Context: an optimization exercise on an open-source flow, tuned for small area, a short achievable clock period and few clock cycles per item. The choices shown serve that exercise and are no tape-out recipe.
The RTL was checked by simulation tests, not by an equivalence proof against the original design.
Some runs may be left out. An edit can pass the tests and still lose a function that they never use.

**flow/design.v**
```verilog
`timescale 1ns / 1ps
module DEC(a, d);
    parameter DATAWIDTH = 8;
    input [DATAWIDTH-1:0] a;
    output reg [DATAWIDTH-1:0] d;
    always @ (a) begin
        d <= a - 1;
    end
endmodule
`timescale 1ns / 1ps
module INC(a, d);
    parameter DATAWIDTH = 0;
    input [DATAWIDTH-1:0] a;
    output reg [DATAWIDTH-1:0] d;
    always @ (a) begin
       d <= a + 1;
    end
endmodule
`timescale 1ns / 1ps
module MOD(a, b, rem);
    parameter DATAWIDTH = 0;
    input [DATAWIDTH-1:0] a, b;
    output reg [DATAWIDTH-1:0] rem;
    always @ (a, b) begin
       rem <= a % b;
    end
endmodule
`timescale 1ns / 1ps
module COMP(a, b, gt, lt, eq);
    parameter DATAWIDTH = 2;
    input [DATAWIDTH-1:0] a, b;
    output reg gt, lt, eq;
    always @ (a, b) begin
        gt <= 0; lt <= 0; eq <= 0;
        if(a > b)
            gt <= 1;
        else if(a < b) 
            lt <= 1;
        else 
            eq <= 1;
    end
endmodule
`timescale 1ns / 1ps
module MUX2x1(a, b, sel, d);
    parameter DATAWIDTH = 2;
    input [DATAWIDTH-1:0] a, b;
    input sel;
    output reg [DATAWIDTH-1:0] d;
    always @ (a, b, sel) begin
        if(~sel)
            d <= a;
        else
            d <= b;
    end
endmodule
`timescale 1ns / 1ps
module REG(d, clk, rst, q);
    parameter DATAWIDTH = 16;
    input [DATAWIDTH-1:0] d;
    input clk, rst;
    output reg [DATAWIDTH-1:0] q;
    always @(posedge clk) begin
        if(rst)
            q <= 0;
        else 
            q <= d;
    end
endmodule
`timescale 1ns / 1ps
module circuit8(a, b, c, zero, clk, rst, start, z, done);
    input [63:0] a, b, c, zero;
    input clk, rst;
    input start;
    output [63:0] z;
    output done;
    wire [63:0] e, f, g, zwire;
    wire  gEQz;
    DEC     #(.DATAWIDTH(64))   DEC_0(a, e);
    INC     #(.DATAWIDTH(64))   INC_0(c, f);
    MOD     #(.DATAWIDTH(64))   MOD_0(a, c, g);
    COMP    #(.DATAWIDTH(64))   COMP_0(.a(g), .b(zero), .eq(gEQz));
    MUX2x1  #(.DATAWIDTH(64))   MUX2x1_0(f, e, gEQz, zwire);
    REG     #(.DATAWIDTH(64))   REG_0(zwire, clk, rst, z);
    REG     #(.DATAWIDTH(1))    REG_1(start, clk, rst, done);
endmodule
```
**flow/run.sh**
```bash
#!/bin/bash
# synth_recipe.tcl (not shown) runs the flow's synth.tcl, then flattens the netlist and writes it again
# the make line also repeats each setting of config.mk as NAME=value (left out here)
make -C /OpenROAD-flow-scripts/flow DESIGN_CONFIG=/design/flow/config.mk WORK_HOME=/design/flow/orfs CLKGATE_MAP_FILE= SYNTH_SCRIPT=/design/flow/synth_recipe.tcl finish
```
**flow/config.mk**
```make
export PLATFORM = sky130hd
export DESIGN_NAME = circuit8
export DESIGN_NICKNAME = circuit8
export VERILOG_FILES = /design/flow/design.v
export SDC_FILE = /design/flow/constraint.sdc
export NUM_CORES = 4
export LEC_CHECK = 0
export CAP_MARGIN = 20
export CORE_MARGIN = 2
export CORE_UTILIZATION = 25
export SETUP_SLACK_MARGIN = 5
export SLEW_MARGIN = 20
```
**flow/constraint.sdc**
```tcl
create_clock -name core_clock -period 250.0 [get_ports {clk}]
set_input_delay 50.0000 -clock core_clock [delete_from_list [all_inputs] [get_ports {clk}]]
set_output_delay 50.0000 -clock core_clock [all_outputs]
set_load 0.01 [all_outputs]
```
==> impl_metrics.env, run 1 <==
export IMPL_place_gp_congestion=1.09
export IMPL_async_flop_share_pct=0
export IMPL_syn_inst=19718
export IMPL_initial_core_util_pct=25.1
export IMPL_finalSetupTns_ns=0
export IMPL_synth_top_area_cell="ha_1"
export IMPL_io_pins=324
export IMPL_worst_pin_slew_ns=1.38
export IMPL_yosysSeqAreaShare_pct=1.00
export IMPL_firstDrtPassIters=9
export IMPL_crit_required_ns=250.18
export IMPL_cp_arrival_ns=240.11
export IMPL_ys_warn_count=7
export IMPL_port_buffers=259
export IMPL_die_area_mm2=0.524
export IMPL_setup_worst_path_end="REG_0.q[47]$_SDFF_PP0_"
export IMPL_finalSetupViolations=0
export IMPL_synth_area_top_cells="ha_1 (21%), nand2_1 (7.3%), xnor2_1 (7.2%)"
export IMPL_synth_edf_count=0
export IMPL_critPathMaxFanout=31
export IMPL_min_to="REG_1.q$_SDFF_PP0_"
export IMPL_finalWorstSetupSlack_ns=10.07
export IMPL_critPathKind="in2reg"
export IMPL_final_common_cell="buf_4"
export IMPL_ys_types=122
export IMPL_synth_seq_cells=65
export IMPL_post_route_cell_area_mm2=0.197
export IMPL_synthesis_area_mm2=0.130
export IMPL_worst_path_stages=1158
export IMPL_placed_cell_area_mm2=0.195
export IMPL_final_util_pct=38.1
export IMPL_die_w_um=724
export IMPL_synth_main_ff_cell="dfxtp_1"
export IMPL_status="timing/DRC/antenna clean"
export IMPL_grt_pass1_vias=175524
export IMPL_crit_path_end_kind="register"
export IMPL_whs_ns=50.21
export IMPL_ant_nets=0
export IMPL_worstHoldStart="start"
export IMPL_syn_to_final_growth_pct=51.8
export IMPL_drc=0
Testbench counts for the RTL of run 1, summed over its fixed seeds: cycles 12,000, items 12,000.
## run 1: area by class of cell
cell class,count,area [µm²]
fillers,54974,320000
multi-input cells,18245,124000
repair buffers,7656,59200
well taps,6916,8650
inverters,740,2830
flip-flops and latches,65,1300
clock buffers,10,239
diodes,27,67.6
clock inverters,6,51.3
## run 1: routing by layer
| layer | routed length [µm] | up-vias | track usage [%] |
|---|---|---|---|
| met5 | 227 | - | 0 |
| met4 | 67200 | 34 | 19.7 |
| met3 | 79100 | 2000 | 4.76 |
| met2 | 359000 | 9323 | 47.8 |
| met1 | 352000 | 88795 | 40.1 |
| li1 | - | 86885 | - |
## run 1: kinds of logic (layout without fill, tap and decap cells)
group | after synthesis | in the layout | synth area share [%]
simple gates | 7484 | 7484 | 26.7
compound gates | 6638 | 6638 | 33.7
fa+ha+maj | 2149 | 2149 | 20.7
xor+xnor | 1720 | 1720 | 11.6
buf+inv | 1408 | 8412 | 4.13
mux | 254 | 254 | 2.11
flops | 65 | 65 | 1.00
other cells | 0 | 27 | 0
## run 1: state kept, by name, summed over array words and instances (netlist names)
register / count
REG_1.q: 1
REG_0.q: 64
## run 1: Yosys cell counts (97+ instances only)
library cell	instances
a211oi_1	223
a21boi_0	102
a21o_1	875
a21oi_1	1793
a31oi_1	301
and2_1	161
and3_1	179
buf_1	121
clkbuf_1	507
ha_1	2148
inv_1	735
mux2_2	155
mux2i_1	99
nand2_1	2517
nand2b_1	202
nand3_1	536
nand4_1	250
nor2_1	2084
nor2b_1	281
nor3_1	536
nor4_1	97
o211ai_1	164
o21a_1	447
o21ai_0	1168
o21bai_1	215
o31ai_1	144
or2_2	138
or3_1	235
xnor2_1	1067
xor2_1	653
## run 1: what timing repair did
item / CTS / global route
gates resized for setup: 23 / 213
setup buffers: 0 / 36
pin swaps: 0 / 20
endpoints found under the setup margin: 64 / 64
run_1/met4.png
Bar = 200 µm.
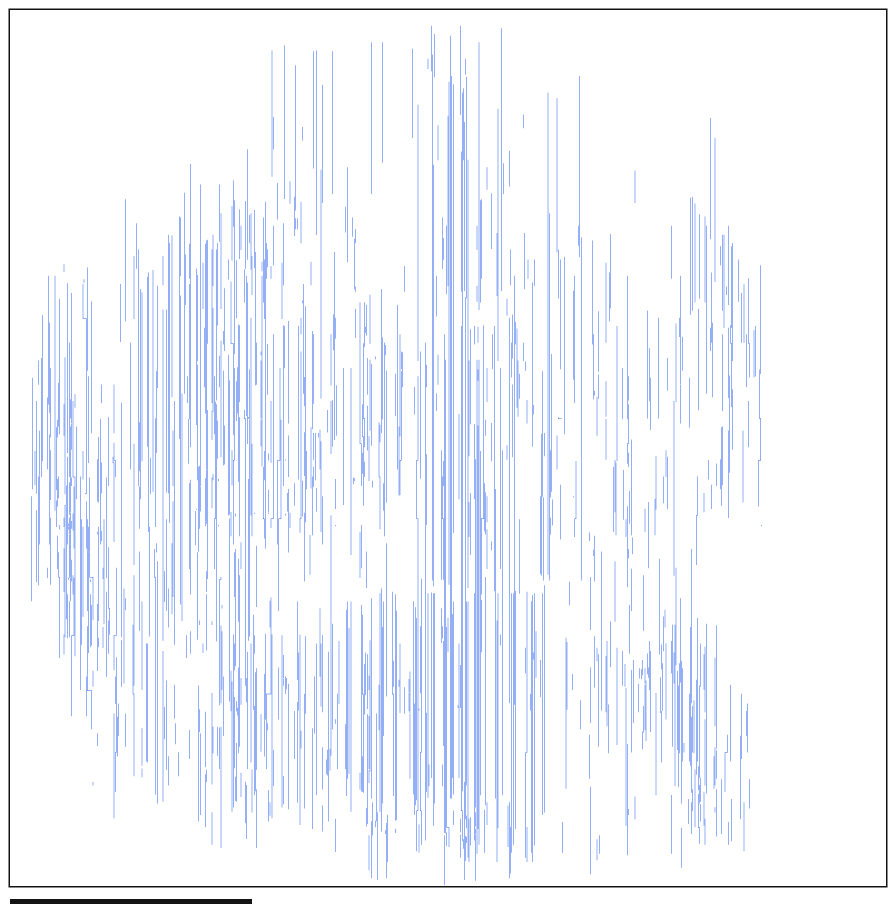
nets with wire on the layer = 669
longest straight run = 630 µm
main direction = vertical
wire length on this layer = 67.2 mm
share of all routed wire = 7.8%
routed via count: 187037
Routed WL: 857000 µm

run_1/cts_layout.png
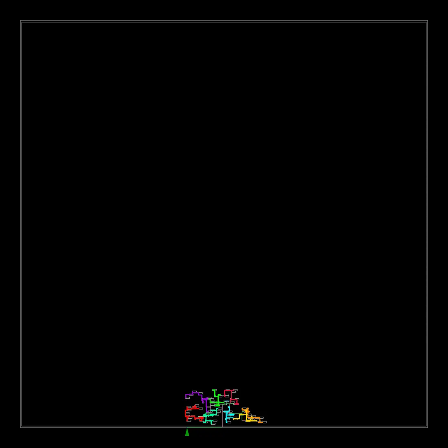
H-tree Lvls: 3
CTS buffer count: 9
CTS sink count: 65
sequential cells: 65
Clock Tree Root: clkbuf_16

run_1/wire_density.png
36 x 36 tiles, from black (low) to pale yellow (high), scaled to the fullest tile. Values are wire area over tile area, all layers added.
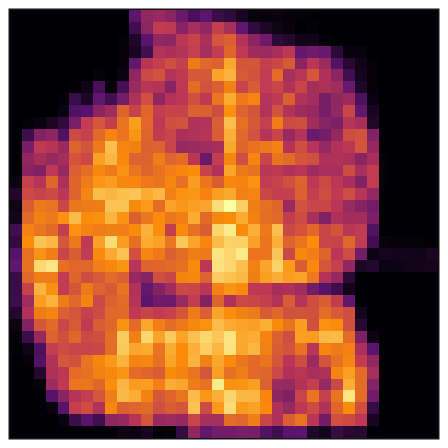
mean over tiles = 0.28
densest ninth of the die = middle
tiles over half the peak = 50%
emptiest ninth of the die = top right
nearly empty tiles = 24%
fullest tile = 0.67
post-DR wirelength/cell: 25.5 µm
All-Layer GR Usage: 31.0%

run_1/port_nets.png
Bar = 200 µm.
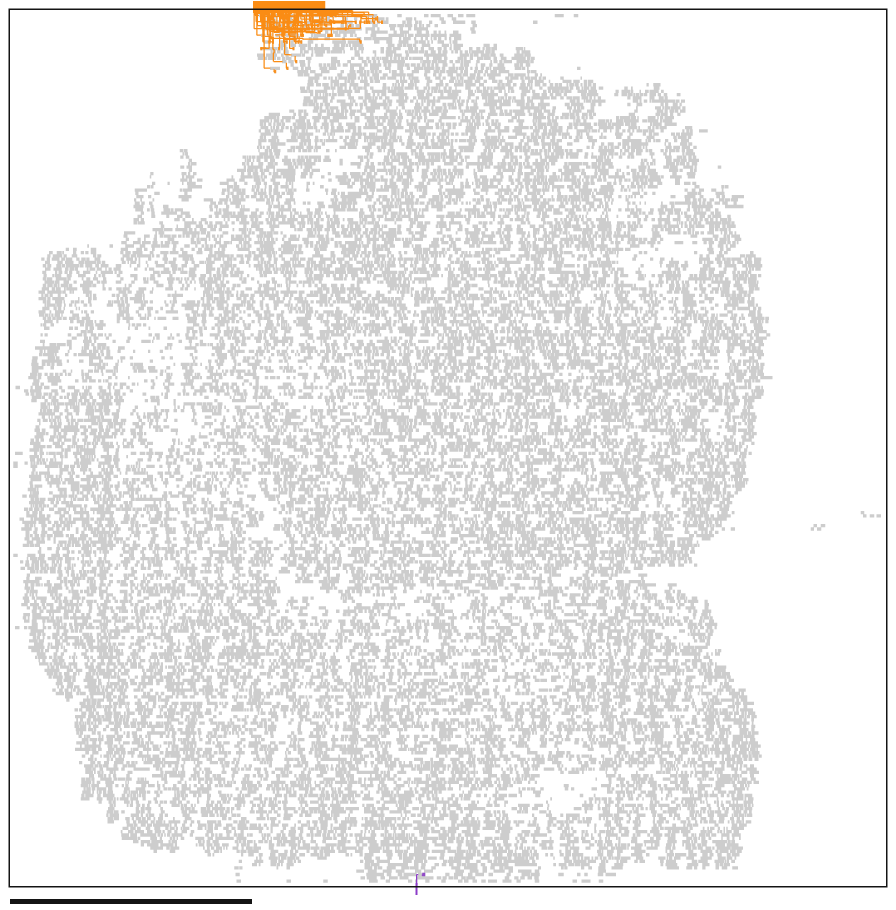

==> run 2: a larger rewrite; changed files in full <==
==> flow/design.v <==
module DEC(a, d);
    parameter DATAWIDTH = 8;
    input  [DATAWIDTH-1:0] a;
    output [DATAWIDTH-1:0] d;
    wire [DATAWIDTH:0] bw;
    assign bw[0] = 1'b1;
    genvar i;
    generate
        for (i = 0; i < DATAWIDTH; i = i + 1) begin : b
            assign d[i] = a[i] ^ bw[i];
            assign bw[i+1] = bw[i] & ~a[i];
        end
    endgenerate
endmodule
module INC(a, d);
    parameter DATAWIDTH = 8;
    input  [DATAWIDTH-1:0] a;
    output [DATAWIDTH-1:0] d;
    wire [DATAWIDTH:0] cy;
    assign cy[0] = 1'b1;
    genvar i;
    generate
        for (i = 0; i < DATAWIDTH; i = i + 1) begin : b
            assign d[i] = a[i] ^ cy[i];
            assign cy[i+1] = cy[i] & a[i];
        end
    endgenerate
endmodule
module MOD(R, D, first, rk, dsh, gm1);
    parameter K = 8;
    localparam NG = (64 + K - 1) / K;
    localparam DW = 64 + K - 1;
    localparam SB = (NG > 32) ? 6 : (NG > 16) ? 5 : (NG > 8) ? 4 : (NG > 4) ? 3 : 2;
    input  [63:0]     R;
    input  [DW-1:0]   D;
    input             first;
    output reg [63:0]   rk;
    output reg [DW-1:0] dsh;
    output reg [5:0]    gm1;
    function [5:0] lzg;
        input [63:0] x;
        integer i;
        reg [K*NG-1:0] xe;
        begin
            xe = {x, {(K*NG-64){1'b0}}};
            lzg = NG - 1;
            for (i = NG - 1; i >= 0; i = i - 1)
                if (|xe[K*NG-1-K*i -: K]) lzg = i;
        end
    endfunction
    function [64:0] subge;
        input [63:0] a, b;
        reg [63:0] p, gg, pp;
        integer l, j;
        begin
            p  = a ^ ~b;
            gg = a & ~b;
            gg[0] = gg[0] | p[0];       
            pp = p;
            for (l = 0; l < 6; l = l + 1)
                for (j = (2 << l) - 1; j < 64; j = j + (2 << l)) begin
                    gg[j] = gg[j] | (pp[j] & gg[j - (1 << l)]);
                    pp[j] = pp[j] & pp[j - (1 << l)];
                end
            for (l = 4; l >= 0; l = l - 1)
                for (j = (3 << l) - 1; j < 64; j = j + (2 << l)) begin
                    gg[j] = gg[j] | (pp[j] & gg[j - (1 << l)]);
                    pp[j] = pp[j] & pp[j - (1 << l)];
                end
            subge = {gg[63], p ^ {gg[62:0], 1'b1}};
        end
    endfunction
    reg [6:0]    gw;
    reg [64:0]   t;
    reg [DW-1:0] dv;
    integer i;
    always @* begin
        gw  = {1'b0, lzg(D[63:0])} - {1'b0, lzg(R)};
        gm1 = (first && !gw[6]) ? gw[5:0] : 6'd0;
        dsh = first ? {D[63:0], {(K-1){1'b0}}} : D;
        for (i = 0; i < SB; i = i + 1)
            if (gm1[i]) dsh = dsh << (K << i);
        rk = R;
        for (i = 0; i < K; i = i + 1) begin
            dv = dsh >> i;
            t = subge(rk, dv[63:0]);
            if (t[64] && (dv >> 64) == 0)
                rk = t[63:0];
        end
    end
endmodule
`timescale 1ns / 1ps
module COMP(a, b, gt, lt, eq);
    parameter DATAWIDTH = 2;
    input [DATAWIDTH-1:0] a, b;
    output reg gt, lt, eq;
    always @ (a, b) begin
        gt <= 0; lt <= 0; eq <= 0;
        if(a > b)
            gt <= 1;
        else if(a < b) 
            lt <= 1;
        else 
            eq <= 1;
    end
endmodule
`timescale 1ns / 1ps
module MUX2x1(a, b, sel, d);
    parameter DATAWIDTH = 2;
    input [DATAWIDTH-1:0] a, b;
    input sel;
    output reg [DATAWIDTH-1:0] d;
    always @ (a, b, sel) begin
        if(~sel)
            d <= a;
        else
            d <= b;
    end
endmodule
`timescale 1ns / 1ps
module REG(d, clk, rst, q);
    parameter DATAWIDTH = 16;
    input [DATAWIDTH-1:0] d;
    input clk, rst;
    output reg [DATAWIDTH-1:0] q;
    always @(posedge clk) begin
        if(rst)
            q <= 0;
        else 
            q <= d;
    end
endmodule
module circuit8(a, b, c, zero, clk, rst, start, z, done);
    input [63:0] a, b, c, zero;
    input clk, rst;
    input start;
    output [63:0] z;
    output done;
    localparam K  = 8;                 
    localparam DW = 64 + K - 1;        
    reg         busy, first, done_r;
    reg  [5:0]  cnt;                   
    reg  [63:0] Zr;                    
    reg  [63:0] R;                     
    reg  [63:0] ZR;                    
    reg  [DW-1:0] D;                   
    wire [63:0]   rk;
    wire [DW-1:0] dsh;
    wire [5:0]    gm1;
    MOD #(.K(K)) steps (.R(R), .D(D), .first(first), .rk(rk), .dsh(dsh), .gm1(gm1));
    wire fin = first ? (gm1 == 6'd0) : (cnt == 6'd0);
    wire [63:0] cfin = dsh[K-1 +: 64];
    wire eq = (rk == ZR);
    wire [63:0] am1, cp1;
    DEC #(.DATAWIDTH(64)) dec0 (.a(Zr), .d(am1));
    INC #(.DATAWIDTH(64)) inc0 (.a(cfin), .d(cp1));
    wire [63:0] res = eq ? am1 : cp1;
    always @(posedge clk) begin
        if (start) begin
            Zr <= a;
            R  <= a;
            D  <= {{(K-1){1'b0}}, c};
            ZR <= zero;
        end else begin
            R <= rk;
            D <= dsh >> K;
            if (busy && fin) Zr <= res;
        end
    end
    always @(posedge clk) begin
        if (rst) begin
            busy <= 1'b0;
            done_r <= 1'b0;
            first <= 1'b0;
            cnt <= 6'd0;
        end else if (start) begin
            busy <= 1'b1;
            done_r <= 1'b0;
            first <= 1'b1;
            cnt <= 6'd0;
        end else begin
            first <= 1'b0;
            cnt <= first ? gm1 - 6'd1 : cnt - 6'd1;
            done_r <= busy & fin;
            if (fin) busy <= 1'b0;
        end
    end
    assign z = Zr;
    assign done = done_r;
endmodule
run_2/port_nets.png
Bar = 100 µm.
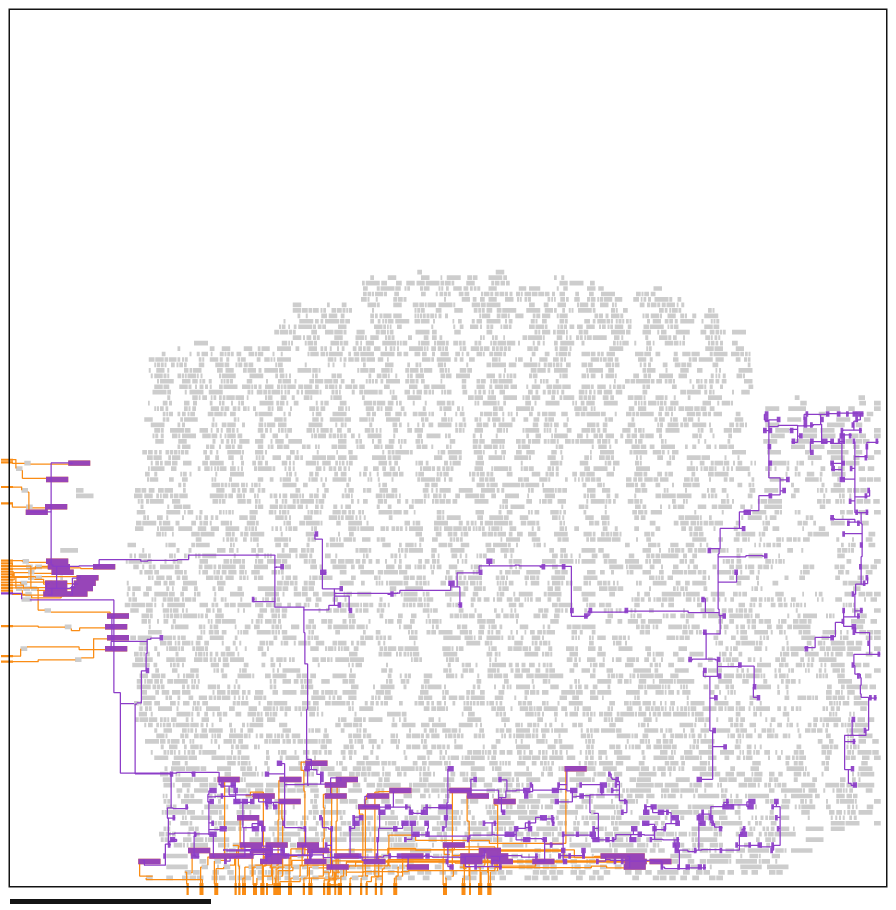
purple -> start  # bits 1, direction input, edge left, end cells 362, wire 3800 µm
orange -> zero  # bits 64, direction input, edge 45 bottom, 19 left, end cells 64, wire 3020 µm
port bufs: 259
io pins: 324

run_2/cts_layout.png
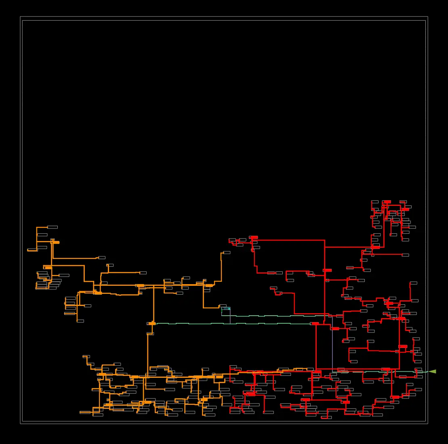
CTS buffer count: 31
sequential cells: 265
CTS sink count: 265

run_2/registers.png
Bar = 100 µm. Other sequential cells in the stronger gray, the rest of the logic in the fainter gray.
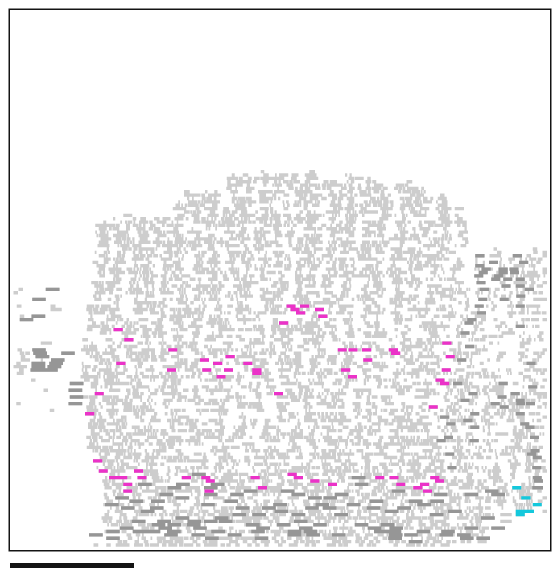
magenta -> R  # flops 64
cyan -> cnt  # flops 6, where bottom right
final core occ: 29.0%
sequential cell area share: 12.2%

==> run 2 against run 1 <==
- still clean on timing, DRC and antenna
- area after synthesis shrank 64%
- fmax rose to 4.6 times the previous value
- clock-buffer cell count up 25
- via count shrank 73%
- first-iteration DRC count shrank 69%
- global-route usage is 6.4 points lower
- synthesized cell count fell by 70%
- largest cell class unchanged
==> impl_metrics.env, run 2 <==
export IMPL_status="timing/DRC/antenna clean"
export IMPL_final_common_cell="nand2_1"
export IMPL_cp_arrival_ns=52.63
export IMPL_cts_resized=0
export IMPL_synth_common_cells="nand2_1 (696), ha_1 (632), a21oi_1 (540)"
export IMPL_route_detailed_wl_per_inst_um=28.4
export IMPL_multi_input_area_mm2=0.0376
export IMPL_nFillCells=19886
export IMPL_min_to="busy$_SDFFE_PP0P_"
export IMPL_synth_area_top_cells="ha_1 (17%), fa_1 (11%), edfxtp_1 (8.2%)"
export IMPL_worst_pin_slew_ns=1.37
export IMPL_met3_usage_pct=6.41
export IMPL_ys_warn_count=2
export IMPL_htreeDepth=1
export IMPL_via_per_inst=5.74
export IMPL_synth_xor_area_share_pct=6.21
export IMPL_ant_nets=0
export IMPL_ys_types=99
export IMPL_place_gp_congestion=1.07
export IMPL_yosys_area_share_simple_pct=18.9
export IMPL_synth_top_area_cell="ha_1"
export IMPL_clk_latency_ns=0.68
export IMPL_async_flop_share_pct=0
export IMPL_initial_core_util_pct=25.2
export IMPL_cts_tree="yes"
export IMPL_synthesis_area_mm2=0.0468
export IMPL_crit_path_end_kind="register"
export IMPL_synth_compound_area_share_pct=24.4
export IMPL_synth_area_mux_share_pct=2.57
export IMPL_yosysSeqAreaShare_pct=14.1
export IMPL_synth_edf_count=128
export IMPL_die_area_mm2=0.191
export IMPL_root_buffer="clkbuf_16"
export IMPL_drc=0
export IMPL_num_vias=49844
export IMPL_finalSetupViolations=0
export IMPL_firstDrtPassIters=8
export IMPL_cts_setup_buffers=0
export IMPL_critPathMaxFanout=87
export IMPL_syn_to_final_growth_pct=15.1
export IMPL_finalWorstSetupSlack_ns=197.80
export IMPL_ff_latch_area_mm2=0.00659
export IMPL_die_w_um=437
export IMPL_critPathKind="in2reg"
export IMPL_syn_inst=5987
export IMPL_grt_usage_pct=24.6
export IMPL_crit_required_ns=250.43
export IMPL_busiest_layer="met2"
export IMPL_finalSetupTns_ns=0
export IMPL_synthAdderAreaFrac_pct=27.9
export IMPL_placed_cell_area_mm2=0.0528
export IMPL_core_mm2=0.186
export IMPL_met1_usage_pct=32.1
export IMPL_synth_seq_cells=265
export IMPL_worstHoldStart="busy$_SDFFE_PP0P_"
export IMPL_synth_main_ff_cell="dfxtp_1"
export IMPL_synth_top_family_by_area="adder cells"
export IMPL_wl_um=246000
export IMPL_grt_pass1_vias=46281
Testbench counts for the RTL of run 2, summed over its fixed seeds: cycles 51,579, items 12,000.
==> run 2: cell types whose count changed in the layout (fill, tap and decap cells not counted), sizes merged, moves of 479 or more <==
cell	change
nand2	-1823
o21ai	-802
nor2	-1611
ha	-1516
a21o	-703
a21oi	-1259
xor2	-479
nor3	-488
buf	-7231
xnor2	-909
==> run 2: area by class of cell <==
class                      instances  area share [%]
multi-input combinational       5020            69.9
sequential                       265            12.2
inverter                         420            2.93
tap                             2480            5.76
clock buffer                      35            1.60
antenna                            9          0.0418
timing repair buffer             425            7.18
clock inverter                    23           0.376
==> run 2: how the worst max path moves through the flow <==
stage	from	end	slack (ns)	cells after the start
floorplan	start	Zr[0]$_DFFE_PP_	197.11	6
global placement	start	Zr[45]$_DFFE_PP_	197.18	6
detailed placement	start	Zr[45]$_DFFE_PP_	197.17	6
CTS	start	Zr[45]$_DFFE_PP_	197.87	6
global route	start	Zr[41]$_DFFE_PP_	197.68	6
finish	start	Zr[45]$_DFFE_PP_	197.80	6
==> run 2: through the flow <==
stage / hold slack (ns) / std cells
4_1_cts: 0.518 / 8668
3_5_place_dp: 0.503 / 8610
2_1_floorplan: 0.455 / 5987
3_3_place_gp: 0.476 / 8608
6_report: 0.524 / 8677
5_1_grt: 0.581 / 8670
==> run 2: layer usage <==
| metal | vias to the layer above | part of all wire, % |
|---|---|---|
| met4 | 10 | 7.3 |
| met5 | - | 0.025 |
| met1 | 24289 | 39 |
| met3 | 621 | 12 |
| li1 | 21952 | - |
| met2 | 2972 | 41 |
==> run 2: cell families after synthesis <==
group,after synthesis
AOI/OAI and AO/OA,1812
adders and majority gates,890
buffers and inverters,702
muxes,115
and+or+nand+nor,1871
DFF,265
xor gates and xnor gates,332
==> run 2: critical path: stages <==
cell and delay [ns]:
buf_8 0.22, buf_4 0.66, buf_4 0.81, nand2b_1 0.48, o31a_1 0.23, o311a_1 0.10
run_2/met4.png
Bar = 100 µm.
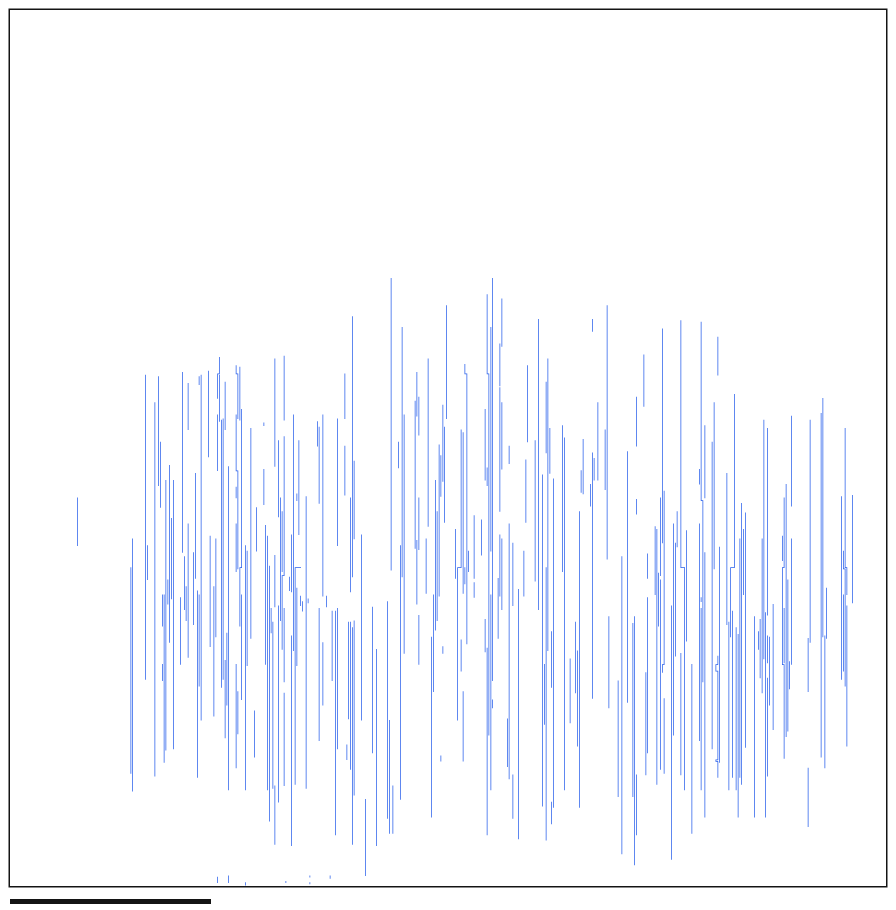

--- run 3 (changed files replaced; the others as in run 2) ---
==> flow/design.v <==
module DEC(a, d);
    parameter DATAWIDTH = 8;
    input  [DATAWIDTH-1:0] a;
    output [DATAWIDTH-1:0] d;
    wire [DATAWIDTH:0] bw;
    assign bw[0] = 1'b1;
    genvar i;
    generate
        for (i = 0; i < DATAWIDTH; i = i + 1) begin : b
            assign d[i] = a[i] ^ bw[i];
            assign bw[i+1] = bw[i] & ~a[i];
        end
    endgenerate
endmodule
module INC(a, d);
    parameter DATAWIDTH = 8;
    input  [DATAWIDTH-1:0] a;
    output [DATAWIDTH-1:0] d;
    wire [DATAWIDTH:0] cy;
    assign cy[0] = 1'b1;
    genvar i;
    generate
        for (i = 0; i < DATAWIDTH; i = i + 1) begin : b
            assign d[i] = a[i] ^ cy[i];
            assign cy[i+1] = cy[i] & a[i];
        end
    endgenerate
endmodule
module MOD(NR, C, first, cnt, nrk, idx);
    parameter K = 8;
    localparam NG = (64 + K - 1) / K;
    localparam DW = 64 + K - 1;
    localparam SB = (NG > 32) ? 6 : (NG > 16) ? 5 : (NG > 8) ? 4 : (NG > 4) ? 3 : 2;
    input  [63:0]     NR;
    input  [63:0]     C;
    input             first;
    input  [5:0]      cnt;
    output reg [63:0] nrk;
    output reg [5:0]  idx;
    function [5:0] lzg;
        input [63:0] x;
        integer i;
        reg [K*NG-1:0] xe;
        begin
            xe = {x, {(K*NG-64){1'b0}}};
            lzg = NG - 1;
            for (i = NG - 1; i >= 0; i = i - 1)
                if (|xe[K*NG-1-K*i -: K]) lzg = i;
        end
    endfunction
    localparam B = 4, NB = 64 / B, LB = 4;
    function [64:0] add;
        input [63:0] a, b;
        reg [63:0] p, g;
        reg [NB-1:0] bg, bp;
        reg [64:0] cy;
        reg gt;
        integer l, j, k;
        begin
            p = a ^ b;
            g = a & b;
            for (j = 0; j < NB; j = j + 1) begin
                gt = g[B*j];
                for (k = 1; k < B; k = k + 1)
                    gt = g[B*j+k] | (p[B*j+k] & gt);
                bg[j] = gt;
                bp[j] = &p[B*j +: B];
            end
            for (l = 0; l < LB; l = l + 1)
                for (j = (2 << l) - 1; j < NB; j = j + (2 << l)) begin
                    bg[j] = bg[j] | (bp[j] & bg[j - (1 << l)]);
                    bp[j] = bp[j] & bp[j - (1 << l)];
                end
            for (l = LB - 2; l >= 0; l = l - 1)
                for (j = (3 << l) - 1; j < NB; j = j + (2 << l)) begin
                    bg[j] = bg[j] | (bp[j] & bg[j - (1 << l)]);
                    bp[j] = bp[j] & bp[j - (1 << l)];
                end
            cy[0] = 1'b0;
            for (j = 0; j < NB; j = j + 1) begin
                for (k = 0; k < B - 1; k = k + 1)
                    cy[B*j+k+1] = g[B*j+k] | (p[B*j+k] & cy[B*j+k]);
                cy[B*j+B] = bg[j];
            end
            add = {cy[64], p ^ cy[63:0]};
        end
    endfunction
    reg [6:0]    gw;
    reg [DW-1:0] dsh;
    reg [64:0]   t;
    reg [DW-1:0] dv;
    integer i;
    always @* begin
        gw  = {1'b0, lzg(C)} - {1'b0, lzg(~NR)};
        idx = first ? (gw[6] ? 6'd0 : gw[5:0]) : cnt;
        dsh = {C, {(K-1){1'b0}}};
        for (i = 0; i < SB; i = i + 1)
            if (idx[i]) dsh = dsh << (K << i);
        nrk = NR;
        for (i = 0; i < K; i = i + 1) begin
            dv = dsh >> i;
            t = add(nrk, dv[63:0]);
            if (!t[64] && (dv >> 64) == 0)
                nrk = t[63:0];
        end
    end
endmodule
`timescale 1ns / 1ps
module COMP(a, b, gt, lt, eq);
    parameter DATAWIDTH = 2;
    input [DATAWIDTH-1:0] a, b;
    output reg gt, lt, eq;
    always @ (a, b) begin
        gt <= 0; lt <= 0; eq <= 0;
        if(a > b)
            gt <= 1;
        else if(a < b) 
            lt <= 1;
        else 
            eq <= 1;
    end
endmodule
`timescale 1ns / 1ps
module MUX2x1(a, b, sel, d);
    parameter DATAWIDTH = 2;
    input [DATAWIDTH-1:0] a, b;
    input sel;
    output reg [DATAWIDTH-1:0] d;
    always @ (a, b, sel) begin
        if(~sel)
            d <= a;
        else
            d <= b;
    end
endmodule
`timescale 1ns / 1ps
module REG(d, clk, rst, q);
    parameter DATAWIDTH = 16;
    input [DATAWIDTH-1:0] d;
    input clk, rst;
    output reg [DATAWIDTH-1:0] q;
    always @(posedge clk) begin
        if(rst)
            q <= 0;
        else 
            q <= d;
    end
endmodule
module circuit8(a, b, c, zero, clk, rst, start, z, done);
    input [63:0] a, b, c, zero;
    input clk, rst;
    input start;
    output [63:0] z;
    output done;
    localparam K  = 8;                 
    reg         busy, first, done_r;
    reg  [5:0]  cnt;                   
    reg  [63:0] Zr;                    
    reg  [63:0] NR;                    
    reg  [63:0] ZR;                    
    reg  [63:0] C;                     
    wire [63:0] nrk;
    wire [5:0]  idx;
    MOD #(.K(K)) steps (.NR(NR), .C(C), .first(first), .cnt(cnt), .nrk(nrk), .idx(idx));
    wire fin = (idx == 6'd0);
    wire eq = (nrk == ~ZR);
    wire [63:0] am1, cp1;
    DEC #(.DATAWIDTH(64)) dec0 (.a(Zr), .d(am1));
    INC #(.DATAWIDTH(64)) inc0 (.a(C), .d(cp1));
    wire [63:0] res = eq ? am1 : cp1;
    always @(posedge clk) begin
        if (start) begin
            Zr <= a;
            NR <= ~a;
            C  <= c;
            ZR <= zero;
        end else begin
            NR <= nrk;
            if (busy && fin) Zr <= res;
        end
    end
    always @(posedge clk) begin
        if (rst) begin
            busy <= 1'b0;
            done_r <= 1'b0;
            first <= 1'b0;
            cnt <= 6'd0;
        end else if (start) begin
            busy <= 1'b1;
            done_r <= 1'b0;
            first <= 1'b1;
            cnt <= 6'd0;
        end else begin
            first <= 1'b0;
            cnt <= idx - 6'd1;
            done_r <= busy & fin;
            if (fin) busy <= 1'b0;
        end
    end
    assign z = Zr;
    assign done = done_r;
endmodule
run_3/met4.png
Bar = 100 µm.
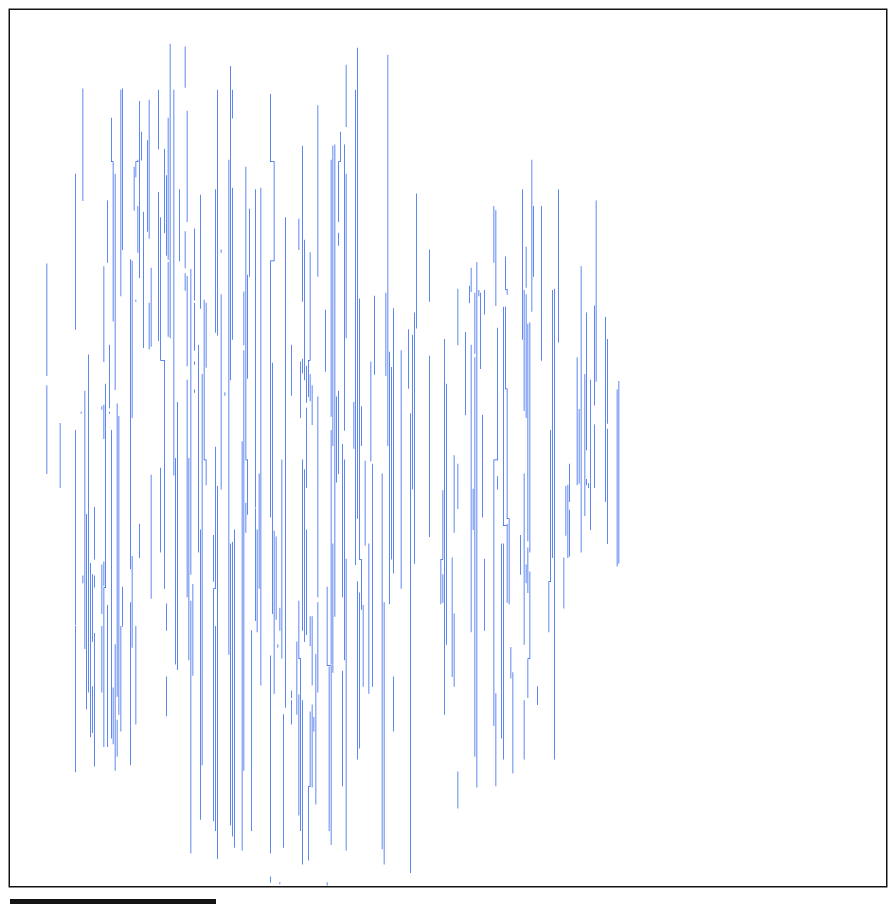
main direction = vertical
nets with wire on the layer = 215
share of all routed wire = 8.9%
longest straight run = 255 µm
wire length on this layer = 20.4 mm
Routed WL: 230000 µm
routed via count: 43921

run_3/registers.png
Bar = 100 µm. Other sequential cells in the stronger gray, the rest of the logic in the fainter gray.
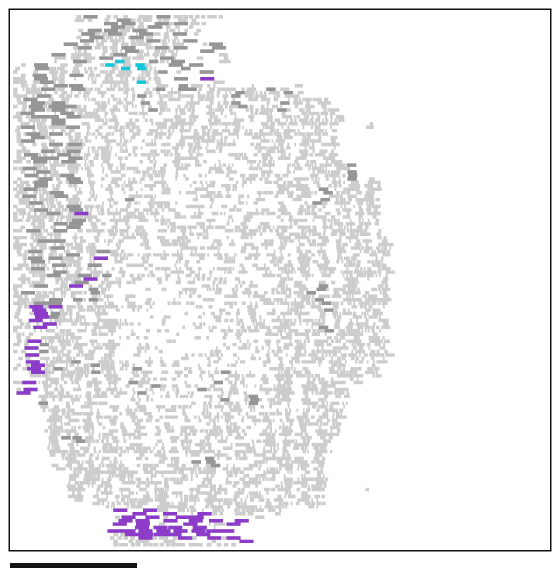
purple -> ZR  # flops 64
cyan -> cnt  # flops 6, where top left
not colored = 195
final core occ: 29.1%

==> run 3 against run 2 <==
- still clean
- global-route usage hardly changed
- routed wire length is 6.6% lower
- synthesized cell count decreased by 13%
- register-to-register slack worse by 0.66 ns
- critical path type unchanged
==> impl_metrics.env, run 3 <==
export IMPL_status="timing/DRC/antenna clean"
export IMPL_clk_pin_slew_ns=0.06
export IMPL_synth_edf_count=192
export IMPL_crit_path_end_kind="register"
export IMPL_initial_core_util_pct=25.2
export IMPL_ant_nets=0
export IMPL_dieHeight_um=426
export IMPL_grt_pass1_vias=42067
export IMPL_synth_xor_area_share_pct=3.31
export IMPL_synthesis_area_mm2=0.0444
export IMPL_syn_inst=5203
export IMPL_route_detailed_wl_per_inst_um=29.6
export IMPL_hold_path_class="reg2reg"
export IMPL_synth_top_cell_area_share_pct=16.9
export IMPL_ys_warn_count=2
export IMPL_synth_area_top_cells="ha_1 (17%), fa_1 (16%), edfxtp_1 (13%)"
export IMPL_max_cap_viol_count=0
export IMPL_yosys_area_share_simple_pct=16.3
export IMPL_cts_setup_buffers=0
export IMPL_whs_ns=0.519
export IMPL_synth_compound_area_share_pct=19.7
export IMPL_die_w_um=426
export IMPL_critPathKind="in2reg"
export IMPL_min_path_cells=2
export IMPL_ys_types=93
export IMPL_core_mm2=0.176
export IMPL_final_cell_mix="ha_1 (600), inv_1 (565), nand2_1 (489)"
export IMPL_io_pins=324
export IMPL_synth_seq_cells=265
export IMPL_rsz0062_at_grt="false"
export IMPL_worstHoldStart="busy$_SDFFE_PP0P_"
export IMPL_synth_main_ff_cell="edfxtp_1"
export IMPL_root_buffer="clkbuf_16"
export IMPL_min_to="busy$_SDFFE_PP0P_"
export IMPL_cts_hold_buf=0
export IMPL_worst_pin_slew_ns=1.29
export IMPL_grt_pass1_wl_um=318000
export IMPL_firstDrtPassIters=6
export IMPL_worst_path_max_delay_cell="buf_4"
export IMPL_slew_viol_final=0
export IMPL_async_flop_share_pct=0
export IMPL_nFillCells=18707
export IMPL_synth_most_common_cell="ha_1"
export IMPL_die_area_mm2=0.181
export IMPL_place_gp_congestion=1.07
export IMPL_crit_chain="buf_8 -> buf_4 -> nand2b_1 -> o31ai_1"
export IMPL_grt_usage_pct=24.6
export IMPL_reg2reg_depth=132
export IMPL_synth_top_family_by_area="adder cells"
export IMPL_finalSetupTns_ns=0
export IMPL_port_buffers=259
export IMPL_crit_required_ns=250.42
export IMPL_grt_max_degree=103
export IMPL_yosysSeqAreaShare_pct=16.3
export IMPL_cp_arrival_ns=52.40
export IMPL_clk_latency_ns=0.62
export IMPL_final_common_cell="ha_1"
export IMPL_synth_common_cells="ha_1 (600), inv_1 (566), nand2_1 (495)"
export IMPL_timing_hold_violations_final=0
export IMPL_fin_crit_ns=51.98
export IMPL_cts_sinks=265
export IMPL_std_cell_rows=154
export IMPL_drive_gt1_share_pct=5.68
export IMPL_cts_resized=0
export IMPL_finalClockSkew_ns=0.0221
export IMPL_via_per_inst=5.65
export IMPL_regToRegSetupSlack_ns=201.22
export IMPL_cpPeakStageDelay_ns=0.80
export IMPL_fmax_mhz=19.2
export IMPL_final_nets=6616
export IMPL_critPathMaxFanout=102
export IMPL_synthAdderAreaFrac_pct=33.2
export IMPL_antenna_found_initial=27
export IMPL_cts_buffer_depth=3
export IMPL_synth_top_area_cell="ha_1"
export IMPL_drc=0
export IMPL_cts_tree="yes"
export IMPL_synth_area_mux_share_pct=4.24
export IMPL_finalSetupViolations=0
export IMPL_syn_to_final_growth_pct=15.3
Testbench counts for the RTL of run 3, summed over its fixed seeds: cycles 51,579, items 12,000.
run_3/cts_layout.png
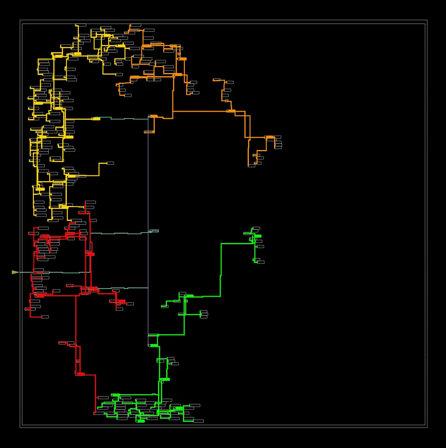
CTS buffer count: 34
H-tree Lvls: 2

run 3: per-stage QoR:
step           worst slack (ns)  cell area (µm²)  cells  utilization, %
3_5_place_dp             197.46            50100   7700            28.4
4_1_cts                  198.11            51200   7762            29.0
2_1_floorplan            197.32            44400   5203               -
5_1_grt                  198.00            51200   7765            29.0
3_3_place_gp             197.48            50000   7700            28.4
6_report                 198.02            51200   7772            29.1
run 3: kinds of logic after synthesis:
kind of cell             Yosys count
AND/OR/NAND/NOR                 1501
buffers and inverters            788
flip-flops                       265
multiplexers                     182
AO/OA/AOI/OAI                   1338
XOR/XNOR                         168
adder cells (fa/ha/maj)          961
run 3: how the worst max path moves through the flow:
stage	slack, ns	to	cells past startpoint	startpoint
CTS	198.11	Zr[47]$_DFFE_PP_	4	start
detailed placement	197.46	Zr[47]$_DFFE_PP_	4	start
finish	198.02	NR[47]$_DFF_P_	4	start
global placement	197.48	NR[39]$_DFF_P_	4	start
floorplan	197.32	Zr[0]$_DFFE_PP_	5	start
global route	198.00	Zr[28]$_DFFE_PP_	4	start
run 3: final cells by class:
class / count / area, µm² / area share, %
timing repair buffer: 372 / 3460 / 6.75
tap: 2340 / 2930 / 5.72
clock buffer: 41 / 887 / 1.73
multi-input combinational: 4150 / 34300 / 66.9
sequential: 265 / 7230 / 14.1
clock inverter: 21 / 258 / 0.503
inverter: 573 / 2150 / 4.20
antenna: 10 / 25.0 / 0.0489
run 3: layer usage:
metal	share of wire, %	up-vias	global-route usage, %
li1	-	19014	-
met2	43	2661	37.4
met4	8.9	26	17.9
met1	38	21584	30.5
met3	10	636	5.58
met5	0.075	-	0
run 3: worst max-delay path: cells and delay by family:
kind / cells / cell delay, ns
and+or+nand+nor: 1 / 0.59
AOI/OAI and AO/OA: 1 / 0.40
buffers and inverters: 2 / 1.31
run_3/port_nets.png
Bar = 100 µm.
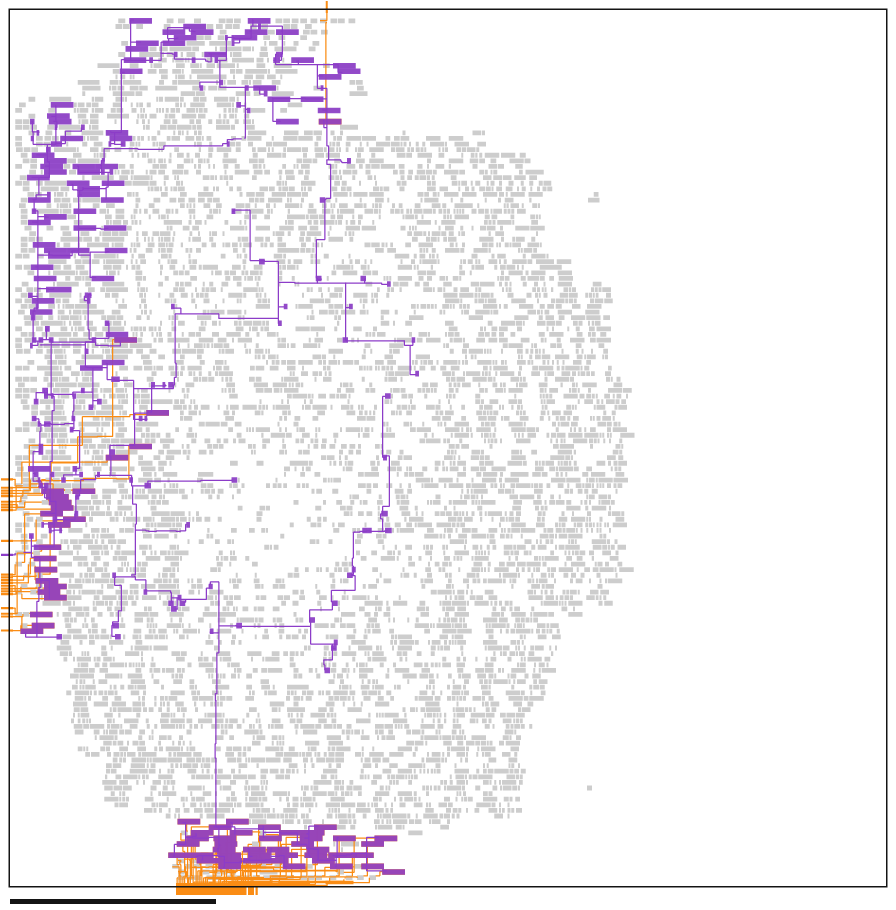

--- run 4 (diff from run 3) ---
--- a/flow/design.v
+++ b/flow/design.v
@@ -49,7 +49,8 @@
         end
     endfunction
-    localparam B = 4, NB = 64 / B, LB = 4;
+    localparam B = 2, NB = 64 / B, LB = 5;
     function [64:0] add;
         input [63:0] a, b;
+        input        ci;
         reg [63:0] p, g;
         reg [NB-1:0] bg, bp;
@@ -67,4 +68,5 @@
                 bp[j] = &p[B*j +: B];
             end
+            bg[0] = bg[0] | (bp[0] & ci);
             for (l = 0; l < LB; l = l + 1)
                 for (j = (2 << l) - 1; j < NB; j = j + (2 << l)) begin
@@ -77,5 +79,5 @@
                     bp[j] = bp[j] & bp[j - (1 << l)];
                 end
-            cy[0] = 1'b0;
+            cy[0] = ci;
             for (j = 0; j < NB; j = j + 1) begin
                 for (k = 0; k < B - 1; k = k + 1)
@@ -90,4 +92,5 @@
     reg [64:0]   t;
     reg [DW-1:0] dv;
+    reg [63:0]   x;
     integer i;
     always @* begin
@@ -97,11 +100,16 @@
         for (i = 0; i < SB; i = i + 1)
             if (idx[i]) dsh = dsh << (K << i);
-        nrk = NR;
+        x = NR;
         for (i = 0; i < K; i = i + 1) begin
             dv = dsh >> i;
-            t = add(nrk, dv[63:0]);
-            if (!t[64] && (dv >> 64) == 0)
-                nrk = t[63:0];
-        end
+            if (i % 2 == 0) begin
+                t = add(x, dv[63:0], 1'b0);
+                x = (!t[64] && (dv >> 64) == 0) ? ~t[63:0] : ~x;
+            end else begin
+                t = add(x, ~dv[63:0], 1'b1);
+                x = (t[64] && (dv >> 64) == 0) ? ~t[63:0] : ~x;
+            end
+        end
+        nrk = (K % 2 == 0) ? x : ~x;
     end
 endmodule
@@ -170,5 +178,5 @@
     wire [63:0] res = eq ? am1 : cp1;
     always @(posedge clk) begin
-        if (start) begin
+        if (!busy) begin
             Zr <= a;
             NR <= ~a;
@@ -177,5 +185,5 @@
         end else begin
             NR <= nrk;
-            if (busy && fin) Zr <= res;
+            if (fin) Zr <= res;
         end
     end
--- a/flow/config.mk
+++ b/flow/config.mk
@@ -9,4 +9,5 @@
 export CORE_MARGIN = 2
 export CORE_UTILIZATION = 25
+export CTS_BUF_LIST = sky130_fd_sc_hd__clkbuf_4 sky130_fd_sc_hd__clkbuf_8
 export SETUP_SLACK_MARGIN = 5
 export SLEW_MARGIN = 20
run_4/port_nets.png
Bar = 100 µm.
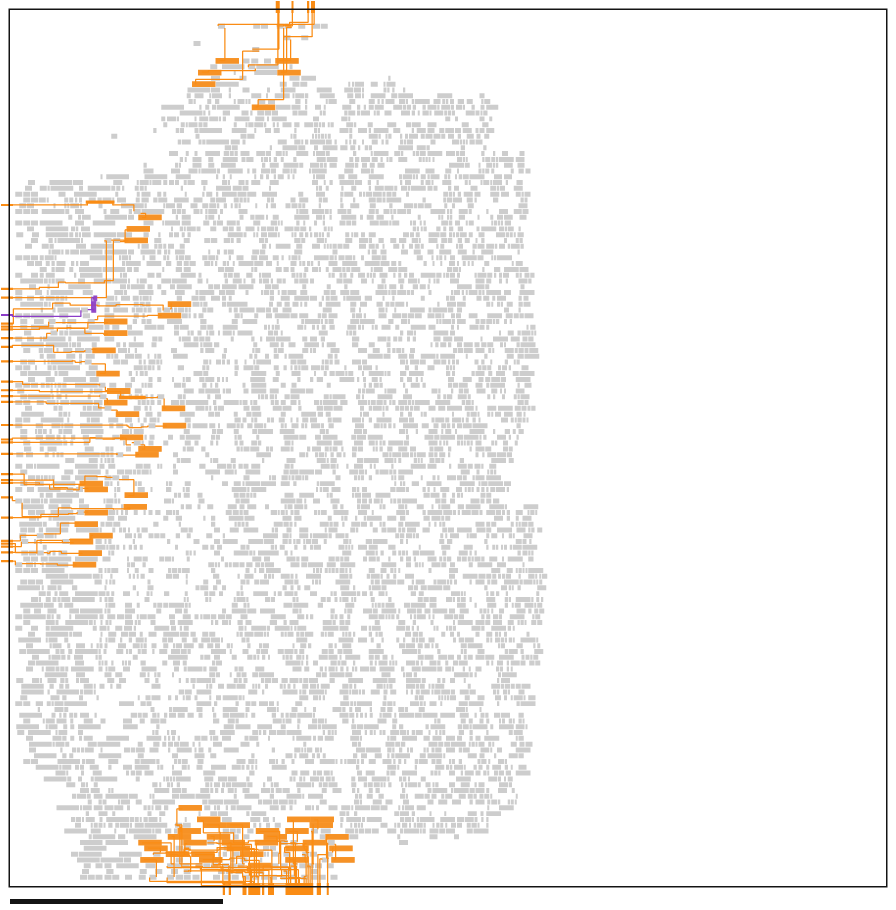
orange -> zero  # bits 64, direction input, edge 31 bottom, 27 left, 6 top, end cells 64, wire 3290 µm
purple -> start  # bits 1, direction input, edge left, end cells 3, wire 46.9 µm

run_4/cts_layout.png
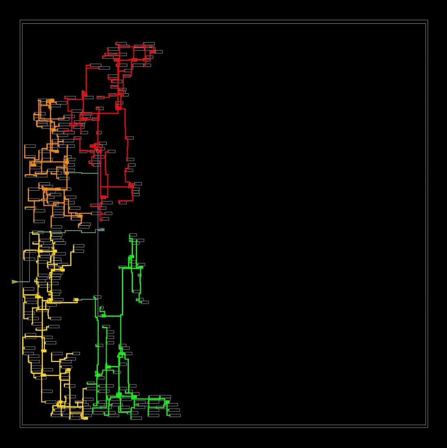
CTS buffer count: 40
Clock Tree Root: clkbuf_8

==> run 4 against run 3 <==
- fmax is 0.70% higher
- clock skew is 0.023 ns higher
- hold slack better by 0.086 ns
- still clean on timing, DRC and antenna
- non-clock buffer count is 36 lower
- synthesized cell count is 6.2% lower
- clock-buffer cell count is 9 higher
- routed wire length is 25% lower
- global-route usage is 5.0 points lower
- flip-flop and latch count stayed put
- die area is 6.5% lower
- largest cell class unchanged
==> impl_metrics.env, run 4 <==
export IMPL_final_cell_mix="ha_1 (612), a21oi_1 (429), nand2_1 (405)"
export IMPL_synth_common_cells="ha_1 (612), a21oi_1 (435), nand2_1 (407)"
export IMPL_synth_top_area_cell="ha_1"
export IMPL_antenna_found_initial=6
export IMPL_die_w_um=412
export IMPL_fmax_mhz=19.4
export IMPL_initial_core_util_pct=25.2
export IMPL_post_route_cell_area_mm2=0.0477
export IMPL_core_mm2=0.165
export IMPL_route_detailed_wl_per_inst_um=23.5
export IMPL_critPathKind="reg2out"
export IMPL_multi_input_area_mm2=0.0322
export IMPL_cpLargestDelayFamily="buffers and inverters"
export IMPL_syn_inst=4880
export IMPL_hold_path_class="reg2reg"
export IMPL_max_cap_viol_count=0
export IMPL_num_vias=38670
export IMPL_async_flop_share_pct=0
export IMPL_place_inst=7225
export IMPL_fin_crit_ns=51.62
export IMPL_synth_top_cell_area_share_pct=18.4
export IMPL_synth_seq_cells=265
export IMPL_synth_area_top_cells="ha_1 (18%), edfxtp_1 (14%), fa_1 (11%)"
export IMPL_synth_main_ff_cell="edfxtp_1"
export IMPL_io_pins=324
export IMPL_via_per_inst=5.30
export IMPL_nFillCells=17479
export IMPL_ant_nets=0
export IMPL_ys_types=107
export IMPL_drive_gt1_share_pct=4.87
export IMPL_finalSetupViolations=0
export IMPL_yosysSeqAreaShare_pct=17.4
export IMPL_synth_most_common_cell="ha_1"
export IMPL_rsz0062_at_grt="false"
export IMPL_cts_tree="yes"
export IMPL_grt_usage_pct=19.6
export IMPL_cts_setup_buffers=0
export IMPL_worst_path_max_delay_cell="clkdlybuf4s50_1"
export IMPL_final_nets=6176
export IMPL_cts_resized=0
export IMPL_ys_warn_count=2
export IMPL_placed_cell_area_mm2=0.0468
export IMPL_place_gp_congestion=1.01
export IMPL_cp_arrival_ns=1.62
export IMPL_final_common_cell="ha_1"
export IMPL_crit_path_end_kind="output port"
export IMPL_critPathMaxFanout=2
export IMPL_std_cell_rows=149
export IMPL_finalNonFillerCells=7303
export IMPL_status="timing/DRC/antenna clean"
export IMPL_cts_hold_buf=0
export IMPL_die_area_mm2=0.169
export IMPL_port_buffers=259
export IMPL_timing_hold_violations_final=0
export IMPL_cts_buffer_depth=3
export IMPL_grt_pass1_vias=37269
export IMPL_grt_max_degree=104
export IMPL_clk_pin_slew_ns=0.08
export IMPL_clk_latency_ns=0.62
export IMPL_cts_sinks=265
export IMPL_htreeDepth=2
export IMPL_syn_to_final_growth_pct=14.8
export IMPL_wl_um=172000
export IMPL_crit_chain="clkdlybuf4s50_1"
export IMPL_crit_required_ns=200.00
Testbench counts for the RTL of run 4, summed over its fixed seeds: cycles 51,579, items 12,000.
run_4/registers.png
Bar = 100 µm. Other sequential cells in the stronger gray, the rest of the logic in the fainter gray.
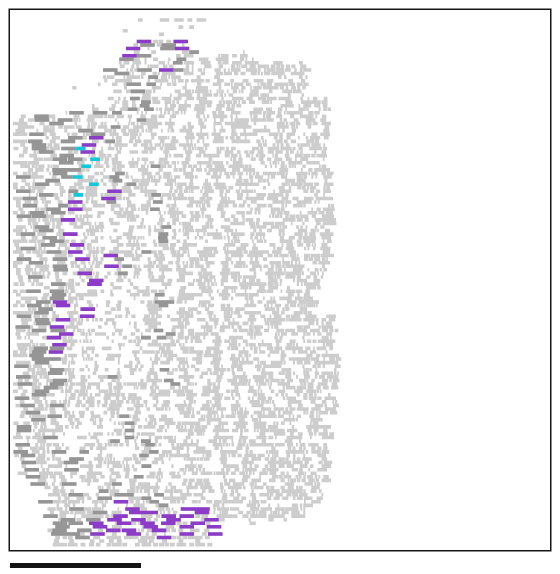
purple -> ZR  # flops 64, where a vertical strip on the left
cyan -> cnt  # flops 6
not colored = 195
final core occ: 28.9%
Seq. cell area: 0.00723 mm²

-- run 4: per-stage QoR --
step	hold WS, ns	setup slack [ns]	utilization [%]
after floorplan	0.536	199.39	-
after global placement	0.565	198.58	28.4
after detailed placement	0.580	198.59	28.4
after CTS	0.599	198.34	28.9
after global routing	0.645	198.34	28.9
final	0.605	198.38	28.9
-- run 4: layout make-up --
| type | count | area share [%] |
|---|---|---|
| multi-input cells | 4052 | 67.6 |
| flip-flops and latches | 265 | 15.2 |
| repair buffers | 336 | 6.65 |
| well taps | 2189 | 5.74 |
| inverters | 383 | 3.03 |
| clock buffers | 50 | 1.34 |
| clock inverters | 24 | 0.472 |
| diodes | 4 | 0.0210 |
-- run 4: worst paths after layout --
kind	from	to	slack [ns]	cells past startpoint
hold / removal	cnt[4]$_SDFF_PP0_	cnt[4]$_SDFF_PP0_	0.61	3
hold reg to reg	cnt[4]$_SDFF_PP0_	cnt[4]$_SDFF_PP0_	0.61	3
setup / recovery	Zr[46]$_DFFE_PP_	z[46]	198.38	1
setup reg to reg	NR[9]$_DFF_P_	Zr[0]$_DFFE_PP_	204.57	146
-- run 4: cell families (layout without fill, tap and decap cells) --
family | Yosys count | count (layout) | synth area share (%)
AOI/OAI and AO/OA | 1414 | 1414 | 21.3
xor gates and xnor gates | 328 | 328 | 6.94
adders and majority gates | 847 | 847 | 29.6
other | 1 | 10 | 0.00903
buffers and inverters | 568 | 793 | 5.37
and+or+nand+nor | 1247 | 1247 | 14.3
muxes | 210 | 210 | 5.13
DFF | 265 | 265 | 17.4
-- run 4: metal layers --
layer	global-route usage, %	part of all wire [%]	vias up
met2	30.6	44	1559
li1	-	-	17964
met1	25.9	43	18800
met3	2.47	6.5	341
met4	11.3	6.9	6
met5	0	0.020	-
run_4/gate_families.png
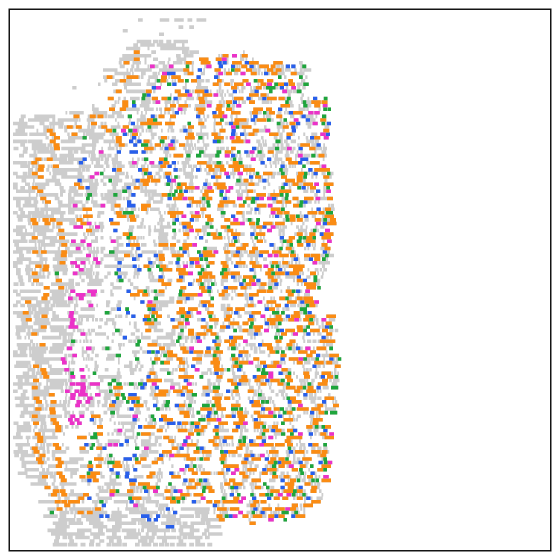

--- run 5 (diff from run 4) ---
--- a/flow/config.mk
+++ b/flow/config.mk
@@ -9,5 +9,4 @@
 export CORE_MARGIN = 2
 export CORE_UTILIZATION = 25
-export CTS_BUF_LIST = sky130_fd_sc_hd__clkbuf_4 sky130_fd_sc_hd__clkbuf_8
 export SETUP_SLACK_MARGIN = 5
 export SLEW_MARGIN = 20
run_5/gate_families.png
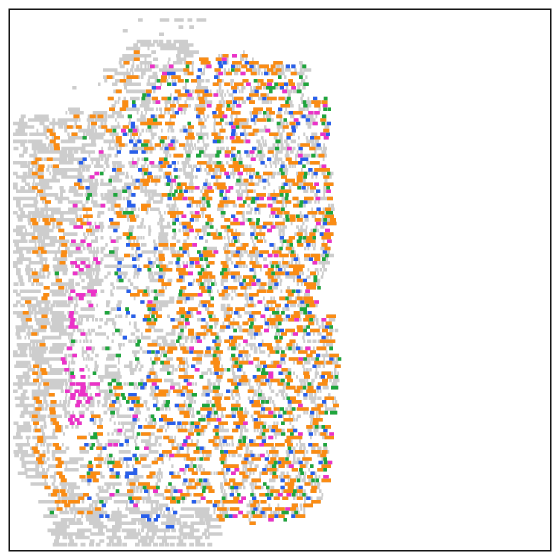
green -> AND-OR and OR-AND gates  # cells 366
orange -> adder and majority cells  # cells 847
blue -> XOR/XNOR gates  # cells 328
magenta -> multiplexers  # cells 210
commonest non-fill, non-tap cell in the layout: ha_1
multi-input gate share of total cell area: 67.5%
Post-Layout Cell Count: 7276

run_5/cts_layout.png
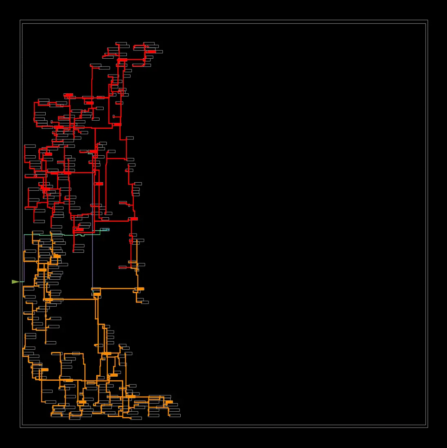
CTS buffer count: 26
H-tree Lvls: 1

run_5/registers.png
Bar = 100 µm. Other sequential cells in the stronger gray, the rest of the logic in the fainter gray.
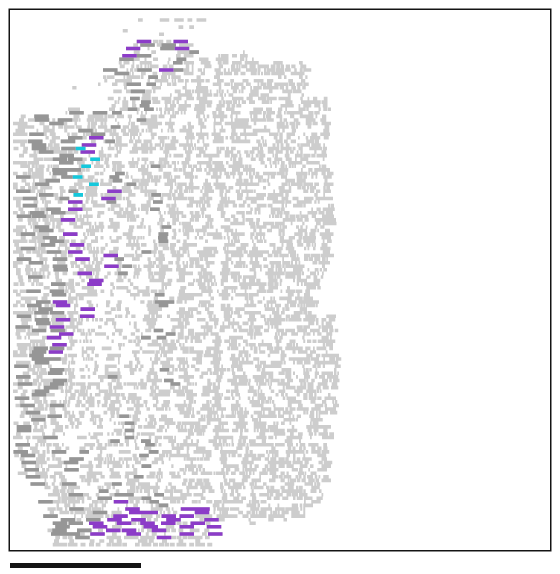
cyan -> cnt  # flops 6
purple -> ZR  # flops 64, where a vertical strip on the left
sequential cell area share: 15.1%

==> run 5 against run 4 <==
- area after synthesis is the same
- routed wire length about the same
- synthesized cell count unchanged
- sequential share of layout area hardly changed
- via count is 0.33% lower
- die area unchanged
- core utilization hardly changed
- critical path type unchanged
- largest cell class unchanged
- highest routed layer unchanged
==> impl_metrics.env, run 5 <==
export IMPL_cts_sinks=265
export IMPL_ys_types=107
export IMPL_cpLargestDelayFamily="buffers and inverters"
export IMPL_whs_ns=0.613
export IMPL_final_cell_mix="ha_1 (612), a21oi_1 (430), nand2_1 (405)"
export IMPL_timing_hold_violations_final=0
export IMPL_grt_max_degree=104
export IMPL_synth_main_ff_cell="edfxtp_1"
export IMPL_crit_path_end_kind="output port"
export IMPL_die_w_um=412
export IMPL_critPathMaxFanout=2
export IMPL_synth_top_cell_area_share_pct=18.4
export IMPL_via_per_inst=5.30
export IMPL_status="timing/DRC/antenna clean"
export IMPL_max_cap_viol_count=0
export IMPL_antenna_found_initial=7
export IMPL_wl_um=172000
export IMPL_initial_core_util_pct=25.2
export IMPL_ant_nets=0
export IMPL_die_area_mm2=0.169
export IMPL_grt_pass1_vias=37053
export IMPL_synth_seq_cells=265
export IMPL_cp_arrival_ns=1.59
export IMPL_ys_warn_count=2
export IMPL_synth_area_top_cells="ha_1 (18%), edfxtp_1 (14%), fa_1 (11%)"
export IMPL_clk_latency_ns=0.60
export IMPL_num_vias=38541
export IMPL_route_detailed_wl_per_inst_um=23.6
export IMPL_cts_tree="yes"
export IMPL_hold_path_class="reg2reg"
export IMPL_crit_chain="clkdlybuf4s50_1"
export IMPL_cts_resized=0
export IMPL_port_buffers=259
export IMPL_async_flop_share_pct=0
export IMPL_nFillCells=17460
export IMPL_syn_to_final_growth_pct=14.9
export IMPL_synth_common_cells="ha_1 (612), a21oi_1 (435), nand2_1 (407)"
export IMPL_fmax_mhz=19.4
export IMPL_finalSetupViolations=0
export IMPL_fin_crit_ns=51.59
export IMPL_rsz0062_at_grt="false"
export IMPL_cts_hold_buf=0
export IMPL_clk_pin_slew_ns=0.07
export IMPL_cts_buffer_depth=3
export IMPL_io_pins=324
export IMPL_synth_most_common_cell="ha_1"
export IMPL_critPathKind="reg2out"
export IMPL_syn_inst=4880
export IMPL_final_nets=6163
export IMPL_grt_usage_pct=19.6
export IMPL_drive_gt1_share_pct=4.42
export IMPL_cts_setup_buffers=0
-- run 5: cell types whose count changed in the layout (fill, tap and decap cells not counted), sizes merged --
| cell | previous run | this run |
|---|---|---|
| clkinv | 19 | 9 |
| clkbuf | 50 | 32 |
| buf | 77 | 78 |
| diode | 4 | 2 |
| inv | 382 | 384 |
-- run 5: cells by family (layout without fill, tap and decap cells) --
kind of cell / Yosys count / after routing / share of synthesized area, %
AOI/OAI and AO/OA: 1414 / 1414 / 21.3
and+or+nand+nor: 1247 / 1247 / 14.3
adders and majority gates: 847 / 847 / 29.6
buffers and inverters: 568 / 768 / 5.37
xor gates and xnor gates: 328 / 328 / 6.94
DFF: 265 / 265 / 17.4
muxes: 210 / 210 / 5.13
other: 1 / 8 / 0.00903
-- run 5: final timing paths --
check | startpoint | to | slack, ns | cells after the start
worst max-delay path | Zr[46]$_DFFE_PP_ | z[46] | 198.41 | 1
worst min-delay path | cnt[4]$_SDFF_PP0_ | cnt[4]$_SDFF_PP0_ | 0.61 | 3
worst max register to register | NR[9]$_DFF_P_ | Zr[0]$_DFFE_PP_ | 204.50 | 145
worst min register to register | cnt[4]$_SDFF_PP0_ | cnt[4]$_SDFF_PP0_ | 0.61 | 3
-- run 5: per-layer routing --
layer | track usage, % | routed length, µm
met3 | 2.34 | 11300
met5 | 0 | 48
met4 | 11.3 | 11400
met1 | 26.0 | 73900
met2 | 30.5 | 74900
-- run 5: area by class of cell --
| class | count | area (µm²) | share of cell area (%) |
|---|---|---|---|
| Clock inverter | 16 | 203 | 0.425 |
| Sequential cell | 265 | 7230 | 15.1 |
| Inverter | 383 | 1440 | 3.02 |
| Multi-Input combinational cell | 4052 | 32200 | 67.5 |
| Timing Repair Buffer | 337 | 3180 | 6.65 |
| Clock buffer | 32 | 704 | 1.48 |
| Tap cell | 2189 | 2740 | 5.74 |
| Antenna cell | 2 | 5.00 | 0.0105 |
-- run 5: metrics by stage --
step                setup slack [ns]  cell area (µm²)  utilization, %  cells
floorplan                     199.39            41500               -   4885
global placement              198.58            46800            28.4   7225
detailed placement            198.59            46800            28.4   7225
CTS                           198.39            47700            28.9   7273
global route                  198.37            47700            28.9   7274
finish                        198.41            47700            28.9   7276

==> re-timing with driven ports <==
Ports are ideal in the flow. The routed layouts listed here were re-timed in OpenROAD. Step 1 (the two cells are an assumption about what drives the block):
set clk [get_ports {clk}]
set_driving_cell -lib_cell sky130_fd_sc_hd__clkbuf_16 $clk
set_driving_cell -lib_cell sky130_fd_sc_hd__buf_2 [delete_from_list [all_inputs] $clk]
Step 2, shift: input delay + t, output delay - t, t = (earliest + latest rising clock arrival at the registers) / 2. This alone moves slack from input paths to output paths. a / b / c = ideal ports / drivers / drivers and shift; a / b = the first two.
| run | shift t [ns] | slack for setup (ns) | hold WS [ns] | worst slew at a driven data input, ns | pins driven straight from the clock port |
|---|---|---|---|---|---|
| run 1 | 0.379 | 10.070 / 10.058 / 9.679 | 50.213 / 50.195 / 50.574 | 0.33 | 1 |
| run 2 | 0.736 | 197.800 / 197.825 / 197.089 | 0.524 / 0.524 / 0.524 | 0.16 | 1 |
| run 3 | 0.663 | 198.016 / 198.029 / 197.365 | 0.519 / 0.519 / 0.519 | 0.09 | 1 |
| run 4 | 0.639 | 198.379 / 198.333 / 198.513 | 0.605 / 0.605 / 0.605 | 0.13 | 1 |
| run 5 | 0.635 | 198.408 / 198.358 / 198.509 | 0.613 / 0.613 / 0.613 | 0.11 | 1 |
After both steps every run listed still meets setup and hold. The setup slack of run 2, which loses most, moves by +0.025 ns with the drivers and by -0.711 ns with both steps.
